From an optimization exercise on the open Yosys and OpenROAD flow, aimed at small area; shortcuts taken in it are not production practice. Function was checked by simulation only, so behaviour that the tests miss may differ from the original. Some runs may be left out. An edit can pass the tests and still lose a function that they never use.

--- design.v ---
`timescale 1ns / 1ps
module blk_mem_gen_0 (
    input  wire        clka,
    input  wire        ena,
    input  wire [15:0] addra,
    output reg  [15:0] douta,
    input  wire        clkb,
    input  wire        enb,
    input  wire [15:0] addrb,
    output reg  [15:0] doutb
);
    reg [15:0] mem [0:1023];
    initial $readmemh("sin1024_16bit.hex", mem);
    reg [15:0] qa, qb;
    always @(posedge clka)
        if (ena) begin
            qa      <= mem[addra[9:0]];
            douta   <= qa;
        end
    always @(posedge clkb)
        if (enb) begin
            qb      <= mem[addrb[9:0]];
            doutb   <= qb;
        end
endmodule
`timescale 1ns / 1ps
module Nco_Single_Gen(
    input wire clk, 
	input wire rst_n,
	input wire ref_pps_pedge,
	input wire [15:0] init_phase,
	input wire DDS_enable,
	input wire DDS_CH_enable,
	input wire signed [7:0] DDS_scale,
	input wire [63:0] D_i,
	output wire [31:0] DDS_IQ_o
    );
    reg DDS_CH_enable_d1;
    always @(posedge clk or negedge rst_n)
	if(!rst_n)
        DDS_CH_enable_d1 <= 1'b0;
    else
        DDS_CH_enable_d1 <= DDS_CH_enable;
    wire DDS_CH_enable_pedge;
    assign DDS_CH_enable_pedge = DDS_CH_enable & ~DDS_CH_enable_d1;
	reg ref_pps_pedge_d1;
	always @(posedge clk or negedge rst_n)
	if(!rst_n)
	   ref_pps_pedge_d1 <= 1'b0;
	else
	   ref_pps_pedge_d1 <= ref_pps_pedge;
	reg shock_time;
	always @(posedge clk or negedge rst_n)
	if(!rst_n)
	   shock_time <= 'd0;
	else if(DDS_CH_enable_pedge)
	   shock_time <= 1'b1;
	else if(ref_pps_pedge_d1)
	   shock_time <= 1'b0;
	else
	   shock_time <= shock_time;
    reg [63:0] D;
	always @(posedge clk or negedge rst_n)
	if(!rst_n)
		D <= 'd0;
	else if(DDS_enable)
		D <= D_i;
	else
		D <= 'd0;
	reg [47:0] cnt0;
	always @(posedge clk or negedge rst_n)
	if(!rst_n)
		cnt0 <= 'd0;
	else if(shock_time == 1'b1)
	    cnt0 <= 'd0;
	else
		cnt0 <= cnt0 + D;
wire rd_en1;
wire rd_en2;
wire [15:0] rd_addr1;
wire [15:0] rd_addr2;
wire signed [15:0]  rd_data1;
wire signed [15:0]  rd_data2;
blk_mem_gen_0  r1(
  .clka(clk),     
  .ena(rd_en1),       
  .addra(rd_addr1),   
  .douta(rd_data1),   
  .clkb(clk),     
  .enb(rd_en2),       
  .addrb(rd_addr2),   
  .doutb(rd_data2)   
);
wire signed [15:0] data_I_p1;
assign data_I_p1 = rd_data1 >>> DDS_scale;
wire signed [15:0] data_Q_p1;
assign data_Q_p1 = rd_data2 >>> DDS_scale;
assign rd_addr1 = cnt0[47:38] + 256 + init_phase;
assign rd_en1 = 1'b1;
assign rd_addr2 = cnt0[47:38] + init_phase;
assign rd_en2 = 1'b1;
assign DDS_IQ_o = (DDS_CH_enable == 1'b1) ? {data_Q_p1,data_I_p1} : 32'd0;
endmodule
--- sin1024_16bit.hex ---
0000
00c9
0192
025b
0324
03ed
04b6
057f
0648
0711
07d9
08a2
096a
0a33
0afb
0bc4
0c8c
0d54
0e1c
0ee3
0fab
1072
113a
1201
12c8
138f
1455
151c
15e2
16a8
176e
1833
18f9
19be
1a82
1b47
1c0b
1ccf
1d93
1e57
1f1a
1fdd
209f
2161
2223
22e5
23a6
2467
2528
25e8
26a8
2767
2826
28e5
29a3
2a61
2b1f
2bdc
2c99
2d55
2e11
2ecc
2f87
3041
30fb
31b5
326e
3326
33df
3496
354d
3604
36ba
376f
3824
38d9
398c
3a40
3af2
3ba5
3c56
3d07
3db8
3e68
3f17
3fc5
4073
4121
41ce
427a
4325
43d0
447a
4524
45cd
4675
471c
47c3
4869
490f
49b4
4a58
4afb
4b9d
4c3f
4ce0
4d81
4e20
4ebf
4f5d
4ffb
5097
5133
51ce
5268
5302
539b
5432
54c9
5560
55f5
568a
571d
57b0
5842
58d3
5964
59f3
5a82
5b0f
5b9c
5c28
5cb3
5d3e
5dc7
5e4f
5ed7
5f5d
5fe3
6068
60eb
616e
61f0
6271
62f1
6370
63ee
646c
64e8
6563
65dd
6656
66cf
6746
67bc
6832
68a6
6919
698b
69fd
6a6d
6adc
6b4a
6bb7
6c23
6c8e
6cf8
6d61
6dc9
6e30
6e96
6efb
6f5e
6fc1
7022
7083
70e2
7140
719d
71f9
7254
72ae
7307
735e
73b5
740a
745f
74b2
7504
7555
75a5
75f3
7641
768d
76d8
7722
776b
77b3
77fa
783f
7884
78c7
7909
794a
7989
79c8
7a05
7a41
7a7c
7ab6
7aee
7b26
7b5c
7b91
7bc5
7bf8
7c29
7c59
7c88
7cb6
7ce3
7d0e
7d39
7d62
7d89
7db0
7dd5
7dfa
7e1d
7e3e
7e5f
7e7e
7e9c
7eb9
7ed5
7eef
7f09
7f21
7f37
7f4d
7f61
7f74
7f86
7f97
7fa6
7fb4
7fc1
7fcd
7fd8
7fe1
7fe9
7ff0
7ff5
7ff9
7ffd
7ffe
7fff
7ffe
7ffd
7ff9
7ff5
7ff0
7fe9
7fe1
7fd8
7fcd
7fc1
7fb4
7fa6
7f97
7f86
7f74
7f61
7f4d
7f37
7f21
7f09
7eef
7ed5
7eb9
7e9c
7e7e
7e5f
7e3e
7e1d
7dfa
7dd5
7db0
7d89
7d62
7d39
7d0e
7ce3
7cb6
7c88
7c59
7c29
7bf8
7bc5
7b91
7b5c
7b26
7aee
7ab6
7a7c
7a41
7a05
79c8
7989
794a
7909
78c7
7884
783f
77fa
77b3
776b
7722
76d8
768d
7641
75f3
75a5
7555
7504
74b2
745f
740a
73b5
735e
7307
72ae
7254
71f9
719d
7140
70e2
7083
7022
6fc1
6f5e
6efb
6e96
6e30
6dc9
6d61
6cf8
6c8e
6c23
6bb7
6b4a
6adc
6a6d
69fd
698b
6919
68a6
6832
67bc
6746
66cf
6656
65dd
6563
64e8
646c
63ee
6370
62f1
6271
61f0
616e
60eb
6068
5fe3
5f5d
5ed7
5e4f
5dc7
5d3e
5cb3
5c28
5b9c
5b0f
5a82
59f3
5964
58d3
5842
57b0
571d
568a
55f5
5560
54c9
5432
539b
5302
5268
51ce
5133
5097
4ffb
4f5d
4ebf
4e20
4d81
4ce0
4c3f
4b9d
4afb
4a58
49b4
490f
4869
47c3
471c
4675
45cd
4524
447a
43d0
4325
427a
41ce
4121
4073
3fc5
3f17
3e68
3db8
3d07
3c56
3ba5
3af2
3a40
398c
38d9
3824
376f
36ba
3604
354d
3496
33df
3326
326e
31b5
30fb
3041
2f87
2ecc
2e11
2d55
2c99
2bdc
2b1f
2a61
29a3
28e5
2826
2767
26a8
25e8
2528
2467
23a6
22e5
2223
2161
209f
1fdd
1f1a
1e57
1d93
1ccf
1c0b
1b47
1a82
19be
18f9
1833
176e
16a8
15e2
151c
1455
138f
12c8
1201
113a
1072
0fab
0ee3
0e1c
0d54
0c8c
0bc4
0afb
0a33
096a
08a2
07d9
0711
0648
057f
04b6
03ed
0324
025b
0192
00c9
0000
ff37
fe6e
fda5
fcdc
fc13
fb4a
fa81
f9b8
f8ef
f827
f75e
f696
f5cd
f505
f43c
f374
f2ac
f1e4
f11d
f055
ef8e
eec6
edff
ed38
ec71
ebab
eae4
ea1e
e958
e892
e7cd
e707
e642
e57e
e4b9
e3f5
e331
e26d
e1a9
e0e6
e023
df61
de9f
dddd
dd1b
dc5a
db99
dad8
da18
d958
d899
d7da
d71b
d65d
d59f
d4e1
d424
d367
d2ab
d1ef
d134
d079
cfbf
cf05
ce4b
cd92
ccda
cc21
cb6a
cab3
c9fc
c946
c891
c7dc
c727
c674
c5c0
c50e
c45b
c3aa
c2f9
c248
c198
c0e9
c03b
bf8d
bedf
be32
bd86
bcdb
bc30
bb86
badc
ba33
b98b
b8e4
b83d
b797
b6f1
b64c
b5a8
b505
b463
b3c1
b320
b27f
b1e0
b141
b0a3
b005
af69
aecd
ae32
ad98
acfe
ac65
abce
ab37
aaa0
aa0b
a976
a8e3
a850
a7be
a72d
a69c
a60d
a57e
a4f1
a464
a3d8
a34d
a2c2
a239
a1b1
a129
a0a3
a01d
9f98
9f15
9e92
9e10
9d8f
9d0f
9c90
9c12
9b94
9b18
9a9d
9a23
99aa
9931
98ba
9844
97ce
975a
96e7
9675
9603
9593
9524
94b6
9449
93dd
9372
9308
929f
9237
91d0
916a
9105
90a2
903f
8fde
8f7d
8f1e
8ec0
8e63
8e07
8dac
8d52
8cf9
8ca2
8c4b
8bf6
8ba1
8b4e
8afc
8aab
8a5b
8a0d
89bf
8973
8928
88de
8895
884d
8806
87c1
877c
8739
86f7
86b6
8677
8638
85fb
85bf
8584
854a
8512
84da
84a4
846f
843b
8408
83d7
83a7
8378
834a
831d
82f2
82c7
829e
8277
8250
822b
8206
81e3
81c2
81a1
8182
8164
8147
812b
8111
80f7
80df
80c9
80b3
809f
808c
807a
8069
805a
804c
803f
8033
8028
801f
8017
8010
800b
8007
8003
8002
8001
8002
8003
8007
800b
8010
8017
801f
8028
8033
803f
804c
805a
8069
807a
808c
809f
80b3
80c9
80df
80f7
8111
812b
8147
8164
8182
81a1
81c2
81e3
8206
822b
8250
8277
829e
82c7
82f2
831d
834a
8378
83a7
83d7
8408
843b
846f
84a4
84da
8512
854a
8584
85bf
85fb
8638
8677
86b6
86f7
8739
877c
87c1
8806
884d
8895
88de
8928
8973
89bf
8a0d
8a5b
8aab
8afc
8b4e
8ba1
8bf6
8c4b
8ca2
8cf9
8d52
8dac
8e07
8e63
8ec0
8f1e
8f7d
8fde
903f
90a2
9105
916a
91d0
9237
929f
9308
9372
93dd
9449
94b6
9524
9593
9603
9675
96e7
975a
97ce
9844
98ba
9931
99aa
9a23
9a9d
9b18
9b94
9c12
9c90
9d0f
9d8f
9e10
9e92
9f15
9f98
a01d
a0a3
a129
a1b1
a239
a2c2
a34d
a3d8
a464
a4f1
a57e
a60d
a69c
a72d
a7be
a850
a8e3
a976
aa0b
aaa0
ab37
abce
ac65
acfe
ad98
ae32
aecd
af69
b005
b0a3
b141
b1e0
b27f
b320
b3c1
b463
b505
b5a8
b64c
b6f1
b797
b83d
b8e4
b98b
ba33
badc
bb86
bc30
bcdb
bd86
be32
bedf
bf8d
c03b
c0e9
c198
c248
c2f9
c3aa
c45b
c50e
c5c0
c674
c727
c7dc
c891
c946
c9fc
cab3
cb6a
cc21
ccda
cd92
ce4b
cf05
cfbf
d079
d134
d1ef
d2ab
d367
d424
d4e1
d59f
d65d
d71b
d7da
d899
d958
da18
dad8
db99
dc5a
dd1b
dddd
de9f
df61
e023
e0e6
e1a9
e26d
e331
e3f5
e4b9
e57e
e642
e707
e7cd
e892
e958
ea1e
eae4
ebab
ec71
ed38
edff
eec6
ef8e
f055
f11d
f1e4
f2ac
f374
f43c
f505
f5cd
f696
f75e
f827
f8ef
f9b8
fa81
fb4a
fc13
fcdc
fda5
fe6e
ff37
--- run.sh ---
#!/bin/bash
# synth_recipe.tcl (not shown) runs the flow's synth.tcl, then flattens the netlist and writes it again
# the make line also repeats each setting of config.mk as NAME=value (left out here)
make -C /OpenROAD-flow-scripts/flow DESIGN_CONFIG=/design/flow/config.mk WORK_HOME=/design/flow/orfs CLKGATE_MAP_FILE= SYNTH_SCRIPT=/design/flow/synth_recipe.tcl finish
--- config.mk ---
export PLATFORM = sky130hd
export DESIGN_NAME = Nco_Single_Gen
export DESIGN_NICKNAME = Nco_Single_Gen
export VERILOG_FILES = /design/flow/design.v
export SDC_FILE = /design/flow/constraint.sdc
export NUM_CORES = 4
export LEC_CHECK = 0
export CAP_MARGIN = 20
export CORE_MARGIN = 2
export CORE_UTILIZATION = 25
export PLACE_DENSITY = 0.4
export SLEW_MARGIN = 20
export SYNTH_MEMORY_MAX_BITS = 32768
--- constraint.sdc ---
create_clock -name core_clock -period 8.0 [get_ports {clk}]
set_input_delay 1.6000 -clock core_clock [delete_from_list [all_inputs] [get_ports {clk}]]
set_output_delay 1.6000 -clock core_clock [all_outputs]
set_load 0.01 [all_outputs]
==> results by group, run 1 <==
Global route
  • Largest net degree at the start of global routing: 84
  • Number of global-route vias before repair: a little under 50000
  • GRT Util Overall: 49.7%
  • Global-route wire length before repair: 481000 um
  • Initial antenna violation count: 69

Yosys
  • Netlist cell types: roughly 110
  • Synth Warn #: 2
  • Netlist Area Pre-Place: 34900 um2
  • Seq/Total Area, Yosys: around 11%
  • Synthesized flop and latch total: between 150 and 200
  • Mean post-synth cell area: about 6.5 um2
  • Top_reg_cell synth: dfrtp_1

Clocking
  • CTS clk-pin slew, worst paths: about 0.08 ns
  • Longest Clk Path Bufs: 2
  • TritonCTS clock tree: built
  • CTS sink cnt: 163
  • Htree depth: 4
  • # Post-CTS Setup Buffers: 0

Final layout
  • Share of cells above drive strength 1: between 10% and 20%
  • P&R area growth vs syn: 20.2%
  • Nets@finish: 5733
  • Register area: roughly 3800 um2

Run
  • Max-Cap Viols: 0

Worst setup path
  • Startpoint types: input port
  • Critical path cell sequence: clkdlybuf4s50_1, ha_4, inv_1, fa_4, clkinv_1, buf_4, ha_1, nor2_1, o311ai_0, buf_4, a211oi_1, nor4_1, buf_4, a211oi_2, buf_4, o221ai_1, a211oi_1
  • Delay-heaviest family, CP: buffers and inverters
  • Most common cell on crit path: buf_4
  • Data arrival time of the worst path: ~7.6 ns
  • Max incr delay on CP: 0.80 ns
  • Crit Path Class: input port to flop
  • Worst r2r src: cnt0[38]$_DFF_PN0_
  • Worst setup path startpoint: init_phase[0]
  • CP Max Fanout: 10

Timing
  • Minimum clock period: 7.20 ns
  • WHS: 0.325 ns
  • Hold Vio Cnt, Final: 0
  • RSZ-0062 raised after global routing: false
  • Fin Setup TNS: 0 ns
  • Final Max Tran Viols: 0

Floorplan
  • I/O pin count: around 130
  • Die area: 143000 um2
  • Die X: between 300 and 400 um
  • Die Y: approximately 380 um

Hold path
  • Type of the tightest min-delay check: flop to flop
  • Worst hold path startpoint: r1.qb[9]$_DFF_P_

Status
  • Status: no timing/DRC/antenna violations

Detailed routing
  • DRT iter0 DRCs: roughly 11000
  • Via Count: approximately 54000
  • Drt via density: about 7.3
  • # DRC: 0
  • WL met2: 132000 um

Placed design
  • Hpwl dp: approximately 280000 um
==> run 1: through the flow <==
step | setup slack, ns | cells | area (um2) | util [%]
2_1_floorplan | 2.03 | 5347 | 34900 | -
3_3_place_gp | 0.561 | 7379 | 41200 | 29.6
3_5_place_dp | 0.741 | 7382 | 41300 | 29.7
4_1_cts | 1.24 | 7414 | 41900 | 30.1
5_1_grt | 0.973 | 7418 | 42000 | 30.2
6_report | 0.802 | 7442 | 42000 | 30.2
==> run 1: Yosys cell counts, drive strengths merged, types with 17 or more instances <==
cell type	instances	share of area, %
o21ai	463	6.7
a21oi	534	7.7
dfrtp	99	7.1
inv	46	0.49
clkbuf	267	2.9
a22oi	22	0.47
nand2b	30	0.54
nand2	566	6.1
mux4	21	1.4
dfxtp	64	3.7
o311a	17	0.49
mux2i	61	1.8
a31oi	149	2.7
nor4	46	0.87
a21o	49	1.1
a221o	23	0.66
a311o	23	0.66
nand3	197	2.8
xor2	26	0.65
o311ai	124	3.1
o31ai	44	0.95
o32ai	23	0.58
nand4	39	0.70
a311oi	125	3.2
and3	17	0.32
nor2	586	6.4
o221ai	52	1.3
nor2b	27	0.48
xnor2	41	1.2
a2111oi	44	1.2
buf	377	6.0
and2	77	1.4
o211ai	147	3.2
or3	25	0.45
nor3	196	2.8
o22ai	56	1.0
a211o	21	0.53
a211oi	163	3.6
a221oi	67	1.7
o2111ai	34	0.87
ha	104	3.7
a32oi	29	0.73
==> run 1: state kept, by name, indices dropped and copies added, names as in the netlist <==
name,count
D,48
DDS_CH_enable_d1,1
cnt0,48
r1.douta,16
r1.doutb,16
r1.qa,16
r1.qb,16
ref_pps_pedge_d1,1
shock_time,1
==> run 1: cells in the final DEF, fill, tap and decap left out, types with 29 or more instances in the layout <==
cell type and instances:
buf_4 663, a32oi_1 29, dfxtp_1 64, nand4_1 39, nand3_1 197, a31oi_1 149
a221oi_1 66, inv_1 39, o22ai_1 56, xnor2_1 29, nand2b_1 30, o2111ai_1 33
and2_1 75, o221ai_1 52, nor2_1 564, a311oi_1 122, buf_12 38, o211ai_1 145
a2111oi_0 37, ha_1 96, nor4_1 45, nor3_1 190, nand2_1 560, o31ai_1 44
o21ai_0 436, o311ai_0 103, a211oi_1 160, a21o_1 49, a21oi_1 533, dfrtp_1 98
clkdlybuf4s50_1 99, mux2i_1 59
==> run 1: per-layer routing <==
metal	global-route usage, %	vias up
met2	63.1	5126
met3	26.7	1203
met5	0	-
li1	-	21100
met1	66.1	27000
met4	25.1	56
==> run 1: final timing paths <==
kind                                     endpoint  slack (ns)  cells after the start
max reg2reg                      r1.qa[1]$_DFF_P_        2.15                     16
max                              r1.qa[1]$_DFF_P_        0.80                     17
max in group asynchronous  shock_time$_DFFE_PN0P_        5.68                      2
min in group asynchronous         D[31]$_DFF_PN0_        1.19                      1
min reg2reg                   r1.doutb[9]$_DFF_P_        0.32                      0
min                           r1.doutb[9]$_DFF_P_        0.32                      0
==> run 1: final cells by class <==
cell class | instances | area share, %
multi-input cells | 4491 | 67.2
repair buffers | 804 | 16.1
flip-flops and latches | 163 | 8.95
well taps | 1876 | 5.59
clock buffers | 20 | 1.06
inverters | 49 | 0.473
clock inverters | 12 | 0.458
diodes | 27 | 0.161
==> run 1: logic make-up (layout without fill, tap and decap cells) <==
logic type / count (synthesis) / in the layout / synth area share (%)
adders and majority gates: 114 / 114 / 4.30
and+or+nand+nor: 1870 / 1870 / 24.3
other: 0 / 27 / 0
muxes: 96 / 96 / 3.56
AOI/OAI and AO/OA: 2341 / 2341 / 45.6
xor gates and xnor gates: 70 / 70 / 2.07
buffers and inverters: 693 / 885 / 9.44
DFF: 163 / 163 / 10.8
==> run_1/port_nets.png <==
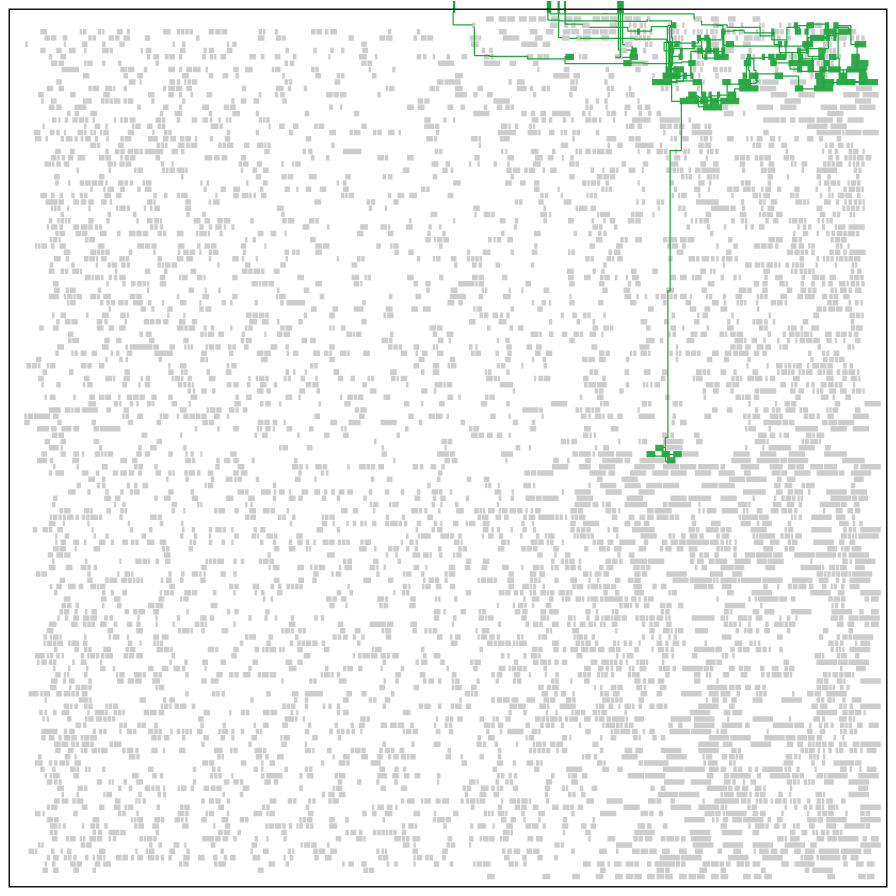
Key: `DDS_scale` = green [bits 8, direction input, edge top, end cells 124, buffers 11, wire 1540 um]

==> run_1/registers.png <==
Scale bar: 100 um. Other sequential cells in the stronger gray, the rest of the logic in the fainter gray.
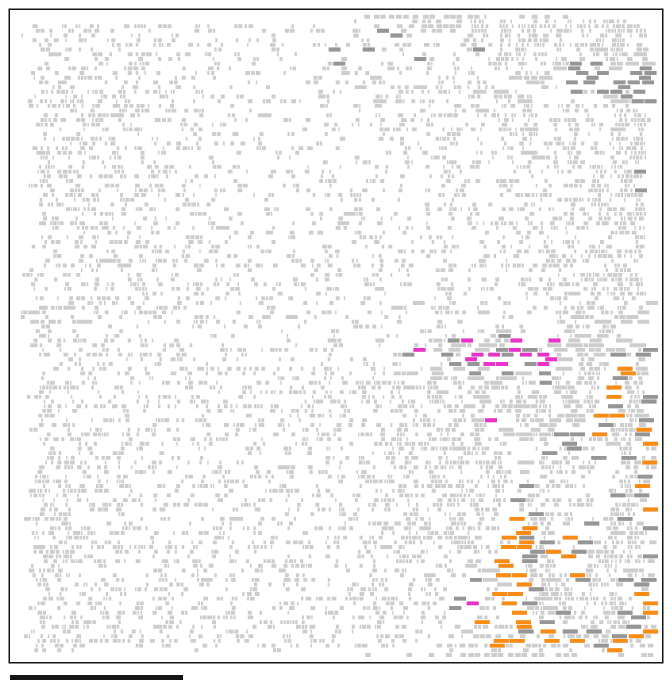
Key: `r1.doutb` = magenta [placed flops 16, where middle right]; `D` = orange [placed flops 48, where lower right]
Another 99 sequential cells are not colored.

==> run_1/pins.png <==
Scale bar: 100 um. Pins as bars across the die edge, other pins in gray.
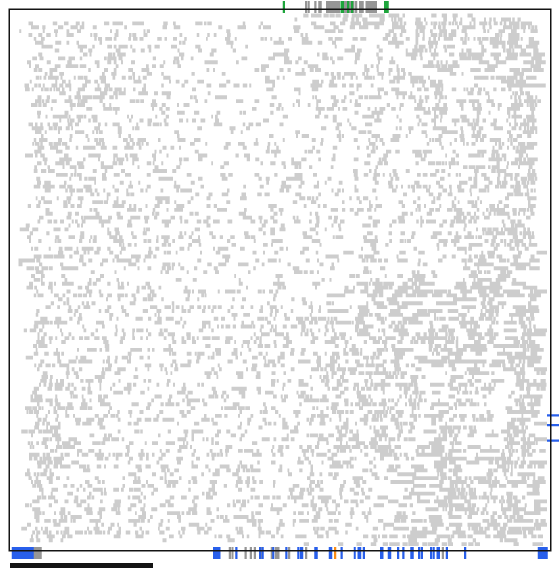
Key: `ref_pps_pedge` = orange [pins 1, direction input, edge bottom]; `D_i` = blue [pins 64, direction input, edge 61 bottom, 3 right]; `DDS_scale` = green [pins 8, direction input, edge top]

==> run_1/cell_classes.png <==
Scale bar: 100 um.
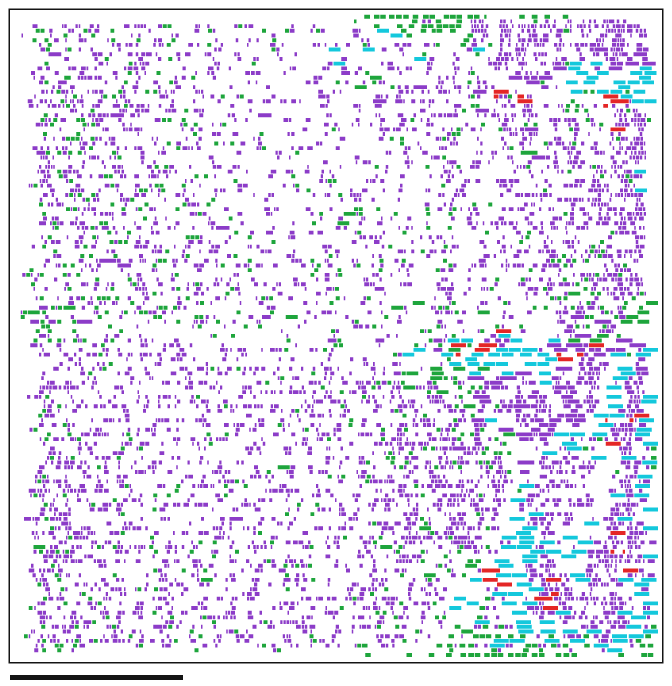

## Run 2: files that changed since run 1, shown whole
removed: sin1024_16bit.hex
==> design.v <==
module blk_mem_gen_0 (
    input  wire [7:0]  x,
    output reg  [14:0] sin_o,
    output reg  [14:0] cos_o
);
    always @(*)
        case (x)
            8'd0: sin_o = 15'd0;
            8'd1: sin_o = 15'd201;
            8'd2: sin_o = 15'd402;
            8'd3: sin_o = 15'd603;
            8'd4: sin_o = 15'd804;
            8'd5: sin_o = 15'd1005;
            8'd6: sin_o = 15'd1206;
            8'd7: sin_o = 15'd1407;
            8'd8: sin_o = 15'd1608;
            8'd9: sin_o = 15'd1809;
            8'd10: sin_o = 15'd2009;
            8'd11: sin_o = 15'd2210;
            8'd12: sin_o = 15'd2410;
            8'd13: sin_o = 15'd2611;
            8'd14: sin_o = 15'd2811;
            8'd15: sin_o = 15'd3012;
            8'd16: sin_o = 15'd3212;
            8'd17: sin_o = 15'd3412;
            8'd18: sin_o = 15'd3612;
            8'd19: sin_o = 15'd3811;
            8'd20: sin_o = 15'd4011;
            8'd21: sin_o = 15'd4210;
            8'd22: sin_o = 15'd4410;
            8'd23: sin_o = 15'd4609;
            8'd24: sin_o = 15'd4808;
            8'd25: sin_o = 15'd5007;
            8'd26: sin_o = 15'd5205;
            8'd27: sin_o = 15'd5404;
            8'd28: sin_o = 15'd5602;
            8'd29: sin_o = 15'd5800;
            8'd30: sin_o = 15'd5998;
            8'd31: sin_o = 15'd6195;
            8'd32: sin_o = 15'd6393;
            8'd33: sin_o = 15'd6590;
            8'd34: sin_o = 15'd6786;
            8'd35: sin_o = 15'd6983;
            8'd36: sin_o = 15'd7179;
            8'd37: sin_o = 15'd7375;
            8'd38: sin_o = 15'd7571;
            8'd39: sin_o = 15'd7767;
            8'd40: sin_o = 15'd7962;
            8'd41: sin_o = 15'd8157;
            8'd42: sin_o = 15'd8351;
            8'd43: sin_o = 15'd8545;
            8'd44: sin_o = 15'd8739;
            8'd45: sin_o = 15'd8933;
            8'd46: sin_o = 15'd9126;
            8'd47: sin_o = 15'd9319;
            8'd48: sin_o = 15'd9512;
            8'd49: sin_o = 15'd9704;
            8'd50: sin_o = 15'd9896;
            8'd51: sin_o = 15'd10087;
            8'd52: sin_o = 15'd10278;
            8'd53: sin_o = 15'd10469;
            8'd54: sin_o = 15'd10659;
            8'd55: sin_o = 15'd10849;
            8'd56: sin_o = 15'd11039;
            8'd57: sin_o = 15'd11228;
            8'd58: sin_o = 15'd11417;
            8'd59: sin_o = 15'd11605;
            8'd60: sin_o = 15'd11793;
            8'd61: sin_o = 15'd11980;
            8'd62: sin_o = 15'd12167;
            8'd63: sin_o = 15'd12353;
            8'd64: sin_o = 15'd12539;
            8'd65: sin_o = 15'd12725;
            8'd66: sin_o = 15'd12910;
            8'd67: sin_o = 15'd13094;
            8'd68: sin_o = 15'd13279;
            8'd69: sin_o = 15'd13462;
            8'd70: sin_o = 15'd13645;
            8'd71: sin_o = 15'd13828;
            8'd72: sin_o = 15'd14010;
            8'd73: sin_o = 15'd14191;
            8'd74: sin_o = 15'd14372;
            8'd75: sin_o = 15'd14553;
            8'd76: sin_o = 15'd14732;
            8'd77: sin_o = 15'd14912;
            8'd78: sin_o = 15'd15090;
            8'd79: sin_o = 15'd15269;
            8'd80: sin_o = 15'd15446;
            8'd81: sin_o = 15'd15623;
            8'd82: sin_o = 15'd15800;
            8'd83: sin_o = 15'd15976;
            8'd84: sin_o = 15'd16151;
            8'd85: sin_o = 15'd16325;
            8'd86: sin_o = 15'd16499;
            8'd87: sin_o = 15'd16673;
            8'd88: sin_o = 15'd16846;
            8'd89: sin_o = 15'd17018;
            8'd90: sin_o = 15'd17189;
            8'd91: sin_o = 15'd17360;
            8'd92: sin_o = 15'd17530;
            8'd93: sin_o = 15'd17700;
            8'd94: sin_o = 15'd17869;
            8'd95: sin_o = 15'd18037;
            8'd96: sin_o = 15'd18204;
            8'd97: sin_o = 15'd18371;
            8'd98: sin_o = 15'd18537;
            8'd99: sin_o = 15'd18703;
            8'd100: sin_o = 15'd18868;
            8'd101: sin_o = 15'd19032;
            8'd102: sin_o = 15'd19195;
            8'd103: sin_o = 15'd19357;
            8'd104: sin_o = 15'd19519;
            8'd105: sin_o = 15'd19680;
            8'd106: sin_o = 15'd19841;
            8'd107: sin_o = 15'd20000;
            8'd108: sin_o = 15'd20159;
            8'd109: sin_o = 15'd20317;
            8'd110: sin_o = 15'd20475;
            8'd111: sin_o = 15'd20631;
            8'd112: sin_o = 15'd20787;
            8'd113: sin_o = 15'd20942;
            8'd114: sin_o = 15'd21096;
            8'd115: sin_o = 15'd21250;
            8'd116: sin_o = 15'd21403;
            8'd117: sin_o = 15'd21554;
            8'd118: sin_o = 15'd21705;
            8'd119: sin_o = 15'd21856;
            8'd120: sin_o = 15'd22005;
            8'd121: sin_o = 15'd22154;
            8'd122: sin_o = 15'd22301;
            8'd123: sin_o = 15'd22448;
            8'd124: sin_o = 15'd22594;
            8'd125: sin_o = 15'd22739;
            8'd126: sin_o = 15'd22884;
            8'd127: sin_o = 15'd23027;
            8'd128: sin_o = 15'd23170;
            default: sin_o = 15'bx;
        endcase
    always @(*)
        case (x)
            8'd0: cos_o = 15'd32767;
            8'd1: cos_o = 15'd32766;
            8'd2: cos_o = 15'd32765;
            8'd3: cos_o = 15'd32761;
            8'd4: cos_o = 15'd32757;
            8'd5: cos_o = 15'd32752;
            8'd6: cos_o = 15'd32745;
            8'd7: cos_o = 15'd32737;
            8'd8: cos_o = 15'd32728;
            8'd9: cos_o = 15'd32717;
            8'd10: cos_o = 15'd32705;
            8'd11: cos_o = 15'd32692;
            8'd12: cos_o = 15'd32678;
            8'd13: cos_o = 15'd32663;
            8'd14: cos_o = 15'd32646;
            8'd15: cos_o = 15'd32628;
            8'd16: cos_o = 15'd32609;
            8'd17: cos_o = 15'd32589;
            8'd18: cos_o = 15'd32567;
            8'd19: cos_o = 15'd32545;
            8'd20: cos_o = 15'd32521;
            8'd21: cos_o = 15'd32495;
            8'd22: cos_o = 15'd32469;
            8'd23: cos_o = 15'd32441;
            8'd24: cos_o = 15'd32412;
            8'd25: cos_o = 15'd32382;
            8'd26: cos_o = 15'd32351;
            8'd27: cos_o = 15'd32318;
            8'd28: cos_o = 15'd32285;
            8'd29: cos_o = 15'd32250;
            8'd30: cos_o = 15'd32213;
            8'd31: cos_o = 15'd32176;
            8'd32: cos_o = 15'd32137;
            8'd33: cos_o = 15'd32098;
            8'd34: cos_o = 15'd32057;
            8'd35: cos_o = 15'd32014;
            8'd36: cos_o = 15'd31971;
            8'd37: cos_o = 15'd31926;
            8'd38: cos_o = 15'd31880;
            8'd39: cos_o = 15'd31833;
            8'd40: cos_o = 15'd31785;
            8'd41: cos_o = 15'd31736;
            8'd42: cos_o = 15'd31685;
            8'd43: cos_o = 15'd31633;
            8'd44: cos_o = 15'd31580;
            8'd45: cos_o = 15'd31526;
            8'd46: cos_o = 15'd31470;
            8'd47: cos_o = 15'd31414;
            8'd48: cos_o = 15'd31356;
            8'd49: cos_o = 15'd31297;
            8'd50: cos_o = 15'd31237;
            8'd51: cos_o = 15'd31176;
            8'd52: cos_o = 15'd31113;
            8'd53: cos_o = 15'd31050;
            8'd54: cos_o = 15'd30985;
            8'd55: cos_o = 15'd30919;
            8'd56: cos_o = 15'd30852;
            8'd57: cos_o = 15'd30783;
            8'd58: cos_o = 15'd30714;
            8'd59: cos_o = 15'd30643;
            8'd60: cos_o = 15'd30571;
            8'd61: cos_o = 15'd30498;
            8'd62: cos_o = 15'd30424;
            8'd63: cos_o = 15'd30349;
            8'd64: cos_o = 15'd30273;
            8'd65: cos_o = 15'd30195;
            8'd66: cos_o = 15'd30117;
            8'd67: cos_o = 15'd30037;
            8'd68: cos_o = 15'd29956;
            8'd69: cos_o = 15'd29874;
            8'd70: cos_o = 15'd29791;
            8'd71: cos_o = 15'd29706;
            8'd72: cos_o = 15'd29621;
            8'd73: cos_o = 15'd29534;
            8'd74: cos_o = 15'd29447;
            8'd75: cos_o = 15'd29358;
            8'd76: cos_o = 15'd29268;
            8'd77: cos_o = 15'd29177;
            8'd78: cos_o = 15'd29085;
            8'd79: cos_o = 15'd28992;
            8'd80: cos_o = 15'd28898;
            8'd81: cos_o = 15'd28803;
            8'd82: cos_o = 15'd28706;
            8'd83: cos_o = 15'd28609;
            8'd84: cos_o = 15'd28510;
            8'd85: cos_o = 15'd28411;
            8'd86: cos_o = 15'd28310;
            8'd87: cos_o = 15'd28208;
            8'd88: cos_o = 15'd28105;
            8'd89: cos_o = 15'd28001;
            8'd90: cos_o = 15'd27896;
            8'd91: cos_o = 15'd27790;
            8'd92: cos_o = 15'd27683;
            8'd93: cos_o = 15'd27575;
            8'd94: cos_o = 15'd27466;
            8'd95: cos_o = 15'd27356;
            8'd96: cos_o = 15'd27245;
            8'd97: cos_o = 15'd27133;
            8'd98: cos_o = 15'd27019;
            8'd99: cos_o = 15'd26905;
            8'd100: cos_o = 15'd26790;
            8'd101: cos_o = 15'd26674;
            8'd102: cos_o = 15'd26556;
            8'd103: cos_o = 15'd26438;
            8'd104: cos_o = 15'd26319;
            8'd105: cos_o = 15'd26198;
            8'd106: cos_o = 15'd26077;
            8'd107: cos_o = 15'd25955;
            8'd108: cos_o = 15'd25832;
            8'd109: cos_o = 15'd25708;
            8'd110: cos_o = 15'd25582;
            8'd111: cos_o = 15'd25456;
            8'd112: cos_o = 15'd25329;
            8'd113: cos_o = 15'd25201;
            8'd114: cos_o = 15'd25072;
            8'd115: cos_o = 15'd24942;
            8'd116: cos_o = 15'd24811;
            8'd117: cos_o = 15'd24680;
            8'd118: cos_o = 15'd24547;
            8'd119: cos_o = 15'd24413;
            8'd120: cos_o = 15'd24279;
            8'd121: cos_o = 15'd24143;
            8'd122: cos_o = 15'd24007;
            8'd123: cos_o = 15'd23870;
            8'd124: cos_o = 15'd23731;
            8'd125: cos_o = 15'd23592;
            8'd126: cos_o = 15'd23452;
            8'd127: cos_o = 15'd23311;
            8'd128: cos_o = 15'd23170;
            default: cos_o = 15'bx;
        endcase
endmodule
`timescale 1ns / 1ps
module Nco_Single_Gen(
    input wire clk,
    input wire rst_n,
    input wire ref_pps_pedge,
    input wire [15:0] init_phase,
    input wire DDS_enable,
    input wire DDS_CH_enable,
    input wire signed [7:0] DDS_scale,
    input wire [63:0] D_i,
    output wire [31:0] DDS_IQ_o
    );
    reg        en_d1;
    reg        pps_d1;
    reg        shock;
    reg [47:0] B;         
    reg [9:0]  acc_hi;    
    always @(posedge clk or negedge rst_n)
        if (!rst_n) begin
            en_d1  <= 1'b0;
            pps_d1 <= 1'b0;
            shock  <= 1'b0;
            B      <= 48'd0;
            acc_hi <= 10'd0;
        end else begin
            en_d1  <= DDS_CH_enable;
            pps_d1 <= ref_pps_pedge;
            if (DDS_CH_enable & ~en_d1)
                shock <= 1'b1;
            else if (pps_d1)
                shock <= 1'b0;
            B      <= (shock ? 48'd0 : B) + (DDS_enable ? D_i[47:0] : 48'd0);
            acc_hi <= shock ? 10'd0 : B[47:38];
        end
    reg [9:0] ph1, ph2;
    always @(posedge clk) begin
        ph1 <= acc_hi + init_phase[9:0];
        ph2 <= ph1;
    end
    wire [7:0] j = ph2[7:0];
    wire [7:0] x = j[7] ? (8'd0 - j) : j;
    wire [14:0] s_o, c_o;
    blk_mem_gen_0 rom (.x(x), .sin_o(s_o), .cos_o(c_o));
    wire swap = ph2[8] ^ j[7];
    wire [14:0] mq = swap ? c_o : s_o;
    wire [14:0] mi = swap ? s_o : c_o;
    wire sq = ph2[9];
    wire si = ph2[9] ^ ph2[8];
    wire signed [15:0] vq = sq ? -{1'b0, mq} : {1'b0, mq};
    wire signed [15:0] vi = si ? -{1'b0, mi} : {1'b0, mi};
    wire signed [15:0] oq = vq >>> DDS_scale;
    wire signed [15:0] oi = vi >>> DDS_scale;
    assign DDS_IQ_o = DDS_CH_enable ? {oq, oi} : 32'd0;
endmodule
==> config.mk <==
export PLATFORM = sky130hd
export DESIGN_NAME = Nco_Single_Gen
export DESIGN_NICKNAME = Nco_Single_Gen
export VERILOG_FILES = /design/flow/design.v
export SDC_FILE = /design/flow/constraint.sdc
export NUM_CORES = 4
export LEC_CHECK = 0
export ABC_AREA = 1
export CAP_MARGIN = 20
export CORE_MARGIN = 2
export CORE_UTILIZATION = 25
export PLACE_DENSITY = 0.4
export SLEW_MARGIN = 20
export SYNTH_MEMORY_MAX_BITS = 32768
==> run_2/cell_classes.png <==
Scale bar: 50 um.
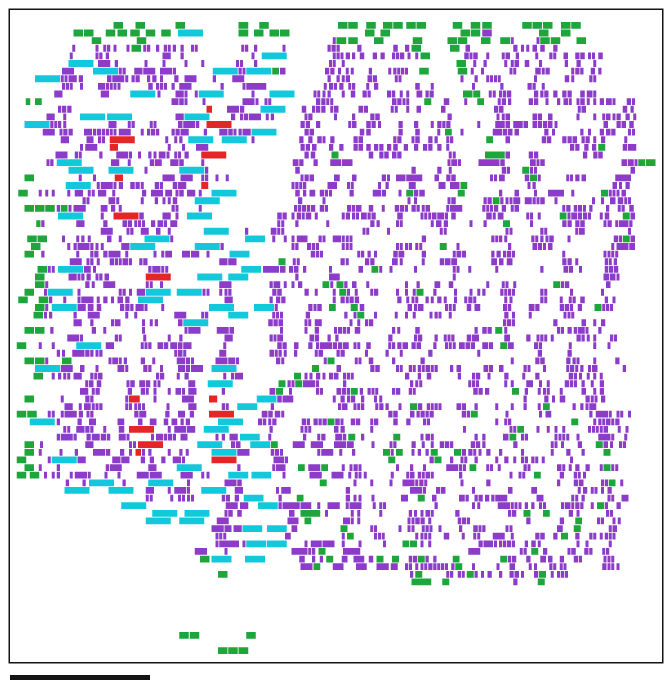
Key: other buffers and delay cells = green [cells 202]; all other logic = purple [cells 2153]; flip-flops = cyan [cells 81]; clock drivers and dummy loads = red [cells 16]

==> run 2 against run 1 <==
Net effect: global-route usage shrank 29 points; register-to-register slack gained 0.88 ns; sequential share of layout area grew 3.6 points.
==> results by group, run 2 <==
Detailed routing
  • Drt via density: 5.05 (-31%)
  • DRT iter0 DRCs: 1411 (-87%)
  • # DRC: 0 (unchanged)

Yosys
  • Yosys top cell area share: 25.2% (+18 points)
  • Top_reg_cell synth: dfrtp_1
  • Netlist cell types: 52 (-53%)
  • Most common library cells after synthesis: nand2_1, nand3_1, inv_1
  • Synth Warn #: 2 (unchanged)
  • Synthesized flop and latch total: 81 (-50%)

Placed design
  • Hpwl dp: 43700 um (-84%)
  • Dpl cells: 3116 (-58%)
  • DP Worst Slack: 1.12 ns (+0.375 ns)

Worst setup path
  • R2r worst-path depth: 20 (+4)
  • Data arrival time of the worst path: 5.73 ns (-1.87 ns)
  • Crit path to: DDS_IQ_o[14]
  • CP Max Fanout: 9 (-1)
  • Worst setup path startpoint: ph2[7]$_DFF_P_
  • Crit Path Class: flop to primary output
  • Worst reg-to-reg setup slack: 3.03 ns (+0.88 ns)
  • Reg2reg end: B[41]$_DFF_PN0_
  • Most common cell on crit path: nand2_1
  • Startpoint types: flop
  • Max incr delay on CP: 0.76 ns (-0.04 ns)

Floorplan
  • Die X: 233 um (-38%)
  • Die area: 54100 um2 (-62%)
  • Die Y: 233 um (-38%)

Clocking
  • Htree depth: 3 (-1)
  • # Post-CTS Setup Buffers: 0 (unchanged)
  • TritonCTS clock tree: built

Global route
  • Initial antenna violation count: 0 (-100%)
  • GRT Util Overall: 20.7% (-29 points)
  • GR Layer Usage met1: 28.5% (-38 points)
  • Met2 Use GR: 33.7% (-29 points)
  • Largest net degree at the start of global routing: 67 (-20%)
  • Global-route wire length before repair: 87900 um (-82%)
  • Number of global-route vias before repair: 15500 (-69%)

Final layout
  • Most frequent cells in the layout: nand2_1, nand3_1, inv_1
  • Nets@finish: 2623 (-54%)
  • Register area: 1930 um2 (-49%)
  • Register with the most flip-flops: B
  • Commonest non-fill, non-tap cell in the layout: nand2_1
  • Share of cells above drive strength 1: 7.71% (-8.3 points)

Status
  • Status: no timing/DRC/antenna violations

Timing
  • Minimum clock period: 7.33 ns (+0.130 ns)
  • Final WS setup: 0.672 ns (-0.130 ns)
  • Final Max Tran Viols: 0 (unchanged)
  • RSZ-0062 raised after global routing: false
  • Hold Vio Cnt, Final: 0 (unchanged)
  • Fin Setup TNS: 0 ns (unchanged)

Hold path
  • Type of the tightest min-delay check: flop to flop
==> run_2/port_nets.png <==
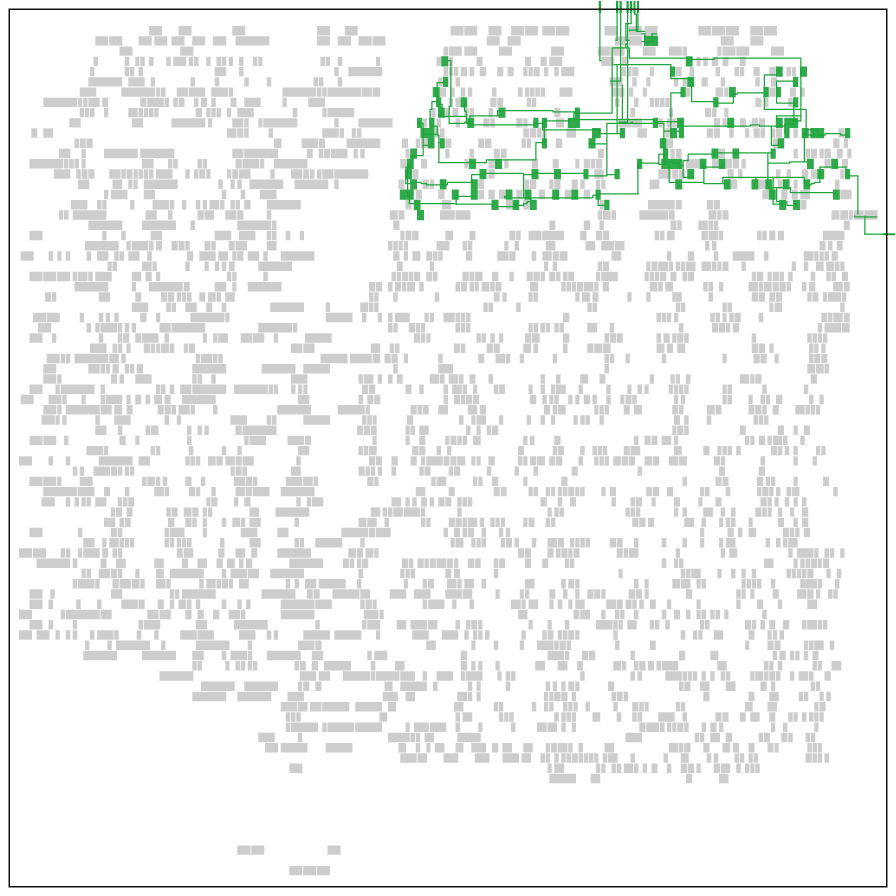
Key: `DDS_scale` = green [bits 8, direction input, edge 7 top, 1 right, end cells 103, buffers 10, wire 1140 um]

[run 2: cell count changes after synthesis, moves of 135 or more]
cell,before,now
nor2_1,576,168
inv_1,41,216
nand2_1,562,876
o21ai_0,440,49
clkbuf_1,267,31
nor3_1,194,7
a21oi_1,533,116
buf_2,270,32
o211ai_1,145,10
nand3_1,197,368
a211oi_1,160,1
[run 2: worst min-delay path by stage]
stage	startpoint	endpoint	slack (ns)	depth (start not counted)
after global routing	ph1[4]$_DFF_P_	ph2[4]$_DFF_P_	0.33	0
after global placement	ph1[4]$_DFF_P_	ph2[4]$_DFF_P_	0.31	0
after detailed placement	ph1[1]$_DFF_P_	ph2[1]$_DFF_P_	0.31	0
after floorplan	ph1[0]$_DFF_P_	ph2[0]$_DFF_P_	0.31	0
after CTS	ph1[1]$_DFF_P_	ph2[1]$_DFF_P_	0.33	0
final	ph1[8]$_DFF_P_	ph2[8]$_DFF_P_	0.33	0
[run 2: area by class of cell]
type | count | area share [%]
tap | 680 | 5.54
timing repair buffer | 202 | 11.7
sequential | 81 | 12.6
clock inverter | 7 | 0.375
multi-input combinational | 1918 | 62.6
clock buffer | 9 | 1.47
inverter | 235 | 5.75
[run 2: routing by layer]
layer  part of all wire [%]  vias up  routed length (um)
met5                      0        -                   0
met4                    3.3        0                1860
met3                    5.8       95                3240
met2                     45      569               25100
met1                     46     7343               25600
li1                       -     7799                   -
[run 2: stage by stage]
stage / utilization [%] / hold slack [ns] / cell area, um2
floorplan: - / 0.310 / 13100
global placement: 29.2 / 0.310 / 15100
detailed placement: 29.2 / 0.312 / 15100
CTS: 29.8 / 0.329 / 15300
global route: 29.8 / 0.334 / 15300
finish: 29.8 / 0.327 / 15300
[run 2: cells by family (layout without fill, tap and decap cells)]
family / Yosys count / count (layout) / synth area share (%)
xor+xnor: 57 / 57 / 3.82
buf+inv: 346 / 453 / 11.8
flops: 81 / 81 / 14.7
fa+ha+maj: 83 / 83 / 8.06
compound gates: 262 / 262 / 11.5
simple gates: 1516 / 1516 / 50.1
[run 2: critical path: cells and delay by family, from the launching register on]
family,cells,cell delay [ns]
flip-flops,1,0.76
adder cells (fa/ha/maj),2,0.52
AO/OA/AOI/OAI,1,0.17
buffers and inverters,2,0.73
AND/OR/NAND/NOR,27,3.18
==> run_2/registers.png <==
Scale bar: 50 um. Other sequential cells in the stronger gray, the rest of the logic in the fainter gray.
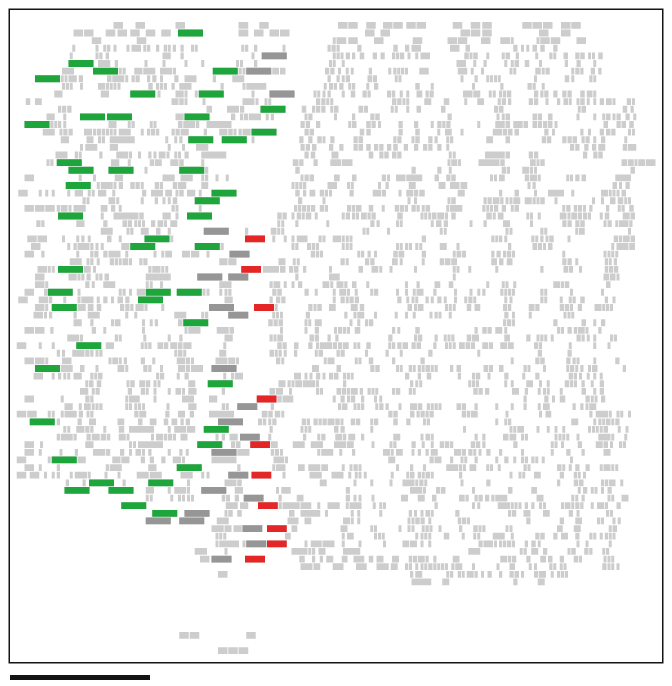

==> run 3: a larger rewrite; changed files in full <==
==> design.v <==
module blk_mem_gen_0 (
    input  wire [6:0]  x,
    output reg  [14:0] sin_o,
    output reg  [14:0] cos_o
);
    always @(*)
        case (x)
            7'd0: begin sin_o = 15'd0; cos_o = 15'd32767; end
            7'd1: begin sin_o = 15'd201; cos_o = 15'd32766; end
            7'd2: begin sin_o = 15'd402; cos_o = 15'd32765; end
            7'd3: begin sin_o = 15'd603; cos_o = 15'd32761; end
            7'd4: begin sin_o = 15'd804; cos_o = 15'd32757; end
            7'd5: begin sin_o = 15'd1005; cos_o = 15'd32752; end
            7'd6: begin sin_o = 15'd1206; cos_o = 15'd32745; end
            7'd7: begin sin_o = 15'd1407; cos_o = 15'd32737; end
            7'd8: begin sin_o = 15'd1608; cos_o = 15'd32728; end
            7'd9: begin sin_o = 15'd1809; cos_o = 15'd32717; end
            7'd10: begin sin_o = 15'd2009; cos_o = 15'd32705; end
            7'd11: begin sin_o = 15'd2210; cos_o = 15'd32692; end
            7'd12: begin sin_o = 15'd2410; cos_o = 15'd32678; end
            7'd13: begin sin_o = 15'd2611; cos_o = 15'd32663; end
            7'd14: begin sin_o = 15'd2811; cos_o = 15'd32646; end
            7'd15: begin sin_o = 15'd3012; cos_o = 15'd32628; end
            7'd16: begin sin_o = 15'd3212; cos_o = 15'd32609; end
            7'd17: begin sin_o = 15'd3412; cos_o = 15'd32589; end
            7'd18: begin sin_o = 15'd3612; cos_o = 15'd32567; end
            7'd19: begin sin_o = 15'd3811; cos_o = 15'd32545; end
            7'd20: begin sin_o = 15'd4011; cos_o = 15'd32521; end
            7'd21: begin sin_o = 15'd4210; cos_o = 15'd32495; end
            7'd22: begin sin_o = 15'd4410; cos_o = 15'd32469; end
            7'd23: begin sin_o = 15'd4609; cos_o = 15'd32441; end
            7'd24: begin sin_o = 15'd4808; cos_o = 15'd32412; end
            7'd25: begin sin_o = 15'd5007; cos_o = 15'd32382; end
            7'd26: begin sin_o = 15'd5205; cos_o = 15'd32351; end
            7'd27: begin sin_o = 15'd5404; cos_o = 15'd32318; end
            7'd28: begin sin_o = 15'd5602; cos_o = 15'd32285; end
            7'd29: begin sin_o = 15'd5800; cos_o = 15'd32250; end
            7'd30: begin sin_o = 15'd5998; cos_o = 15'd32213; end
            7'd31: begin sin_o = 15'd6195; cos_o = 15'd32176; end
            7'd32: begin sin_o = 15'd6393; cos_o = 15'd32137; end
            7'd33: begin sin_o = 15'd6590; cos_o = 15'd32098; end
            7'd34: begin sin_o = 15'd6786; cos_o = 15'd32057; end
            7'd35: begin sin_o = 15'd6983; cos_o = 15'd32014; end
            7'd36: begin sin_o = 15'd7179; cos_o = 15'd31971; end
            7'd37: begin sin_o = 15'd7375; cos_o = 15'd31926; end
            7'd38: begin sin_o = 15'd7571; cos_o = 15'd31880; end
            7'd39: begin sin_o = 15'd7767; cos_o = 15'd31833; end
            7'd40: begin sin_o = 15'd7962; cos_o = 15'd31785; end
            7'd41: begin sin_o = 15'd8157; cos_o = 15'd31736; end
            7'd42: begin sin_o = 15'd8351; cos_o = 15'd31685; end
            7'd43: begin sin_o = 15'd8545; cos_o = 15'd31633; end
            7'd44: begin sin_o = 15'd8739; cos_o = 15'd31580; end
            7'd45: begin sin_o = 15'd8933; cos_o = 15'd31526; end
            7'd46: begin sin_o = 15'd9126; cos_o = 15'd31470; end
            7'd47: begin sin_o = 15'd9319; cos_o = 15'd31414; end
            7'd48: begin sin_o = 15'd9512; cos_o = 15'd31356; end
            7'd49: begin sin_o = 15'd9704; cos_o = 15'd31297; end
            7'd50: begin sin_o = 15'd9896; cos_o = 15'd31237; end
            7'd51: begin sin_o = 15'd10087; cos_o = 15'd31176; end
            7'd52: begin sin_o = 15'd10278; cos_o = 15'd31113; end
            7'd53: begin sin_o = 15'd10469; cos_o = 15'd31050; end
            7'd54: begin sin_o = 15'd10659; cos_o = 15'd30985; end
            7'd55: begin sin_o = 15'd10849; cos_o = 15'd30919; end
            7'd56: begin sin_o = 15'd11039; cos_o = 15'd30852; end
            7'd57: begin sin_o = 15'd11228; cos_o = 15'd30783; end
            7'd58: begin sin_o = 15'd11417; cos_o = 15'd30714; end
            7'd59: begin sin_o = 15'd11605; cos_o = 15'd30643; end
            7'd60: begin sin_o = 15'd11793; cos_o = 15'd30571; end
            7'd61: begin sin_o = 15'd11980; cos_o = 15'd30498; end
            7'd62: begin sin_o = 15'd12167; cos_o = 15'd30424; end
            7'd63: begin sin_o = 15'd12353; cos_o = 15'd30349; end
            7'd64: begin sin_o = 15'd12539; cos_o = 15'd30273; end
            7'd65: begin sin_o = 15'd12725; cos_o = 15'd30195; end
            7'd66: begin sin_o = 15'd12910; cos_o = 15'd30117; end
            7'd67: begin sin_o = 15'd13094; cos_o = 15'd30037; end
            7'd68: begin sin_o = 15'd13279; cos_o = 15'd29956; end
            7'd69: begin sin_o = 15'd13462; cos_o = 15'd29874; end
            7'd70: begin sin_o = 15'd13645; cos_o = 15'd29791; end
            7'd71: begin sin_o = 15'd13828; cos_o = 15'd29706; end
            7'd72: begin sin_o = 15'd14010; cos_o = 15'd29621; end
            7'd73: begin sin_o = 15'd14191; cos_o = 15'd29534; end
            7'd74: begin sin_o = 15'd14372; cos_o = 15'd29447; end
            7'd75: begin sin_o = 15'd14553; cos_o = 15'd29358; end
            7'd76: begin sin_o = 15'd14732; cos_o = 15'd29268; end
            7'd77: begin sin_o = 15'd14912; cos_o = 15'd29177; end
            7'd78: begin sin_o = 15'd15090; cos_o = 15'd29085; end
            7'd79: begin sin_o = 15'd15269; cos_o = 15'd28992; end
            7'd80: begin sin_o = 15'd15446; cos_o = 15'd28898; end
            7'd81: begin sin_o = 15'd15623; cos_o = 15'd28803; end
            7'd82: begin sin_o = 15'd15800; cos_o = 15'd28706; end
            7'd83: begin sin_o = 15'd15976; cos_o = 15'd28609; end
            7'd84: begin sin_o = 15'd16151; cos_o = 15'd28510; end
            7'd85: begin sin_o = 15'd16325; cos_o = 15'd28411; end
            7'd86: begin sin_o = 15'd16499; cos_o = 15'd28310; end
            7'd87: begin sin_o = 15'd16673; cos_o = 15'd28208; end
            7'd88: begin sin_o = 15'd16846; cos_o = 15'd28105; end
            7'd89: begin sin_o = 15'd17018; cos_o = 15'd28001; end
            7'd90: begin sin_o = 15'd17189; cos_o = 15'd27896; end
            7'd91: begin sin_o = 15'd17360; cos_o = 15'd27790; end
            7'd92: begin sin_o = 15'd17530; cos_o = 15'd27683; end
            7'd93: begin sin_o = 15'd17700; cos_o = 15'd27575; end
            7'd94: begin sin_o = 15'd17869; cos_o = 15'd27466; end
            7'd95: begin sin_o = 15'd18037; cos_o = 15'd27356; end
            7'd96: begin sin_o = 15'd18204; cos_o = 15'd27245; end
            7'd97: begin sin_o = 15'd18371; cos_o = 15'd27133; end
            7'd98: begin sin_o = 15'd18537; cos_o = 15'd27019; end
            7'd99: begin sin_o = 15'd18703; cos_o = 15'd26905; end
            7'd100: begin sin_o = 15'd18868; cos_o = 15'd26790; end
            7'd101: begin sin_o = 15'd19032; cos_o = 15'd26674; end
            7'd102: begin sin_o = 15'd19195; cos_o = 15'd26556; end
            7'd103: begin sin_o = 15'd19357; cos_o = 15'd26438; end
            7'd104: begin sin_o = 15'd19519; cos_o = 15'd26319; end
            7'd105: begin sin_o = 15'd19680; cos_o = 15'd26198; end
            7'd106: begin sin_o = 15'd19841; cos_o = 15'd26077; end
            7'd107: begin sin_o = 15'd20000; cos_o = 15'd25955; end
            7'd108: begin sin_o = 15'd20159; cos_o = 15'd25832; end
            7'd109: begin sin_o = 15'd20317; cos_o = 15'd25708; end
            7'd110: begin sin_o = 15'd20475; cos_o = 15'd25582; end
            7'd111: begin sin_o = 15'd20631; cos_o = 15'd25456; end
            7'd112: begin sin_o = 15'd20787; cos_o = 15'd25329; end
            7'd113: begin sin_o = 15'd20942; cos_o = 15'd25201; end
            7'd114: begin sin_o = 15'd21096; cos_o = 15'd25072; end
            7'd115: begin sin_o = 15'd21250; cos_o = 15'd24942; end
            7'd116: begin sin_o = 15'd21403; cos_o = 15'd24811; end
            7'd117: begin sin_o = 15'd21554; cos_o = 15'd24680; end
            7'd118: begin sin_o = 15'd21705; cos_o = 15'd24547; end
            7'd119: begin sin_o = 15'd21856; cos_o = 15'd24413; end
            7'd120: begin sin_o = 15'd22005; cos_o = 15'd24279; end
            7'd121: begin sin_o = 15'd22154; cos_o = 15'd24143; end
            7'd122: begin sin_o = 15'd22301; cos_o = 15'd24007; end
            7'd123: begin sin_o = 15'd22448; cos_o = 15'd23870; end
            7'd124: begin sin_o = 15'd22594; cos_o = 15'd23731; end
            7'd125: begin sin_o = 15'd22739; cos_o = 15'd23592; end
            7'd126: begin sin_o = 15'd22884; cos_o = 15'd23452; end
            7'd127: begin sin_o = 15'd23027; cos_o = 15'd23311; end
        endcase
endmodule
`timescale 1ns / 1ps
module Nco_Single_Gen(
    input wire clk,
    input wire rst_n,
    input wire ref_pps_pedge,
    input wire [15:0] init_phase,
    input wire DDS_enable,
    input wire DDS_CH_enable,
    input wire signed [7:0] DDS_scale,
    input wire [63:0] D_i,
    output wire [31:0] DDS_IQ_o
    );
    reg        en_d1;
    reg        pps_d1;
    reg        shock;
    reg [47:0] B;         
    reg [9:0]  acc_hi;    
    localparam K  = 6;
    localparam NB = 48 / K;
    wire [47:0] a = shock ? 48'd0 : B;
    wire [47:0] d = DDS_enable ? D_i[47:0] : 48'd0;
    wire [47:0] p = a ^ d;
    wire [47:0] g = a & d;
    wire [NB:0] C;
    wire [47:0] c;
    assign C[0] = 1'b0;
    genvar bk, j;
    generate for (bk = 0; bk < NB; bk = bk + 1) begin: blk
        wire [K:0] gg, pp;
        assign gg[0] = 1'b0;
        assign pp[0] = 1'b1;
        for (j = 0; j < K; j = j + 1) begin: bt
            assign gg[j+1] = g[bk*K+j] | (p[bk*K+j] & gg[j]);
            assign pp[j+1] = p[bk*K+j] & pp[j];
            assign c[bk*K+j] = gg[j] | (pp[j] & C[bk]);
        end
        assign C[bk+1] = gg[K] | (pp[K] & C[bk]);
    end endgenerate
    wire [47:0] sum = p ^ c;
    always @(posedge clk or negedge rst_n)
        if (!rst_n) begin
            en_d1  <= 1'b0;
            pps_d1 <= 1'b0;
            shock  <= 1'b0;
            B      <= 48'd0;
            acc_hi <= 10'd0;
        end else begin
            en_d1  <= DDS_CH_enable;
            pps_d1 <= ref_pps_pedge;
            if (DDS_CH_enable & ~en_d1)
                shock <= 1'b1;
            else if (pps_d1)
                shock <= 1'b0;
            B      <= sum;
            acc_hi <= a[47:38];
        end
    reg [9:0] ph1, ph2;
    always @(posedge clk) begin
        ph1 <= acc_hi + init_phase[9:0];
        ph2 <= ph1;
    end
    wire [7:0] jj = ph2[7:0];
    wire [7:0] x8 = jj[7] ? (8'd0 - jj) : jj;
    wire [14:0] s_t, c_t;
    blk_mem_gen_0 rom (.x(x8[6:0]), .sin_o(s_t), .cos_o(c_t));
    localparam [14:0] K45 = 15'd23170;
    wire [14:0] s_o = s_t | (K45 & {15{x8[7]}});
    wire [14:0] c_o = c_t & ~(~K45 & {15{x8[7]}});
    wire swap = ph2[8] ^ jj[7];
    wire [14:0] mq = swap ? c_o : s_o;
    wire [14:0] mi = swap ? s_o : c_o;
    wire sq = ph2[9];
    wire si = ph2[9] ^ ph2[8];
    wire signed [15:0] vq = sq ? -{1'b0, mq} : {1'b0, mq};
    wire signed [15:0] vi = si ? -{1'b0, mi} : {1'b0, mi};
    wire [3:0] sh = (DDS_scale[7:4] != 4'd0) ? 4'd15 : DDS_scale[3:0];
    wire signed [15:0] oq = vq >>> sh;
    wire signed [15:0] oi = vi >>> sh;
    assign DDS_IQ_o = DDS_CH_enable ? {oq, oi} : 32'd0;
endmodule
==> run_3/registers.png <==
Scale bar: 50 um. Other sequential cells in the stronger gray, the rest of the logic in the fainter gray.
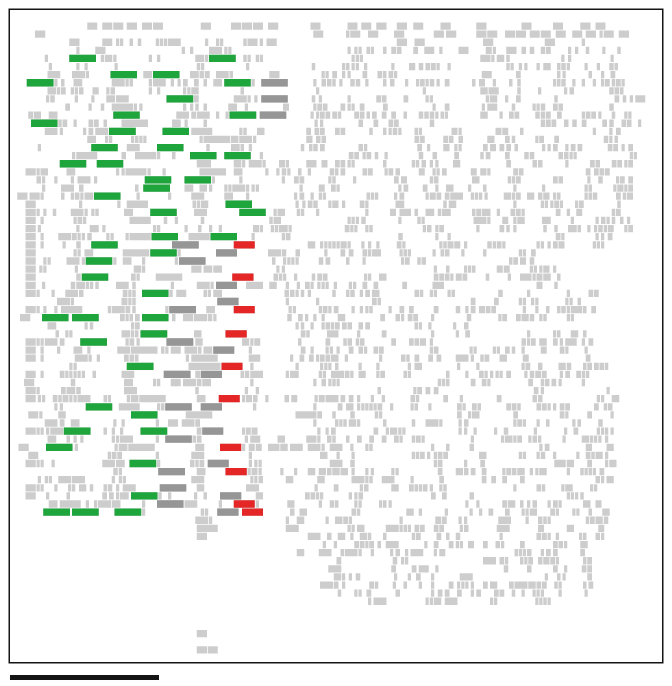
Key: `B` = green [placed flops 48]; `ph2` = red [placed flops 10]
Another 23 sequential cells are not colored.

==> run_3/port_nets.png <==
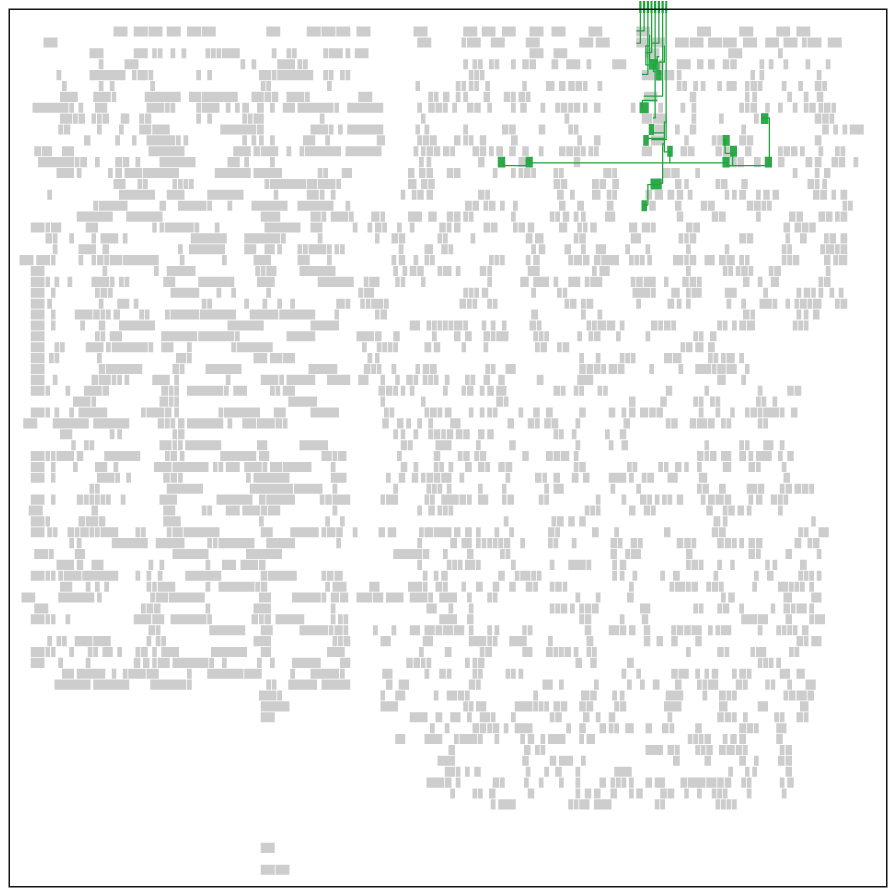
Key: `DDS_scale` = green [bits 8, direction input, edge top, end cells 15, buffers 8, wire 311 um]

==> run 3 against run 2 <==
Net effect: routed wire length down 14%; synthesized cell count down 14%; flip-flop and latch count unchanged; still clean on timing, DRC and antenna.
==> results by group, run 3 <==
Placed design
  • Dpl cells: 2692 (-14%)
  • Hpwl dp: 37400 um (-14%)
  • DP Worst Slack: 0.574 ns (-0.543 ns)
  • Port Buf Inserts: 102

Floorplan
  • Core box area: roughly 45000 um2
  • Cell row count: 78
  • Die area: 47900 um2 (-11%)
  • Die Y: 219 um (-5.9%)
  • Die X: 219 um (-5.9%)

Yosys
  • Synthesized flop and latch total: 81 (unchanged)
  • Top_reg_cell synth: dfrtp_1
  • Netlist cell types: 48 (-7.7%)
  • Yosys top cell area share: 22.1% (-3.1 points)
  • Post-synth top area cell: nand2_1
  • Cells after synthesis: about 2000
  • Most common library cells after synthesis: nand2_1, nand3_1, inv_1
  • Synth Warn #: 2 (unchanged)
  • Mean post-synth cell area: 5.73 um2
  • Top cells by area, synth: nand2_1, nand3_1, dfrtp_1

Global route
  • Initial antenna violation count: 6 (+6)
  • Largest net degree at the start of global routing: 62 (-7.5%)
  • GRT Util Overall: 20.2% (-0.47 points)
  • Number of global-route vias before repair: 13200 (-15%)
  • Global-route wire length before repair: 75100 um (-14%)

Worst setup path
  • Worst reg-to-reg setup slack: 2.01 ns (-1.02 ns)
  • Buffers and inverters on the worst path: 5 (+3)
  • CP Data Required Time: between 6 and 7 ns
  • Most common cell on crit path: nand2_1
  • Data arrival time of the worst path: 5.67 ns (-0.06 ns)
  • Worst path slowest cell: dfxtp_1
  • Crit Path Class: flop to primary output
  • Startpoint types: flop
  • Delay-heaviest family, CP: simple AND/OR/NAND/NOR gates
  • R2r worst-path depth: 32 (+60%)
  • Reg2reg end: B[43]$_DFF_PN0_
  • Worst r2r src: shock$_DFFE_PN0P_
  • Max incr delay on CP: 0.64 ns (-0.12 ns)
  • CP Max Fanout: 13 (+4)
  • Worst setup path startpoint: ph2[7]$_DFF_P_

Timing
  • Minimum clock period: 7.27 ns (-0.0602 ns)
  • Final setup vio count: 0
  • Final Max Tran Viols: 0 (unchanged)
  • Final WS setup: 0.732 ns (+0.0602 ns)
  • Final period utilization: 90.8%
  • Hold Vio Cnt, Final: 0 (unchanged)
  • RSZ-0062 raised after global routing: false
  • WHS: 0.325 ns (-0.00292 ns)
  • Fin Setup TNS: 0 ns (unchanged)

Detailed routing
  • DRT antenna net count: 0
  • Drt via density: 4.98 (-1.2%)
  • # DRC: 0 (unchanged)
  • TritonRoute pass-1 iters: 6
  • DRT iter0 DRCs: 1046 (-26%)

Hold path
  • Hold path depth: 0 (unchanged)
  • Type of the tightest min-delay check: flop to flop
  • Worst hold path startpoint: ph1[4]$_DFF_P_
  • Hold EP: ph2[4]$_DFF_P_

Clocking
  • # Post-CTS Setup Buffers: 0 (unchanged)
  • TritonCTS clock tree: built
  • Htree depth: 3 (unchanged)
  • Number of hold buffers added after cts: 0

Final layout
  • Share of cells above drive strength 1: 6.45% (-1.3 points)
  • P&R area growth vs syn: 18.2%
  • Register with the most flip-flops: B
  • Nets@finish: 2289 (-13%)
  • Commonest non-fill, non-tap cell in the layout: nand2_1
  • Most frequent cells in the layout: nand2_1, nand3_1, inv_1

Status
  • Status: no timing/DRC/antenna violations
-- run 3: changes by cell type after synthesis, moves of 10 or more --
cell,delta
nand3_1,-12
nor2_1,-21
nand4_1,-13
a21oi_1,-34
nand2_1,-196
inv_1,+15
buf_6,-10
buf_1,-12
fa_1,+11
-- run 3: worst reg2reg max path, delay by kind of cell, from the launching register on --
kind | cells | cell delay, ns
adder cells (fa/ha/maj) | 7 | 2.58
AND/OR/NAND/NOR | 20 | 1.91
buffers and inverters | 2 | 0.43
AO/OA/AOI/OAI | 2 | 0.40
flip-flops | 1 | 0.36
XOR/XNOR | 1 | 0.17
-- run 3: through the flow --
step | area, um2 | utilization [%]
CTS | 13600 | 30.0
floorplan | 11500 | -
finish | 13600 | 30.0
global placement | 13300 | 29.3
detailed placement | 13300 | 29.3
global route | 13600 | 30.0
-- run 3: metal layers --
metal  track usage, %  wire (um)  share of wire [%]
met1             27.1      21300                 45
met2             32.5      21100                 44
met3             2.98       3310                6.9
met4             7.86       1980                4.1
met5                0         65               0.14
-- run 3: cell type report --
cell class	count	area [um2]
fill	5307	31800
multi-input combinational	1598	8200
sequential	81	1930
tap	600	751
timing repair buffer	166	1500
clock inverter	5	60.1
inverter	247	935
clock buffer	11	264
antenna	1	2.50
-- run 3: logic make-up after synthesis --
kind of cell	count (synthesis)	synth area share, %
flops	81	16.7
compound gates	202	9.48
fa+ha+maj	93	10.9
buf+inv	335	12.3
xor+xnor	48	3.71
simple gates	1255	46.9
-- run 3: worst max path at each step --
stage	slack, ns	to	depth (start not counted)
finish	0.73	DDS_IQ_o[21]	28
global route	0.21	DDS_IQ_o[21]	28
CTS	0.70	DDS_IQ_o[21]	28
detailed placement	0.57	B[43]$_DFF_PN0_	33
global placement	0.62	B[43]$_DFF_PN0_	33
floorplan	1.53	B[43]$_DFF_PN0_	33
==> run_3/pins.png <==
Scale bar: 50 um. Pins as bars across the die edge, other pins in gray.
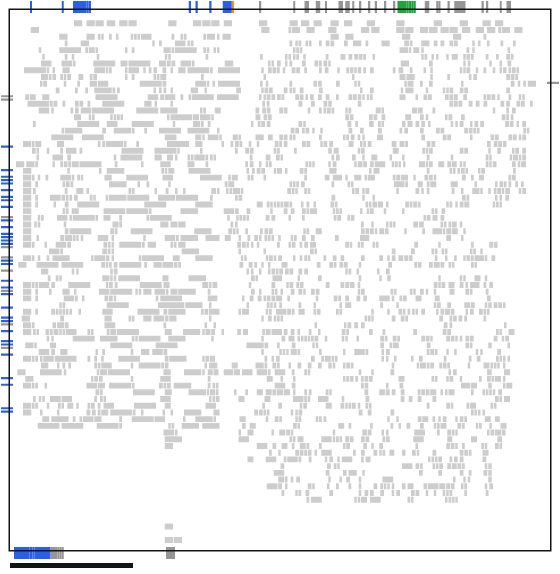

## Run 4: what changed since run 3
--- a/config.mk
+++ b/config.mk
@@ -9,6 +9,6 @@
 export CAP_MARGIN = 20
 export CORE_MARGIN = 2
-export CORE_UTILIZATION = 25
-export PLACE_DENSITY = 0.4
+export CORE_UTILIZATION = 55
+export PLACE_DENSITY = 0.7
 export SLEW_MARGIN = 20
 export SYNTH_MEMORY_MAX_BITS = 32768
==> run_4/pins.png <==
Scale bar: 50 um. Pins as bars across the die edge, other pins in gray.
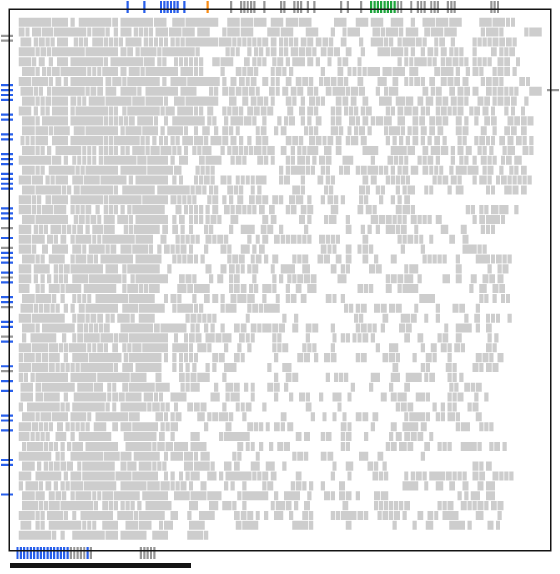
Key: `DDS_scale` = green [pins 8, direction input, edge top]; `ref_pps_pedge` = orange [pins 1, direction input, edge top]; `D_i` = blue [pins 64, direction input, edge 38 left, 17 bottom, 9 top]
All pins by edge: 50 top, 46 left, 28 bottom, 1 right.

==> run 4 against run 3 <==
Net effect: routed wire length decreased by 5.5%; sequential share of layout area increased by 0.58 points; die area decreased by 54%; non-clock buffer count decreased by 22; via count increased by 4.9%; clock-buffer cell count increased by 4; clock skew increased by 0.0014 ns; flip-flop and latch count unchanged; cell count decreased by 13%; fmax decreased by 2.6%; global-route usage increased by 21 points; critical path type unchanged.
==> results by group, run 4 <==
Yosys
  • Cells after synthesis: 2014 (unchanged)
  • Syn nets: 2200
  • Synthesized flop and latch total: 81 (unchanged)
  • Count leader, synth: nand2_1
  • Netlist Area Pre-Place: 11500 um2
  • Mean post-synth cell area: 5.73 um2 (unchanged)
  • Most common library cells after synthesis: nand2_1, nand3_1, inv_1
  • Top_reg_cell synth: dfrtp_1
  • Top cells by area, synth: nand2_1, nand3_1, dfrtp_1
  • Yosys top cell area share: 22.1% (unchanged)
  • Netlist cell types: 48 (unchanged)
  • Post-synth top area cell: nand2_1
  • Ys async rst share: 75.3%
  • Number of synthesized flops with an enable pin: 0
  • Seq/Total Area, Yosys: 16.7%
  • Synth Warn #: 2 (unchanged)

Clocking
  • Root Driver: clkbuf_16
  • CTS clk-pin slew, worst paths: around 0.060 ns
  • Post-cts sizing count: 0
  • Num CTS Buffers: 9
  • TritonCTS clock tree: built
  • Number of hold buffers added after cts: 0 (unchanged)
  • Longest Clk Path Bufs: 2
  • Worst-Skew Late Latency: between 0.3 and 0.4 ns
  • # Post-CTS Setup Buffers: 0 (unchanged)
  • Htree depth: 3 (unchanged)
  • CTS sink cnt: roughly 80

Timing
  • RSZ-0062 raised after global routing: false
  • Final WS setup: 0.537 ns (-0.195 ns)
  • Clock Skew: roughly 0.0097 ns
  • Fmax: approximately 0.13 GHz
  • WHS: 0.329 ns (+0.00435 ns)
  • Final setup vio count: 0 (unchanged)
  • Hold Vio Cnt, Final: 0 (unchanged)
  • Max_slew headroom: between 30% and 40%
  • Fin Setup TNS: 0 ns (unchanged)
  • Worst Tran Pin Value: 0.941 ns
  • Final period utilization: 93.3% (+2.4 points)
  • Minimum clock period: 7.46 ns (+0.195 ns)
  • Final Max Tran Viols: 0 (unchanged)

Status
  • Status: no timing/DRC/antenna violations

Worst setup path
  • Data arrival time of the worst path: 5.86 ns (+0.19 ns)
  • Max incr delay on CP: 0.55 ns (-0.09 ns)
  • Critical Path End Type: primary output
  • Crit Path Class: flop to primary output
  • CP Data Required Time: 6.40 ns (about the same)
  • Most common cell on crit path: nand2_1
  • Worst path slowest cell: clkdlybuf4s50_1
  • CP Max Fanout: 11 (-2)
  • Startpoint types: flop

Floorplan
  • Die area: 22200 um2 (-54%)
  • I/O pin count: 125
  • Die X: 149 um (-32%)
  • Die Y: 149 um (-32%)
  • Core box area: 20800 um2 (-54%)
  • Cell row count: 53 (-32%)
  • Initial Util: 55.5%

Global route
  • Global-route wire length before repair: 70800 um (-5.7%)
  • Largest net degree at the start of global routing: 62 (unchanged)
  • Initial antenna violation count: 0 (-6)
  • Global route overflow: 0
  • GRT Util Overall: 40.7% (+21 points)
  • Number of global-route vias before repair: 13500 (+2.3%)

Placed design
  • DP Worst Slack: 0.562 ns (-0.0118 ns)
  • Hpwl dp: 31900 um (-15%)
  • Port Buf Inserts: 102 (unchanged)
  • GPL Wtd Cong: between 1 and 1.5

Detailed routing
  • WL per Instance: around 19 um
  • # DRC: 0 (unchanged)
  • DRT iter0 DRCs: 1444 (+38%)
  • TritonRoute pass-1 iters: 6 (unchanged)
  • Drt via density: 6.00 (+20%)
  • Final WL: roughly 45000 um
  • DRT antenna net count: 0 (unchanged)
  • Via Count: about 14000

Final layout
  • P&R area growth vs syn: 13.5%
  • Register with the most flip-flops: B
  • Commonest non-fill, non-tap cell in the layout: nand2_1
  • Share of cells above drive strength 1: 5.27% (-1.2 points)
  • ANT cells: 0 (-1)
  • FILL cells: 1966 (-63%)
  • Max FFs per register: 48
  • Nets@finish: 2267 (-0.96%)
  • Most frequent cells in the layout: nand2_1, nand3_1, inv_1

Hold path
  • Type of the tightest min-delay check: flop to flop

Run
  • Max-Cap Viols: 0
==> run_4/cell_classes.png <==
Scale bar: 50 um.
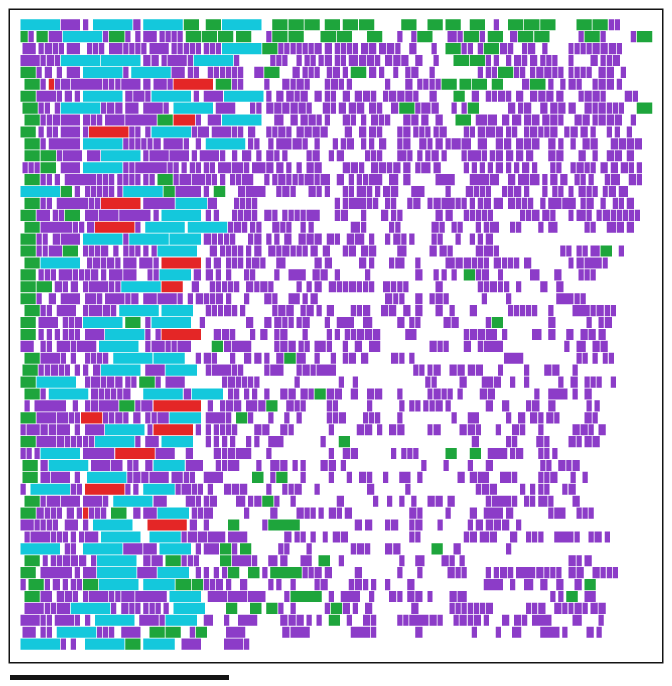
Key: other buffers and delay cells = green [cells 144]; flip-flops = cyan [cells 81]; all other logic = purple [cells 1845]; clock drivers and dummy loads = red [cells 16]

## run 4: changes by cell type in the layout (fill, tap and decap cells not counted), moves of 2 or more
cell / delta
clkbuf_8: +2
buf_4: -24
clkbuf_1: +2
buf_12: +2
## run 4: path summary, 6_finish.rpt
path,start,end,slack (ns),cells past startpoint
worst max-delay path,ph2[0]$_DFF_P_,DDS_IQ_o[21],0.54,30
worst min-delay path,ph1[0]$_DFF_P_,ph2[0]$_DFF_P_,0.33,0
worst max register to register,shock$_DFFE_PN0P_,B[43]$_DFF_PN0_,1.50,31
worst min register to register,ph1[0]$_DFF_P_,ph2[0]$_DFF_P_,0.33,0
max in group asynchronous,rst_n,B[43]$_DFF_PN0_,6.05,2
min in group asynchronous,rst_n,B[21]$_DFF_PN0_,1.42,2
## run 4: layer usage
layer / vias to the layer above / GRT usage [%] / share of wire (%)
met5: - / 0 / 0
met2: 911 / 65.6 / 45
met4: 0 / 21.4 / 5.6
met1: 6450 / 52.6 / 39
li1: 6615 / - / -
met3: 191 / 6.42 / 10
## run 4: worst max-delay path, delay by kind of cell, from the launching register on
family	cells	cell delay (ns)
simple gates	17	2.07
compound gates	3	0.56
fa+ha+maj	4	1.21
buf+inv	6	1.36
flops	1	0.31
## run 4: area by class of cell
type                            count  area [um2]  share of cell area [%]
Sequential cell                    81        1930                    14.7
Clock buffer                       15         299                    2.28
Multi-Input combinational cell   1598        8200                    62.6
Timing Repair Buffer              144        1370                    10.4
Tap cell                          275         344                    2.63
Clock inverter                      1        30.0                   0.229
Inverter                          247         935                    7.13
## run 4: per-stage QoR
step                      instances  cell area (um2)  utilization (%)
after global placement         2345            12800             61.3
after global routing           2361            13100             62.9
after floorplan                2014            11500                -
after detailed placement       2345            12800             61.3
after CTS                      2361            13100             62.9
final                          2361            13100             62.9
## run 4: logic make-up after synthesis
family	synth area share, %
AND/OR/NAND/NOR	46.9
AO/OA/AOI/OAI	9.48
adder cells (fa/ha/maj)	10.9
flip-flops	16.7
XOR/XNOR	3.71
buffers and inverters	12.3
==> run_4/registers.png <==
Scale bar: 50 um. Other sequential cells in the stronger gray, the rest of the logic in the fainter gray.
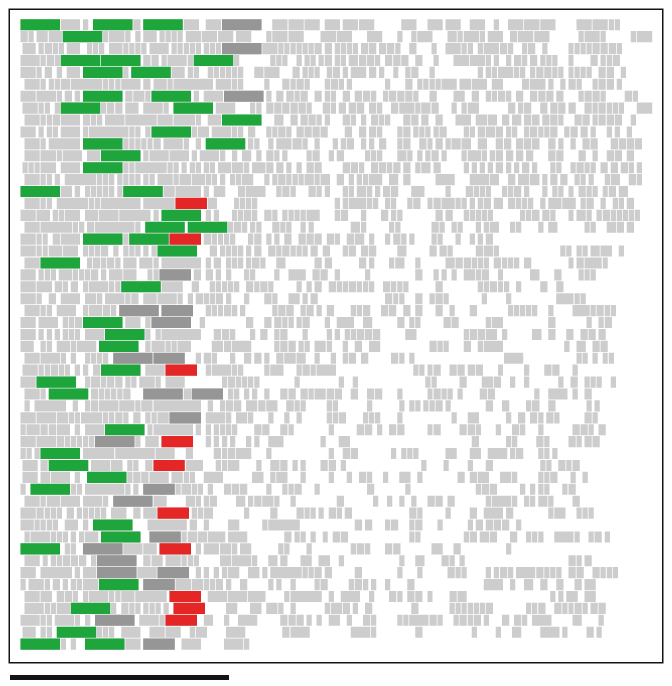

## Run 5: what changed since run 4
==> flow/run.sh (new file) <==
#!/bin/bash
# Standard layout, with one change to synthesis: the technology-mapping ABC
# script is flow/area.abc instead of ORFS's abc_area.script. Everything else
# (registers, flattening, renaming, floorplan to finish) is the standard flow.
set -euo pipefail
W=$(pwd)
# ORFS synthesis script with the ABC script replaced
sed 's#^source $::env(SCRIPTS_DIR)/synth_preamble.tcl#&\nset abc_args [lreplace $abc_args 1 1 $::env(MY_ABC)]#' \
    "$FLOW_HOME/scripts/synth.tcl" > "$W/orfs_synth.tcl"
grep -q 'MY_ABC' "$W/orfs_synth.tcl"
sed "s#source \$::env(SCRIPTS_DIR)/synth.tcl#source $W/orfs_synth.tcl#" synth_recipe.tcl > "$W/my_synth.tcl"
grep -q "orfs_synth.tcl" "$W/my_synth.tcl"
sed "s#$W/synth_recipe.tcl#$W/my_synth.tcl#" standard.sh > "$W/my_standard.sh"
grep -q "my_synth.tcl" "$W/my_standard.sh"
export MY_ABC="$W/flow/area.abc"
bash "$W/my_standard.sh" > "$W/flow_make.log" 2>&1
==> flow/area.abc (new file) <==
strash
dch -f
amap
topo
stime -c
==> standard.sh (new file) <==
#!/bin/bash
# synth_recipe.tcl (not shown) runs the flow's synth.tcl, then flattens the netlist and writes it again
# the make line also repeats each setting of config.mk as NAME=value (left out here)
make -C /OpenROAD-flow-scripts/flow DESIGN_CONFIG=/design/flow/config.mk WORK_HOME=/design/flow/orfs CLKGATE_MAP_FILE= SYNTH_SCRIPT=/design/flow/synth_recipe.tcl "${@:-finish}"
removed: run.sh
==> run_5/registers.png <==
Scale bar: 50 um. Other sequential cells in the stronger gray, the rest of the logic in the fainter gray.
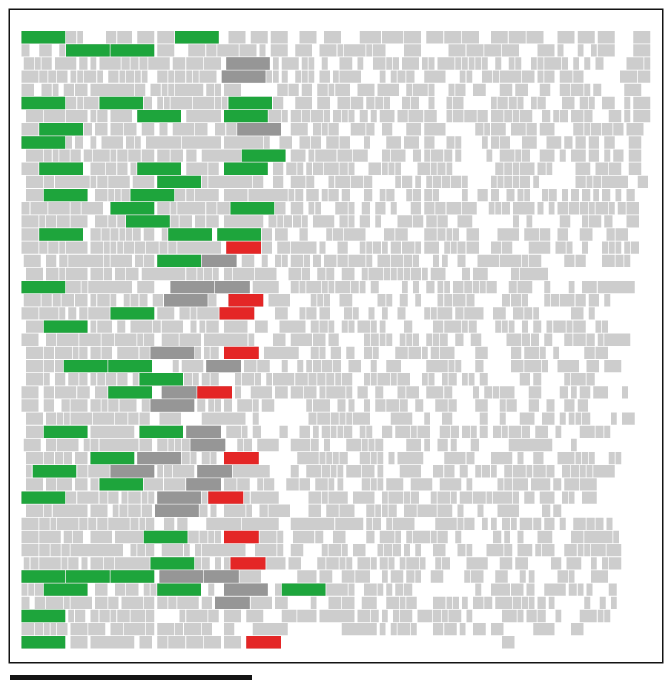
Key: `B` = green [placed flops 48]; `ph2` = red [placed flops 10]

==> run_5/port_nets.png <==
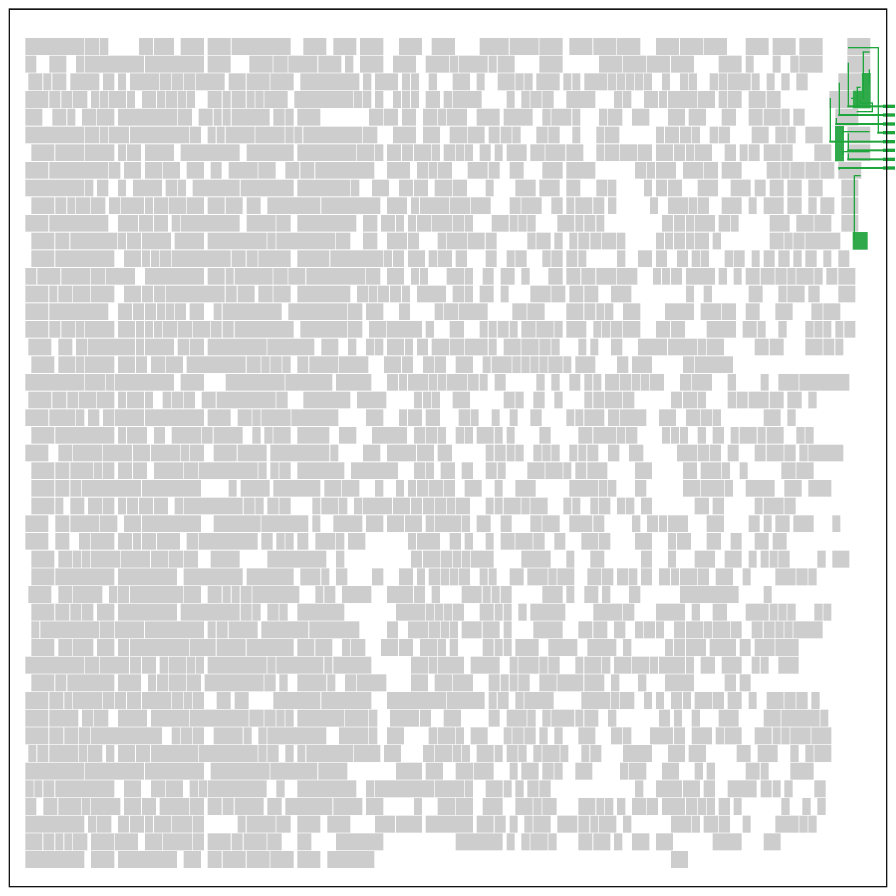
Key: `DDS_scale` = green [bits 8, direction input, edge right, end cells 5, buffers 8, wire 126 um]

==> run 5 against run 4 <==
Net effect: still clean; cell area fell by 4.7%; die area fell by 18%; via count fell by 12%; first-iteration DRC count rose by 17%; worst setup slack got worse by 0.42 ns; hold slack got worse by 0.0027 ns; critical path type is now input port to flop.
==> results by group, run 5 <==
Placed design
  • GPL Wtd Cong: 1.16 (+12%)
  • Port Buf Inserts: 102 (unchanged)
  • DP Worst Slack: -0.725 ns (-1.29 ns)
  • Hpwl dp: 25800 um (-19%)

Timing
  • WHS: 0.326 ns (-0.00267 ns)
  • Worst Tran Pin Value: 0.979 ns (+0.0374 ns)
  • Hold Vio Cnt, Final: 0 (unchanged)
  • Final Max Tran Viols: 0 (unchanged)
  • Final period utilization: 98.6% (+5.3 points)
  • Final setup vio count: 0 (unchanged)
  • Max_slew headroom: 34.8% (-2.3 points)
  • Fin Setup TNS: 0 ns (unchanged)
  • Clock Skew: 0.00831 ns (-0.00136 ns)
  • Final WS setup: 0.115 ns (-0.422 ns)

Final layout
  • P&R area growth vs syn: 32.6%
  • ANT cells: 0 (unchanged)
  • Commonest non-fill, non-tap cell in the layout: nor2_1
  • Nets@finish: 1800 (-21%)
  • Most frequent cells in the layout: nor2_1, buf_4, a21oi_1
  • Share of cells above drive strength 1: 14.3% (+9.1 points)
  • FILL cells: 1237 (-37%)
  • Design Area, Final: 12500 um2 (-4.7%)

Detailed routing
  • Final WL: 39000 um (-14%)
  • TritonRoute pass-1 iters: 12 (+6)
  • WL per Instance: 21.2 um (+11%)
  • # DRC: 0 (unchanged)
  • Via Count: 12400 (-12%)
  • Drt via density: 6.75 (+13%)

Floorplan
  • I/O pin count: 125 (unchanged)
  • Die X: 135 um (-9.4%)
  • Die area: 18200 um2 (-18%)
  • Cell row count: 47 (-11%)
  • Initial Util: 56.6% (+1.1 points)

Yosys
  • Count leader, synth: nor2_1
  • Mean post-synth cell area: 6.86 um2 (+20%)
  • Main combinational cell family by area after synthesis: compound AO/OA/AOI/OAI gates
  • Area share of fa/ha/maj cells after synthesis: 13.4% (+2.5 points)
  • Netlist Area Pre-Place: 9410 um2 (-18%)
  • Ys async rst share: 75.3% (unchanged)
  • Top cells by area, synth: dfrtp_1, nor2_1, ha_1
  • Simple-Gate Fraction of Synth Area: 27.1% (-20 points)
  • Synth Warn #: 2 (unchanged)
  • Netlist cell types: 50 (+4.2%)
  • Seq/Total Area, Yosys: 20.5% (+3.8 points)
  • Post-synth top area cell: dfrtp_1
  • Post-Synth XOR/XNOR Area: 0% (-3.7 points)
  • Synthesized flop and latch total: 81 (unchanged)
  • Most common library cells after synthesis: nor2_1, a21oi_1, o21ai_0
  • Yosys top cell area share: 16.2% (-5.9 points)
  • Syn nets: 1558 (-29%)
  • Cells after synthesis: 1372 (-32%)

Clocking
  • Num CTS Buffers: 9 (unchanged)
  • Root Driver: clkbuf_16
  • Number of hold buffers added after cts: 0 (unchanged)
  • CTS sink cnt: 81 (unchanged)
  • Longest Clk Path Bufs: 2 (unchanged)

Worst setup path
  • Crit Path Class: input port to flop
  • CP Data Required Time: 8.23 ns (+1.83 ns)
  • CP Max Fanout: 2 (-9)
  • Worst path slowest cell: fa_2
  • Most common cell on crit path: a21oi_2
  • Data arrival time of the worst path: 8.11 ns (+2.25 ns)
  • Max incr delay on CP: 0.40 ns (-0.15 ns)

Global route
  • Number of global-route vias before repair: 11500 (-15%)
  • Global route overflow: 0 (unchanged)
  • GRT Util Overall: 41.1% (+0.35 points)
  • Initial antenna violation count: 1 (+1)
  • Global-route wire length before repair: 59100 um (-17%)
  • Largest net degree at the start of global routing: 62 (unchanged)
  • GR Layer Usage met3: 14.5% (+8.0 points)

Status
  • Status: no timing/DRC/antenna violations

Hold path
  • Type of the tightest min-delay check: flop to flop

Run
  • Max-Cap Viols: 0 (unchanged)
## run 5: changes by cell type in the layout (fill, tap and decap cells not counted), moves of 46 or more
cell / change
nand2_1: -598
clkinv_1: +87
nor2_1: +171
nor2b_1: +92
nand3_1: -346
inv_1: -231
o21ai_0: +46
o22ai_1: +76
buf_4: +82
## run 5: final timing paths
kind / start / end / slack (ns) / depth (start not counted)
setup / recovery: DDS_enable / B[45]$_DFF_PN0_ / 0.12 / 33
hold / removal: ph1[9]$_DFF_P_ / ph2[9]$_DFF_P_ / 0.33 / 0
setup reg to reg: shock$_DFFE_PN0P_ / B[45]$_DFF_PN0_ / 0.82 / 32
hold reg to reg: ph1[9]$_DFF_P_ / ph2[9]$_DFF_P_ / 0.33 / 0
max in group asynchronous: rst_n / B[28]$_DFF_PN0_ / 6.06 / 2
min in group asynchronous: rst_n / B[15]$_DFF_PN0_ / 1.40 / 2
## run 5: critical path: cells and delay by family
kind / cells / cell delay, ns
AO/OA/AOI/OAI: 16 / 3.33
adder cells (fa/ha/maj): 6 / 2.07
buffers and inverters: 8 / 0.84
AND/OR/NAND/NOR: 3 / 0.25
## run 5: what timing repair did
action	CTS	global route
gates cloned	0	1
endpoints found under the setup margin	14	40
pin swaps	10	36
buffers inserted	6	16
gates resized for setup	22	87
## run 5: area by class of cell
class	instances	area, um2	share of cell area (%)
Multi-Input combinational cell	1186	7480	59.9
Clock buffer	11	243	1.94
Clock inverter	5	55.1	0.441
Sequential cell	81	1930	15.4
Tap cell	220	275	2.21
Timing Repair Buffer	231	2080	16.6
Inverter	105	432	3.46
## run 5: metrics by stage
step	cells	util, %
after floorplan	1372	-
after global placement	1800	70.0
after detailed placement	1800	70.0
after CTS	1822	72.3
after global routing	1839	75.0
final	1839	75.0
## run 5: per-layer routing
layer,share of wire (%),wire [um],up-vias
li1,-,-,5539
met1,36,14100,5640
met2,44,17200,961
met3,13,5130,281
met4,6.8,2650,0
met5,0,0,-
## run 5: logic make-up after synthesis
logic type,count (synthesis)
buffers and inverters,105
flip-flops,81
AND/OR/NAND/NOR,582
adder cells (fa/ha/maj),93
AO/OA/AOI/OAI,511
==> run_5/cell_classes.png <==
Scale bar: 50 um.
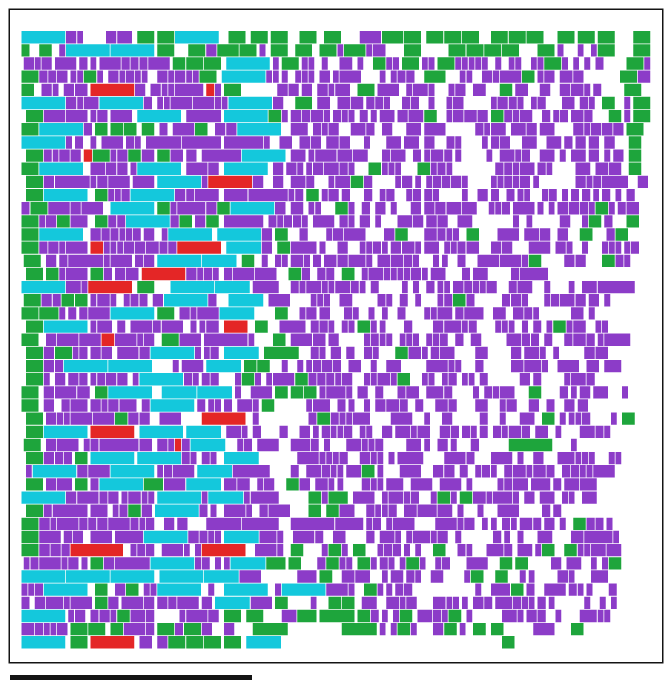

## Run 6: what changed since run 5
==> flow/area.abc (replaced) <==
strash
&get -n
&dch -f
&nf -R 1000
&put
topo
stime -c
==> run_6/cell_classes.png <==
Scale bar: 50 um.
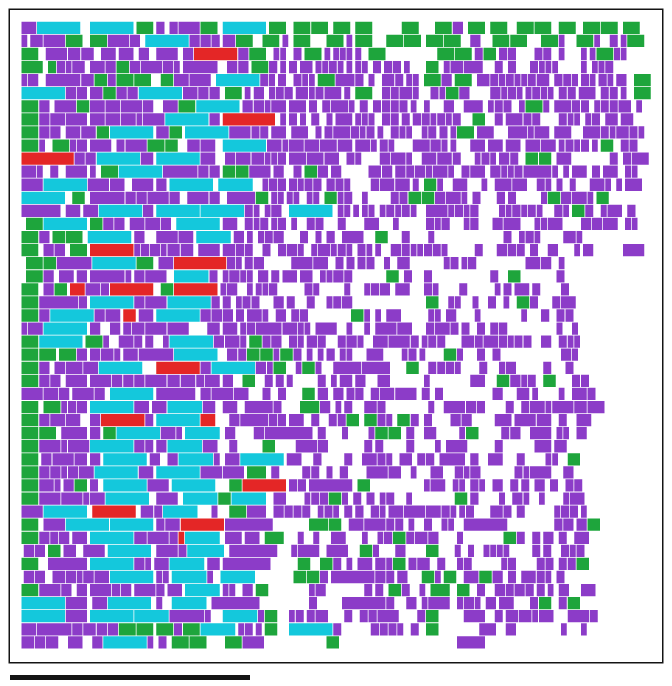
Key: flip-flops = cyan [cells 81]; clock drivers and dummy loads = red [cells 16]; all other logic = purple [cells 1249]; other buffers and delay cells = green [cells 198]

==> run 6 against run 5 <==
Net effect: the layout now fails its checks (setup timing); highest routed layer unchanged; via count down 1.7%; clock skew up 0.0081 ns; synthesized area up 1.2%; fmax down 2.8%; critical endpoint is now B[47]$_DFF_PN0_; cell area down 1.7%; register-to-register slack better by 0.15 ns; critical path depth down 3; clock-buffer cell count down 2.
==> results by group, run 6 <==
Status
  • Status: failed layout checks
  • Layout check fault list: setup timing

Worst setup path
  • Most common cell on crit path: a21oi_2
  • Max incr delay on CP: 0.41 ns (about the same)
  • Delay-heaviest family, CP: compound AO/OA/AOI/OAI gates
  • CP Data Required Time: 8.24 ns (about the same)
  • Data arrival time of the worst path: 8.35 ns (+0.24 ns)
  • Startpoint types: input port
  • CP Max Fanout: 4 (+2)
  • Buffers and inverters on the worst path: 5 (-3)
  • Crit Path Class: input port to flop
  • Worst path slowest cell: fa_2
  • Critical Path End Type: flop

Final layout
  • Register with the most flip-flops: B
  • Nets@finish: 1725 (-4.2%)
  • Most frequent cells in the layout: nor2_1, a21oi_1, nand2_1, o21ai_0, clkdlybuf4s50_1
  • Max FFs per register: 48
  • Commonest non-fill, non-tap cell in the layout: nor2_1
  • Share of cells above drive strength 1: 10.8% (-3.6 points)
  • ANT cells: 0 (unchanged)
  • FILL cells: 1291 (+4.4%)
  • P&R area growth vs syn: 28.7%

Yosys
  • Mean post-synth cell area: 7.18 um2 (+4.6%)
  • Yosys top cell area share: 16.0% (-0.20 points)
  • Synth Warn #: 2 (unchanged)
  • Synthesized flop and latch total: 81 (unchanged)
  • Netlist cell types: 49 (-2.0%)
  • Post-synth top area cell: dfrtp_1
  • Top_reg_cell synth: dfrtp_1
  • Seq/Total Area, Yosys: 20.2% (-0.25 points)
  • Most common library cells after synthesis: nor2_1, a21oi_1, o21ai_0
  • Cells after synthesis: 1328 (-3.2%)
  • Netlist Area Pre-Place: 9530 um2 (+1.2%)
  • Syn nets: 1514 (-2.8%)
  • Count leader, synth: nor2_1
  • Number of synthesized flops with an enable pin: 0
  • Ys async rst share: 75.3% (unchanged)
  • Top cells by area, synth: dfrtp_1, ha_1, a21oi_1

Timing
  • Clock Skew: 0.0164 ns (+0.00807 ns)
  • Minimum clock period: ~8 ns
  • Worst Tran Pin Value: 1.03 ns (+0.0482 ns)
  • Final Max Tran Viols: 0 (unchanged)
  • Max_slew headroom: 31.4% (-3.4 points)
  • Final setup vio count: 2 (+2)
  • WHS: 0.327 ns (+0.00117 ns)
  • Fmax: around 0.12 GHz
  • Final WS setup: -0.111 ns (-0.227 ns)
  • Hold Vio Cnt, Final: 0 (unchanged)
  • Final period utilization: 101% (+2.8 points)

Clocking
  • Htree depth: 3
  • Longest Clk Path Bufs: 2 (unchanged)
  • Num CTS Buffers: 9 (unchanged)
  • CTS clk-pin slew, worst paths: around 0.06 ns
  • Worst-Skew Late Latency: between 0.3 and 0.4 ns
  • Root Driver: clkbuf_16
  • Number of hold buffers added after cts: 0 (unchanged)
  • CTS sink cnt: 81 (unchanged)
  • TritonCTS clock tree: built

Detailed routing
  • Drt via density: 6.90 (+2.2%)
  • WL met1: 15100 um (+7.2%)
  • Via Count: 12200 (-1.7%)
  • Final WL: 42400 um (+8.6%)
  • DR top layer: met4
  • # DRC: 0 (unchanged)
  • TritonRoute pass-1 iters: 8 (-4)
  • DRT iter0 DRCs: 1821
  • WL met2: 18400 um (+7.4%)
  • Metal3 WL: 5160 um (+0.64%)
  • WL per Instance: 24.0 um (+13%)
  • DRT antenna net count: 0

Floorplan
  • Core box area: 17100 um2
  • Cell row count: 48 (+2.1%)
  • Die X: 136 um (+0.60%)
  • Die Y: between 100 and 150 um
  • I/O pin count: 125 (unchanged)
  • Initial Util: 55.7% (-0.89 points)
  • Die area: 18400 um2 (+1.2%)

Run
  • Max-Cap Viols: 0 (unchanged)

Placed design
  • Hpwl dp: 27500 um (+6.8%)
  • DP Worst Slack: -0.612 ns (+0.113 ns)
  • GPL Wtd Cong: 1.10 (-5.3%)
  • Port Buf Inserts: 102 (unchanged)

Global route
  • Number of global-route vias before repair: 11300 (-1.8%)
  • GRT Util Overall: 44.0% (+2.9 points)
  • Largest net degree at the start of global routing: 62 (unchanged)
  • Global route overflow: 0 (unchanged)
  • Global-route wire length before repair: 62900 um (+6.6%)
  • Initial antenna violation count: 0 (-1)

Hold path
  • Type of the tightest min-delay check: flop to flop
==> run_6/pins.png <==
Scale bar: 50 um. Pins as bars across the die edge, other pins in gray.
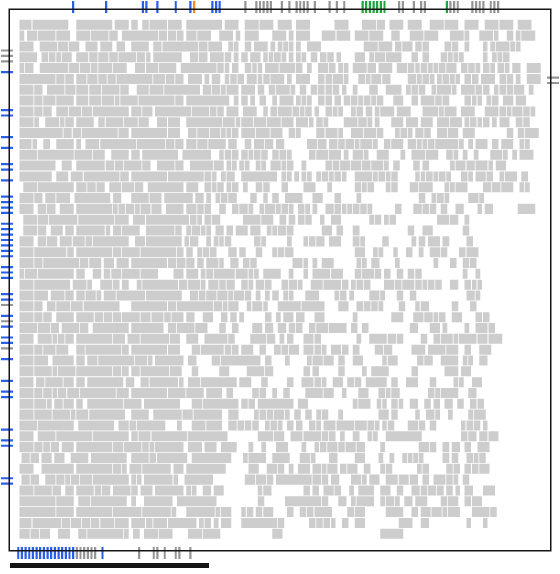
Key: `DDS_scale` = green [pins 8, direction input, edge top]; `ref_pps_pedge` = orange [pins 1, direction input, edge top]; `D_i` = blue [pins 64, direction input, edge 37 left, 17 bottom, 10 top]

run 6: cell type report:
cell class / instances / area (um2) / area share [%]
multi-input combinational: 1216 / 7830 / 63.8
sequential: 81 / 1930 / 15.7
clock inverter: 7 / 119 / 0.969
timing repair buffer: 198 / 1760 / 14.3
tap: 225 / 282 / 2.29
clock buffer: 9 / 225 / 1.84
inverter: 33 / 124 / 1.01
run 6: cell families (layout without fill, tap and decap cells):
logic type | after synthesis | after routing | synth area share (%)
XOR/XNOR | 84 | 86 | 7.72
buffers and inverters | 33 | 247 | 1.30
flip-flops | 81 | 81 | 20.2
AND/OR/NAND/NOR | 532 | 532 | 25.7
AO/OA/AOI/OAI | 483 | 483 | 29.5
adder cells (fa/ha/maj) | 93 | 93 | 13.2
multiplexers | 22 | 22 | 2.34
run 6: path summary, 6_finish.rpt:
kind	startpoint	endpoint	slack [ns]	cells after the start
worst max register to register	shock$_DFFE_PN0P_	B[47]$_DFF_PN0_	0.97	30
worst max-delay path	D_i[0]	B[47]$_DFF_PN0_	-0.11	30
worst min-delay path	ph1[1]$_DFF_P_	ph2[1]$_DFF_P_	0.33	0
worst min register to register	ph1[1]$_DFF_P_	ph2[1]$_DFF_P_	0.33	0
min in group asynchronous	rst_n	B[28]$_DFF_PN0_	1.42	2
max in group asynchronous	rst_n	acc_hi[5]$_DFF_PN0_	6.00	2
run 6: metal layers:
metal / GRT usage [%] / vias to the layer above
met4: 26.2 / 0
met1: 55.1 / 5541
met2: 68.9 / 1071
met5: 0 / -
met3: 10.4 / 325
li1: - / 5269
run 6: per-stage QoR:
step / util [%] / area, um2 / cells / setup TNS (ns)
4_1_cts: 70.0 / 12000 / 1757 / 0
2_1_floorplan: - / 9580 / 1328 / 0
3_5_place_dp: 67.7 / 11600 / 1739 / -4.85
6_report: 71.7 / 12300 / 1769 / -0.168
3_3_place_gp: 67.7 / 11600 / 1739 / -0.715
5_1_grt: 71.7 / 12300 / 1769 / -0.245
run 6: timing repair:
action,4_1_cts,5_1_grt
resized for setup,10,62
setup endpoints to repair,16,44
gates cloned,0,2
pin swaps,3,13
setup buffers,2,10
==> run_6/port_nets.png <==
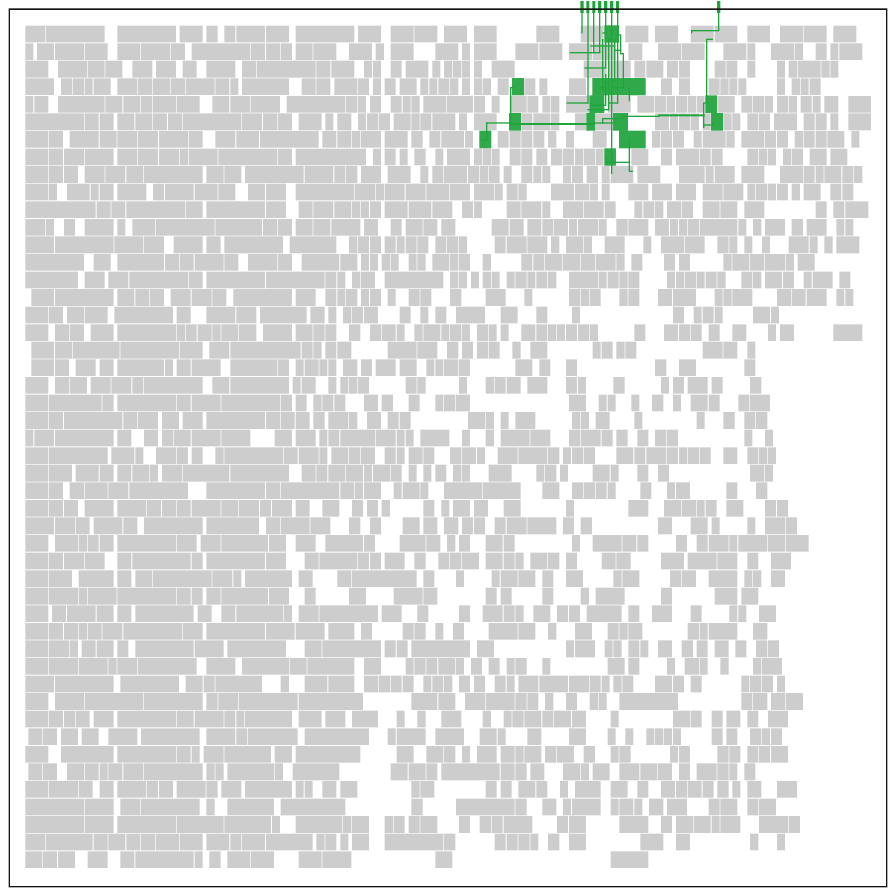

## Run 7: large edit since run 6, in outline
design.v: 217 -> 1059 lines; modules unchanged: 0
  blk_mem_gen_0: edited, 137 -> 944 lines
  Nco_Single_Gen: edited, 79 -> 64 lines
  nco_add48: new, 50 lines
==> module nco_add48 as of run 7 <==
module nco_add48 #(parameter K = 4) (input [47:0] a, input [47:0] b, output [47:0] s);
    localparam NB = 48 / K;
    wire [47:0] p = a ^ b;
    wire [47:0] g = a & b;
    wire [K:0] gg [0:NB-1];
    wire [K:0] pp [0:NB-1];
    wire [47:0] c;
    reg  [NB-1:0] CG;    
    genvar bk, j;
    generate for (bk = 0; bk < NB; bk = bk + 1) begin: blk
        assign gg[bk][0] = 1'b0;
        assign pp[bk][0] = 1'b1;
        for (j = 0; j < K; j = j + 1) begin: bt
            assign gg[bk][j+1] = g[bk*K+j] | (p[bk*K+j] & gg[bk][j]);
            assign pp[bk][j+1] = p[bk*K+j] & pp[bk][j];
        end
    end endgenerate
    integer i, m;
    reg [NB-1:0] pg, pq;
    always @* begin
        for (i = 0; i < NB; i = i + 1) begin
            pg[i] = gg[i][K];
            pq[i] = pp[i][K];
        end
        for (i = 1; (1 << i) <= NB; i = i + 1)
            for (m = (1 << i) - 1; m < NB; m = m + (1 << i)) begin
                pg[m] = pg[m] | (pq[m] & pg[m - (1 << (i-1))]);
                pq[m] = pq[m] & pq[m - (1 << (i-1))];
            end
        for (i = 6; i > 0; i = i - 1)
            if ((1 << i) <= 2*NB)
            for (m = (1 << i) + (1 << (i-1)) - 1; m < NB; m = m + (1 << i)) begin
                pg[m] = pg[m] | (pq[m] & pg[m - (1 << (i-1))]);
                pq[m] = pq[m] & pq[m - (1 << (i-1))];
            end
        CG = pg;    
    end
    generate for (bk = 0; bk < NB; bk = bk + 1) begin: cin
        wire ci;
        if (bk == 0) begin: z
            assign ci = 1'b0;
        end else begin: nz
            assign ci = CG[bk-1];
        end
        for (j = 0; j < K; j = j + 1) begin: bt
            assign c[bk*K+j] = gg[bk][j] | (pp[bk][j] & ci);
        end
    end endgenerate
    assign s = p ^ c;
endmodule
==> module Nco_Single_Gen as of run 7 <==
module Nco_Single_Gen(
    input wire clk,
    input wire rst_n,
    input wire ref_pps_pedge,
    input wire [15:0] init_phase,
    input wire DDS_enable,
    input wire DDS_CH_enable,
    input wire signed [7:0] DDS_scale,
    input wire [63:0] D_i,
    output wire [31:0] DDS_IQ_o
    );
    reg        en_d1;
    reg        pps_d1;
    reg        shock;
    reg [47:0] B;         
    reg [9:0]  acc_hi;    
    wire [47:0] a = shock ? 48'd0 : B;
    wire [47:0] d = DDS_enable ? D_i[47:0] : 48'd0;
    wire [47:0] sum;
    nco_add48 #(.K(4)) add (.a(a), .b(d), .s(sum));
    always @(posedge clk or negedge rst_n)
        if (!rst_n) begin
            en_d1  <= 1'b0;
            pps_d1 <= 1'b0;
            shock  <= 1'b0;
            B      <= 48'd0;
            acc_hi <= 10'd0;
        end else begin
            en_d1  <= DDS_CH_enable;
            pps_d1 <= ref_pps_pedge;
            if (DDS_CH_enable & ~en_d1)
                shock <= 1'b1;
            else if (pps_d1)
                shock <= 1'b0;
            B      <= sum;
            acc_hi <= a[47:38];
        end
    reg [9:0] ph1;
    always @(posedge clk)
        ph1 <= acc_hi + init_phase[9:0];
    wire [7:0] j1 = ph1[7:0];
    wire [7:0] x1 = j1[7] ? (8'd0 - j1) : j1;
    reg  [7:0] x8;
    reg        swap, sq, si;
    always @(posedge clk) begin
        x8   <= x1;
        swap <= ph1[8] ^ j1[7];
        sq   <= ph1[9];
        si   <= ph1[9] ^ ph1[8];
    end
    wire [14:0] s_t, c_t;
    blk_mem_gen_0 rom (.x(x8[6:0]), .sin_o(s_t), .cos_o(c_t));
    localparam [14:0] K45 = 15'd23170;
    wire [14:0] s_o = s_t | (K45 & {15{x8[7]}});
    wire [14:0] c_o = c_t & ~(~K45 & {15{x8[7]}});
    wire [14:0] mq = swap ? c_o : s_o;
    wire [14:0] mi = swap ? s_o : c_o;
    wire signed [15:0] vq = sq ? -{1'b0, mq} : {1'b0, mq};
    wire signed [15:0] vi = si ? -{1'b0, mi} : {1'b0, mi};
    wire [3:0] sh = (DDS_scale[7:4] != 4'd0) ? 4'd15 : DDS_scale[3:0];
    wire signed [15:0] oq = vq >>> sh;
    wire signed [15:0] oi = vi >>> sh;
    assign DDS_IQ_o = DDS_CH_enable ? {oq, oi} : 32'd0;
endmodule
==> flow/area.abc (replaced) <==
strash
dch -f
amap
topo
stime -c
==> run_7/port_nets.png <==
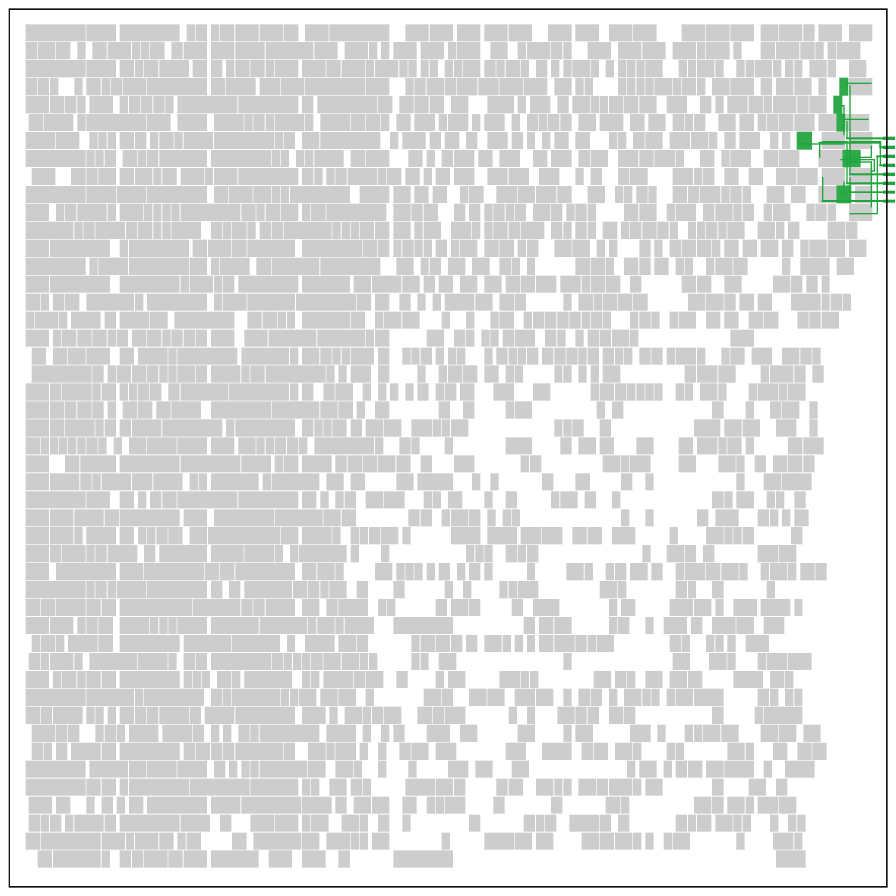
Key: `DDS_scale` = green [bits 8, direction input, edge right, end cells 6, buffers 8, wire 140 um]

==> run 7 against run 6 <==
Net effect: the layout still fails its checks (setup timing); synthesized area fell by 4.5%; cell area is 2.7% lower; utilization is 1.1 points higher; sequential share of layout area up 0.59 points; critical endpoint unchanged; highest routed layer is now met5.
==> results by group, run 7 <==
Status
  • Status: failed layout checks
  • Layout check fault list: setup timing

Timing
  • Hold Vio Cnt, Final: 0 (unchanged)
  • Final setup vio count: 4 (+2)
  • Final period utilization: 103% (+1.2 points)
  • Final WS setup: -0.211 ns (-0.0993 ns)
  • WHS: 0.384 ns (+0.0568 ns)
  • Worst Tran Pin Value: 1.07 ns (+0.0476 ns)
  • Max_slew headroom: 27.6% (-3.8 points)

Global route
  • Initial antenna violation count: 3 (+3)
  • Global-route wire length before repair: 66800 um (+6.2%)
  • Largest net degree at the start of global routing: 62 (unchanged)

Detailed routing
  • # DRC: 0 (unchanged)
  • DRT iter0 DRCs: 1732 (-4.9%)
  • Final WL: 44800 um (+5.8%)
  • Drt via density: 6.96 (+0.93%)
  • DRT antenna net count: 0 (unchanged)
  • WL per Instance: 24.7 um (+3.3%)

Yosys
  • Top cells by area, synth: dfrtp_1, nor2_1, ha_1
  • Number of synthesized flops with an enable pin: 0 (unchanged)
  • Post-synth top area cell: dfrtp_1
  • Syn nets: 1511 (-0.20%)
  • Synthesized flop and latch total: 82 (+1.2%)
  • Synth Warn #: 2 (unchanged)
  • Count leader, synth: nor2_1
  • Top_reg_cell synth: dfrtp_1
  • Mean post-synth cell area: 6.86 um2 (-4.4%)
  • Cells after synthesis: 1327 (-0.075%)

Clocking
  • Root Driver: clkbuf_16
  • Num CTS Buffers: 9 (unchanged)

Floorplan
  • Die Y: 133 um (-2.2%)
  • Die area: 17600 um2 (-4.4%)
  • Cell row count: 47 (-2.1%)
  • Die X: 133 um (-2.2%)
  • Initial Util: 55.5% (-0.20 points)

Placed design
  • Port Buf Inserts: 102 (unchanged)
  • GPL Wtd Cong: 1.05 (-4.2%)
  • Dpl cells: 1794 (+3.2%)
  • Hpwl dp: 28900 um (+4.9%)

Worst setup path
  • CP Max Fanout: 4 (unchanged)
  • Reg2reg end: B[45]$_DFF_PN0_
  • Worst reg-to-reg setup slack: 0.59 ns (-0.38 ns)
  • Startpoint types: input port
  • Worst r2r src: shock$_DFFE_PN0P_
  • Crit Path Class: input port to flop
  • Worst path slowest cell: clkdlybuf4s50_1

Final layout
  • Share of cells above drive strength 1: 11.8% (+1.0 points)
  • Nets@finish: 1770 (+2.6%)
  • Fin cells: 1813 (+2.5%)
  • Util after Layout: 72.8% (+1.1 points)
  • P&R area growth vs syn: 31.1%
  • Commonest non-fill, non-tap cell in the layout: nor2_1

Hold path
  • Hold path depth: 0 (unchanged)
  • Type of the tightest min-delay check: flop to flop
  • Hold EP: x8[0]$_DFF_P_
==> run_7/cell_classes.png <==
Scale bar: 50 um.
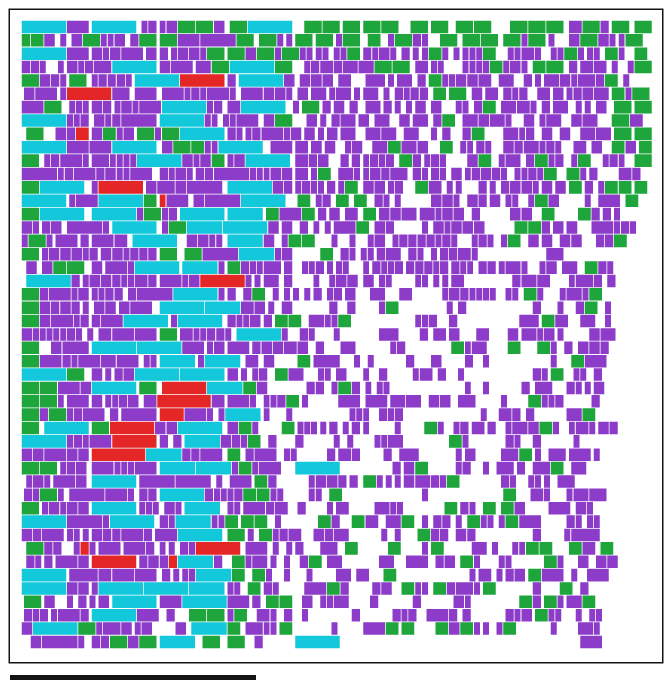
Key: all other logic = purple [cells 1245]; clock drivers and dummy loads = red [cells 16]; flip-flops = cyan [cells 82]; other buffers and delay cells = green [cells 248]

==> run 7: changes by cell type in the layout (fill, tap and decap cells not counted), moves of 54 or more <==
cell	before	now
buf_4	91	146
clkinv_1	32	112
nand2_1	149	75
nor2_1	166	315
o21ai_0	149	95
o22ai_1	13	77
==> run 7: through the flow <==
step                      worst slack, ns  instance area [um2]  TNS, ns
after CTS                          0.0175                11800        0
after detailed placement           -0.439                11500   -0.968
after global routing               -0.587                11900    -2.11
after global placement             0.0344                11500        0
after floorplan                     0.717                 9100        0
final                              -0.211                11900   -0.651
==> run 7: metal layers <==
layer  part of all wire [%]  wire length [um]  GRT usage (%)  vias up
met4                    9.0              4050           34.6        2
met3                     14              6180           16.5      375
met5                  0.038                17              0        -
met1                     35             15600           57.1     5666
li1                       -                 -              -     5357
met2                     42             19000           76.0     1226
==> run 7: layout make-up <==
class | instances | area (um2)
diodes | 2 | 5.00
clock buffers | 11 | 243
clock inverters | 5 | 77.6
fillers | 1217 | 4470
inverters | 114 | 428
multi-input cells | 1131 | 6850
flip-flops and latches | 82 | 1950
well taps | 220 | 275
repair buffers | 248 | 2110
==> run 7: kinds of logic after synthesis <==
| logic type | share of synthesized area [%] |
|---|---|
| flip-flops | 21.4 |
| AO/OA/AOI/OAI | 31.4 |
| AND/OR/NAND/NOR | 28.8 |
| buffers and inverters | 4.70 |
| adder cells (fa/ha/maj) | 13.7 |
==> run 7: worst max-delay path, delay by kind of cell <==
family	cells	cell delay (ns)
buffers and inverters	4	0.98
AO/OA/AOI/OAI	8	1.87
adder cells (fa/ha/maj)	4	0.81
AND/OR/NAND/NOR	16	3.14
==> run 7: worst max path at each step <==
stage,from,to,slack [ns],cells past startpoint
after floorplan,DDS_enable,B[45]$_DFF_PN0_,0.72,31
after global placement,DDS_enable,B[45]$_DFF_PN0_,0.03,32
after detailed placement,DDS_enable,B[45]$_DFF_PN0_,-0.44,32
after CTS,DDS_enable,B[45]$_DFF_PN0_,0.02,32
after global routing,DDS_enable,B[47]$_DFF_PN0_,-0.59,32
final,DDS_enable,B[47]$_DFF_PN0_,-0.21,32
==> run 7: repair_timing <==
item | CTS | global route
endpoints found under the hold margin | 0 | 0
gates resized for setup | 6 | 22
pin swaps | 0 | 1
buffers inserted | 0 | 1
gates cloned | 0 | 0
endpoints found under the setup margin | 6 | 25
==> run_7/pins.png <==
Scale bar: 50 um. Pins as bars across the die edge, other pins in gray.
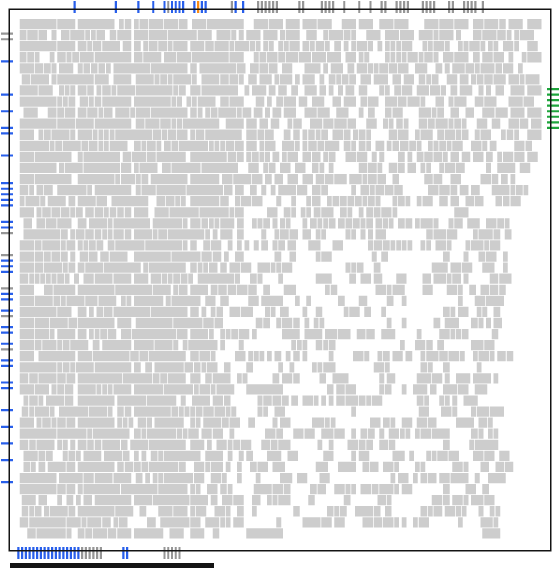

## Run 8: what changed since run 7
==> run.sh (new file) <==
#!/bin/bash
# synth_recipe.tcl (not shown) runs the flow's synth.tcl, then flattens the netlist and writes it again
# the make line also repeats each setting of config.mk as NAME=value (left out here)
make -C /OpenROAD-flow-scripts/flow DESIGN_CONFIG=/design/flow/config.mk WORK_HOME=/design/flow/orfs CLKGATE_MAP_FILE= SYNTH_SCRIPT=/design/flow/synth_recipe.tcl finish
removed: flow/run.sh
removed: flow/area.abc
removed: standard.sh
==> run_8/pins.png <==
Scale bar: 50 um. Pins as bars across the die edge, other pins in gray.
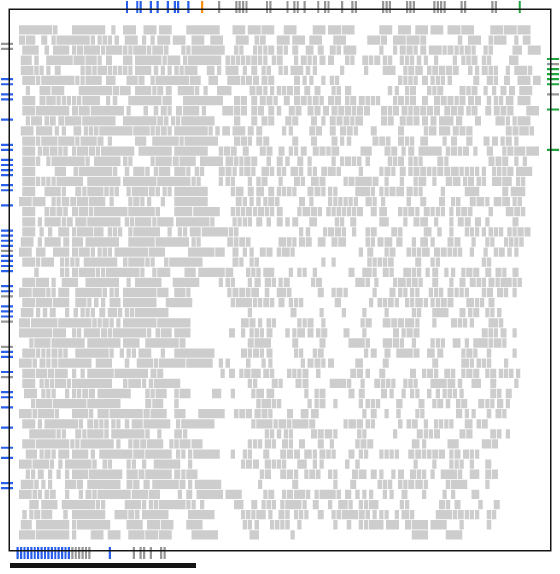
Key: `ref_pps_pedge` = orange [pins 1, direction input, edge top]; `DDS_scale` = green [pins 8, direction input, edge 7 right, 1 top]; `D_i` = blue [pins 64, direction input, edge 38 left, 17 bottom, 9 top]

==> run 8 against run 7 <==
Net effect: now clean on timing, DRC and antenna; flip-flop and latch count stayed put; die area is 20% higher; clock skew is 0.011 ns lower; fmax is 17% higher; critical endpoint is now DDS_IQ_o[27].
==> results by group, run 8 <==
Placed design
  • Hpwl dp: 27800 um (-3.9%)
  • GPL Wtd Cong: 1.07 (+2.2%)
  • DP Worst Slack: 1.50 ns (+1.94 ns)
  • Port Buf Inserts: 102 (unchanged)

Timing
  • Fmax: between 0.1 and 0.15 GHz
  • RSZ-0062 raised after global routing: false
  • Minimum clock period: ~7 ns
  • Final WS setup: 0.962 ns (+1.17 ns)
  • Final setup vio count: 0 (-4)
  • Worst Tran Pin Value: 0.932 ns (-0.142 ns)
  • WHS: 0.371 ns (-0.0136 ns)
  • Final period utilization: 88.0% (-15 points)
  • Final Max Tran Viols: 0
  • Clock Skew: between 0.003 and 0.004 ns
  • Hold Vio Cnt, Final: 0 (unchanged)
  • Max_slew headroom: 37.8% (+10 points)
  • Fin Setup TNS: 0 ns (+0.651 ns)

Worst setup path
  • CP Data Required Time: about 6.4 ns
  • CP Max Fanout: 14 (+10)
  • Data arrival time of the worst path: 5.44 ns
  • Crit Path Class: flop to primary output
  • Critical Path End Type: primary output
  • Startpoint types: flop

Clocking
  • Post-cts sizing count: 0 (-6)
  • CTS sink cnt: approximately 80
  • Longest Clk Path Bufs: 2
  • Number of hold buffers added after cts: 0
  • Htree depth: 3
  • Worst-Skew Late Latency: 0.34 ns
  • CTS clk-pin slew, worst paths: roughly 0.060 ns
  • Num CTS Buffers: 9 (unchanged)
  • TritonCTS clock tree: built
  • Root Driver: clkbuf_16
  • # Post-CTS Setup Buffers: 0 (unchanged)

Floorplan
  • Core box area: 19500 um2
  • Initial Util: 56.4% (+0.88 points)
  • Die area: 21200 um2 (+20%)
  • Cell row count: 51 (+8.5%)
  • I/O pin count: roughly 130
  • Die X: 145 um (+9.7%)
  • Die Y: 145 um (+9.7%)

Yosys
  • Synth Warn #: 2 (unchanged)
  • Netlist cell types: 42
  • Synthesized flop and latch total: 82 (unchanged)
  • Number of synthesized flops with an enable pin: 0 (unchanged)
  • Most common library cells after synthesis: nand2_1, nand3_1, inv_1
  • Count leader, synth: nand2_1
  • Mean post-synth cell area: 5.82 um2 (-15%)
  • Post-synth top area cell: nand2_1
  • Top_reg_cell synth: dfrtp_1
  • Syn nets: 2075 (+37%)
  • Yosys top cell area share: 20.2%
  • Netlist Area Pre-Place: around 11000 um2
  • Top cells by area, synth: nand2_1, nand3_1, dfrtp_1
  • Ys async rst share: between 70% and 80%
  • Cells after synthesis: 1891 (+43%)
  • Seq/Total Area, Yosys: roughly 18%

Hold path
  • Type of the tightest min-delay check: flop to flop

Global route
  • GRT Util Overall: 34.4%
  • Largest net degree at the start of global routing: 62 (unchanged)
  • Global-route wire length before repair: 59800 um (-11%)
  • Initial antenna violation count: 0 (-3)
  • Number of global-route vias before repair: 12200
  • Global route overflow: 0

Final layout
  • Share of cells above drive strength 1: 4.98% (-6.8 points)
  • FILL cells: 1883 (+55%)
  • Register area: 1950 um2 (unchanged)
  • Most frequent cells in the layout: nand2_1, nand3_1, inv_1
  • P&R area growth vs syn: 12.9%
  • Commonest non-fill, non-tap cell in the layout: nand2_1
  • Register with the most flip-flops: B
  • Util after Layout: 63.6% (-9.1 points)
  • Max FFs per register: between 40 and 50
  • ANT cells: 0 (-2)
  • Biggest regs: B: 48 flops, acc_hi: 10 flops, ph1: 10 flops
  • Multi-input combinational cell area: 7760 um2 (+13%)
  • Nets@finish: 2126 (+20%)

Detailed routing
  • Drt via density: 5.85 (-16%)
  • DRT antenna net count: 0 (unchanged)
  • WL per Instance: 16.5 um (-33%)
  • DRT iter0 DRCs: 1485 (-14%)
  • Final WL: 36500 um (-19%)
  • Via Count: roughly 13000
  • # DRC: 0 (unchanged)
  • TritonRoute pass-1 iters: 9

Run
  • Max-Cap Viols: 0

Status
  • Status: no timing/DRC/antenna violations
==> run_8/cell_classes.png <==
Scale bar: 50 um.
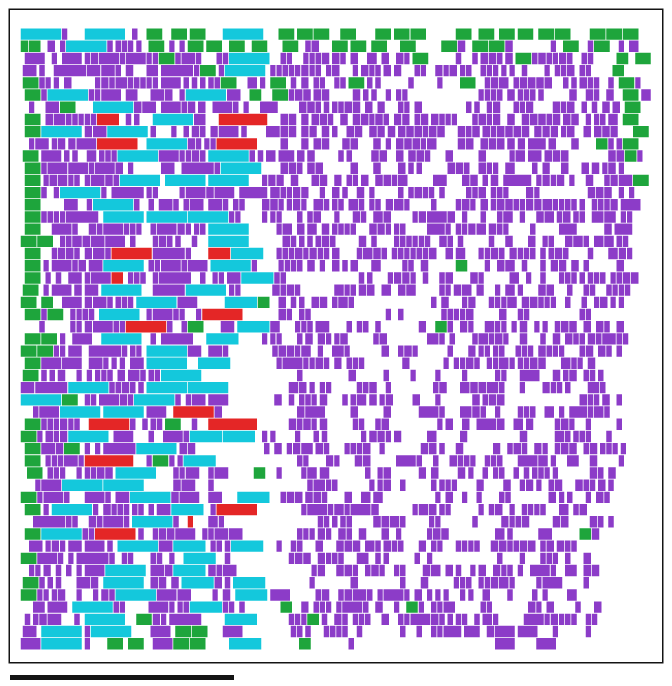
Key: all other logic = purple [cells 1731]; flip-flops = cyan [cells 82]; other buffers and delay cells = green [cells 118]; clock drivers and dummy loads = red [cells 16]

-- run 8: worst paths after layout --
| kind | start | slack (ns) | depth (start not counted) | end |
|---|---|---|---|---|
| worst min-delay path | ph1[9]$_DFF_P_ | 0.37 | 0 | sq$_DFF_P_ |
| worst max register to register | shock$_DFFE_PN0P_ | 3.02 | 22 | B[45]$_DFF_PN0_ |
| min in group asynchronous | rst_n | 1.40 | 2 | B[21]$_DFF_PN0_ |
| worst min register to register | ph1[9]$_DFF_P_ | 0.37 | 0 | sq$_DFF_P_ |
| max in group asynchronous | rst_n | 6.09 | 2 | acc_hi[6]$_DFF_PN0_ |
| worst max-delay path | x8[1]$_DFF_P_ | 0.96 | 26 | DDS_IQ_o[27] |
-- run 8: worst max-delay path, stage by stage (launching register included) --
cell	delay [ns]
dfxtp_1	0.73
inv_2	0.36
ha_1	0.63
inv_1	0.21
nand2_1	0.22
nand2_1	0.13
nand2_1	0.08
nand3_1	0.07
nand3_1	0.17
nand2_1	0.11
nand2_1	0.13
nand2_1	0.08
nand2_1	0.17
ha_1	0.20
nand2_1	0.06
nor2_1	0.14
nand2_1	0.10
nand2_2	0.15
nand3_1	0.10
nand2_1	0.10
nand3_1	0.09
nand3_1	0.18
nand2_1	0.07
nand2_1	0.06
nand2_1	0.06
a21oi_1	0.13
clkdlybuf4s50_1	0.55
-- run 8: logic make-up after synthesis --
logic type	after synthesis	synth area share (%)
flops	82	17.7
xor+xnor	50	3.98
buf+inv	318	11.8
compound gates	213	10.6
fa+ha+maj	91	11.4
simple gates	1137	44.5
-- run 8: area by class of cell --
cell class	instances	share of cell area, %
clock buffer	12	2.06
clock inverter	4	0.785
inverter	240	7.25
multi-input combinational	1491	62.4
sequential	82	15.7
tap	265	2.67
timing repair buffer	118	9.14
-- run 8: stage by stage --
stage / area (um2) / std cells
after floorplan: 11000 / 1891
after global placement: 12100 / 2196
after detailed placement: 12100 / 2196
after CTS: 12400 / 2212
after global routing: 12400 / 2212
final: 12400 / 2212
-- run 8: layer usage --
metal | global-route usage [%] | vias to the layer above | wire length, um
met1 | 43.8 | 5809 | 14300
met3 | 6.58 | 145 | 4000
met2 | 56.0 | 787 | 16400
met4 | 16.9 | 0 | 1870
li1 | - | 6197 | -
met5 | 0 | - | 0

what the ideal ports hide:
The flow's constraints put no driver on any port. The routed layouts listed below were extracted and timed again, unchanged, in two steps. Step 1, drivers: a clkbuf_16 drives clk and a buf_2 each remaining input, both assumed. Step 2 adds t to the input delays and takes it off the output delays; t is the mean of the earliest and latest rising clock arrival at the registers after step 1. Input paths then give back, and output paths get back, about the clock's delay inside the block. Slacks: ideal ports / drivers / drivers and shift; pairs: ideal ports / drivers.
run | t, ns | setup slack, ns | worst setup path after step 2 | pins driven straight from the clock port
run 1 | 0.557 | 0.802 / 0.767 / 0.210 | input to register | 1
run 2 | 0.384 | 0.672 / 0.633 / 1.016 | register to output | 1
run 3 | 0.377 | 0.732 / 0.692 / 0.658 | input to register | 1
run 4 | 0.379 | 0.537 / 0.493 / 0.257 | input to register | 1
run 5 | 0.382 | 0.115 / 0.113 / -0.269 | input to register | 1
run 6 | 0.390 | -0.111 / -0.090 / -0.480 | input to register | 1
run 7 | 0.397 | -0.211 / -0.218 / -0.615 | input to register | 1
run 8 | 0.371 | 0.962 / 0.924 / 1.296 | register to output | 1
With both steps, setup timing fails in run 5, where it was met with ideal ports. The setup slack of run 1, which loses most, moves by -0.035 ns with the drivers and by -0.592 ns with both steps.
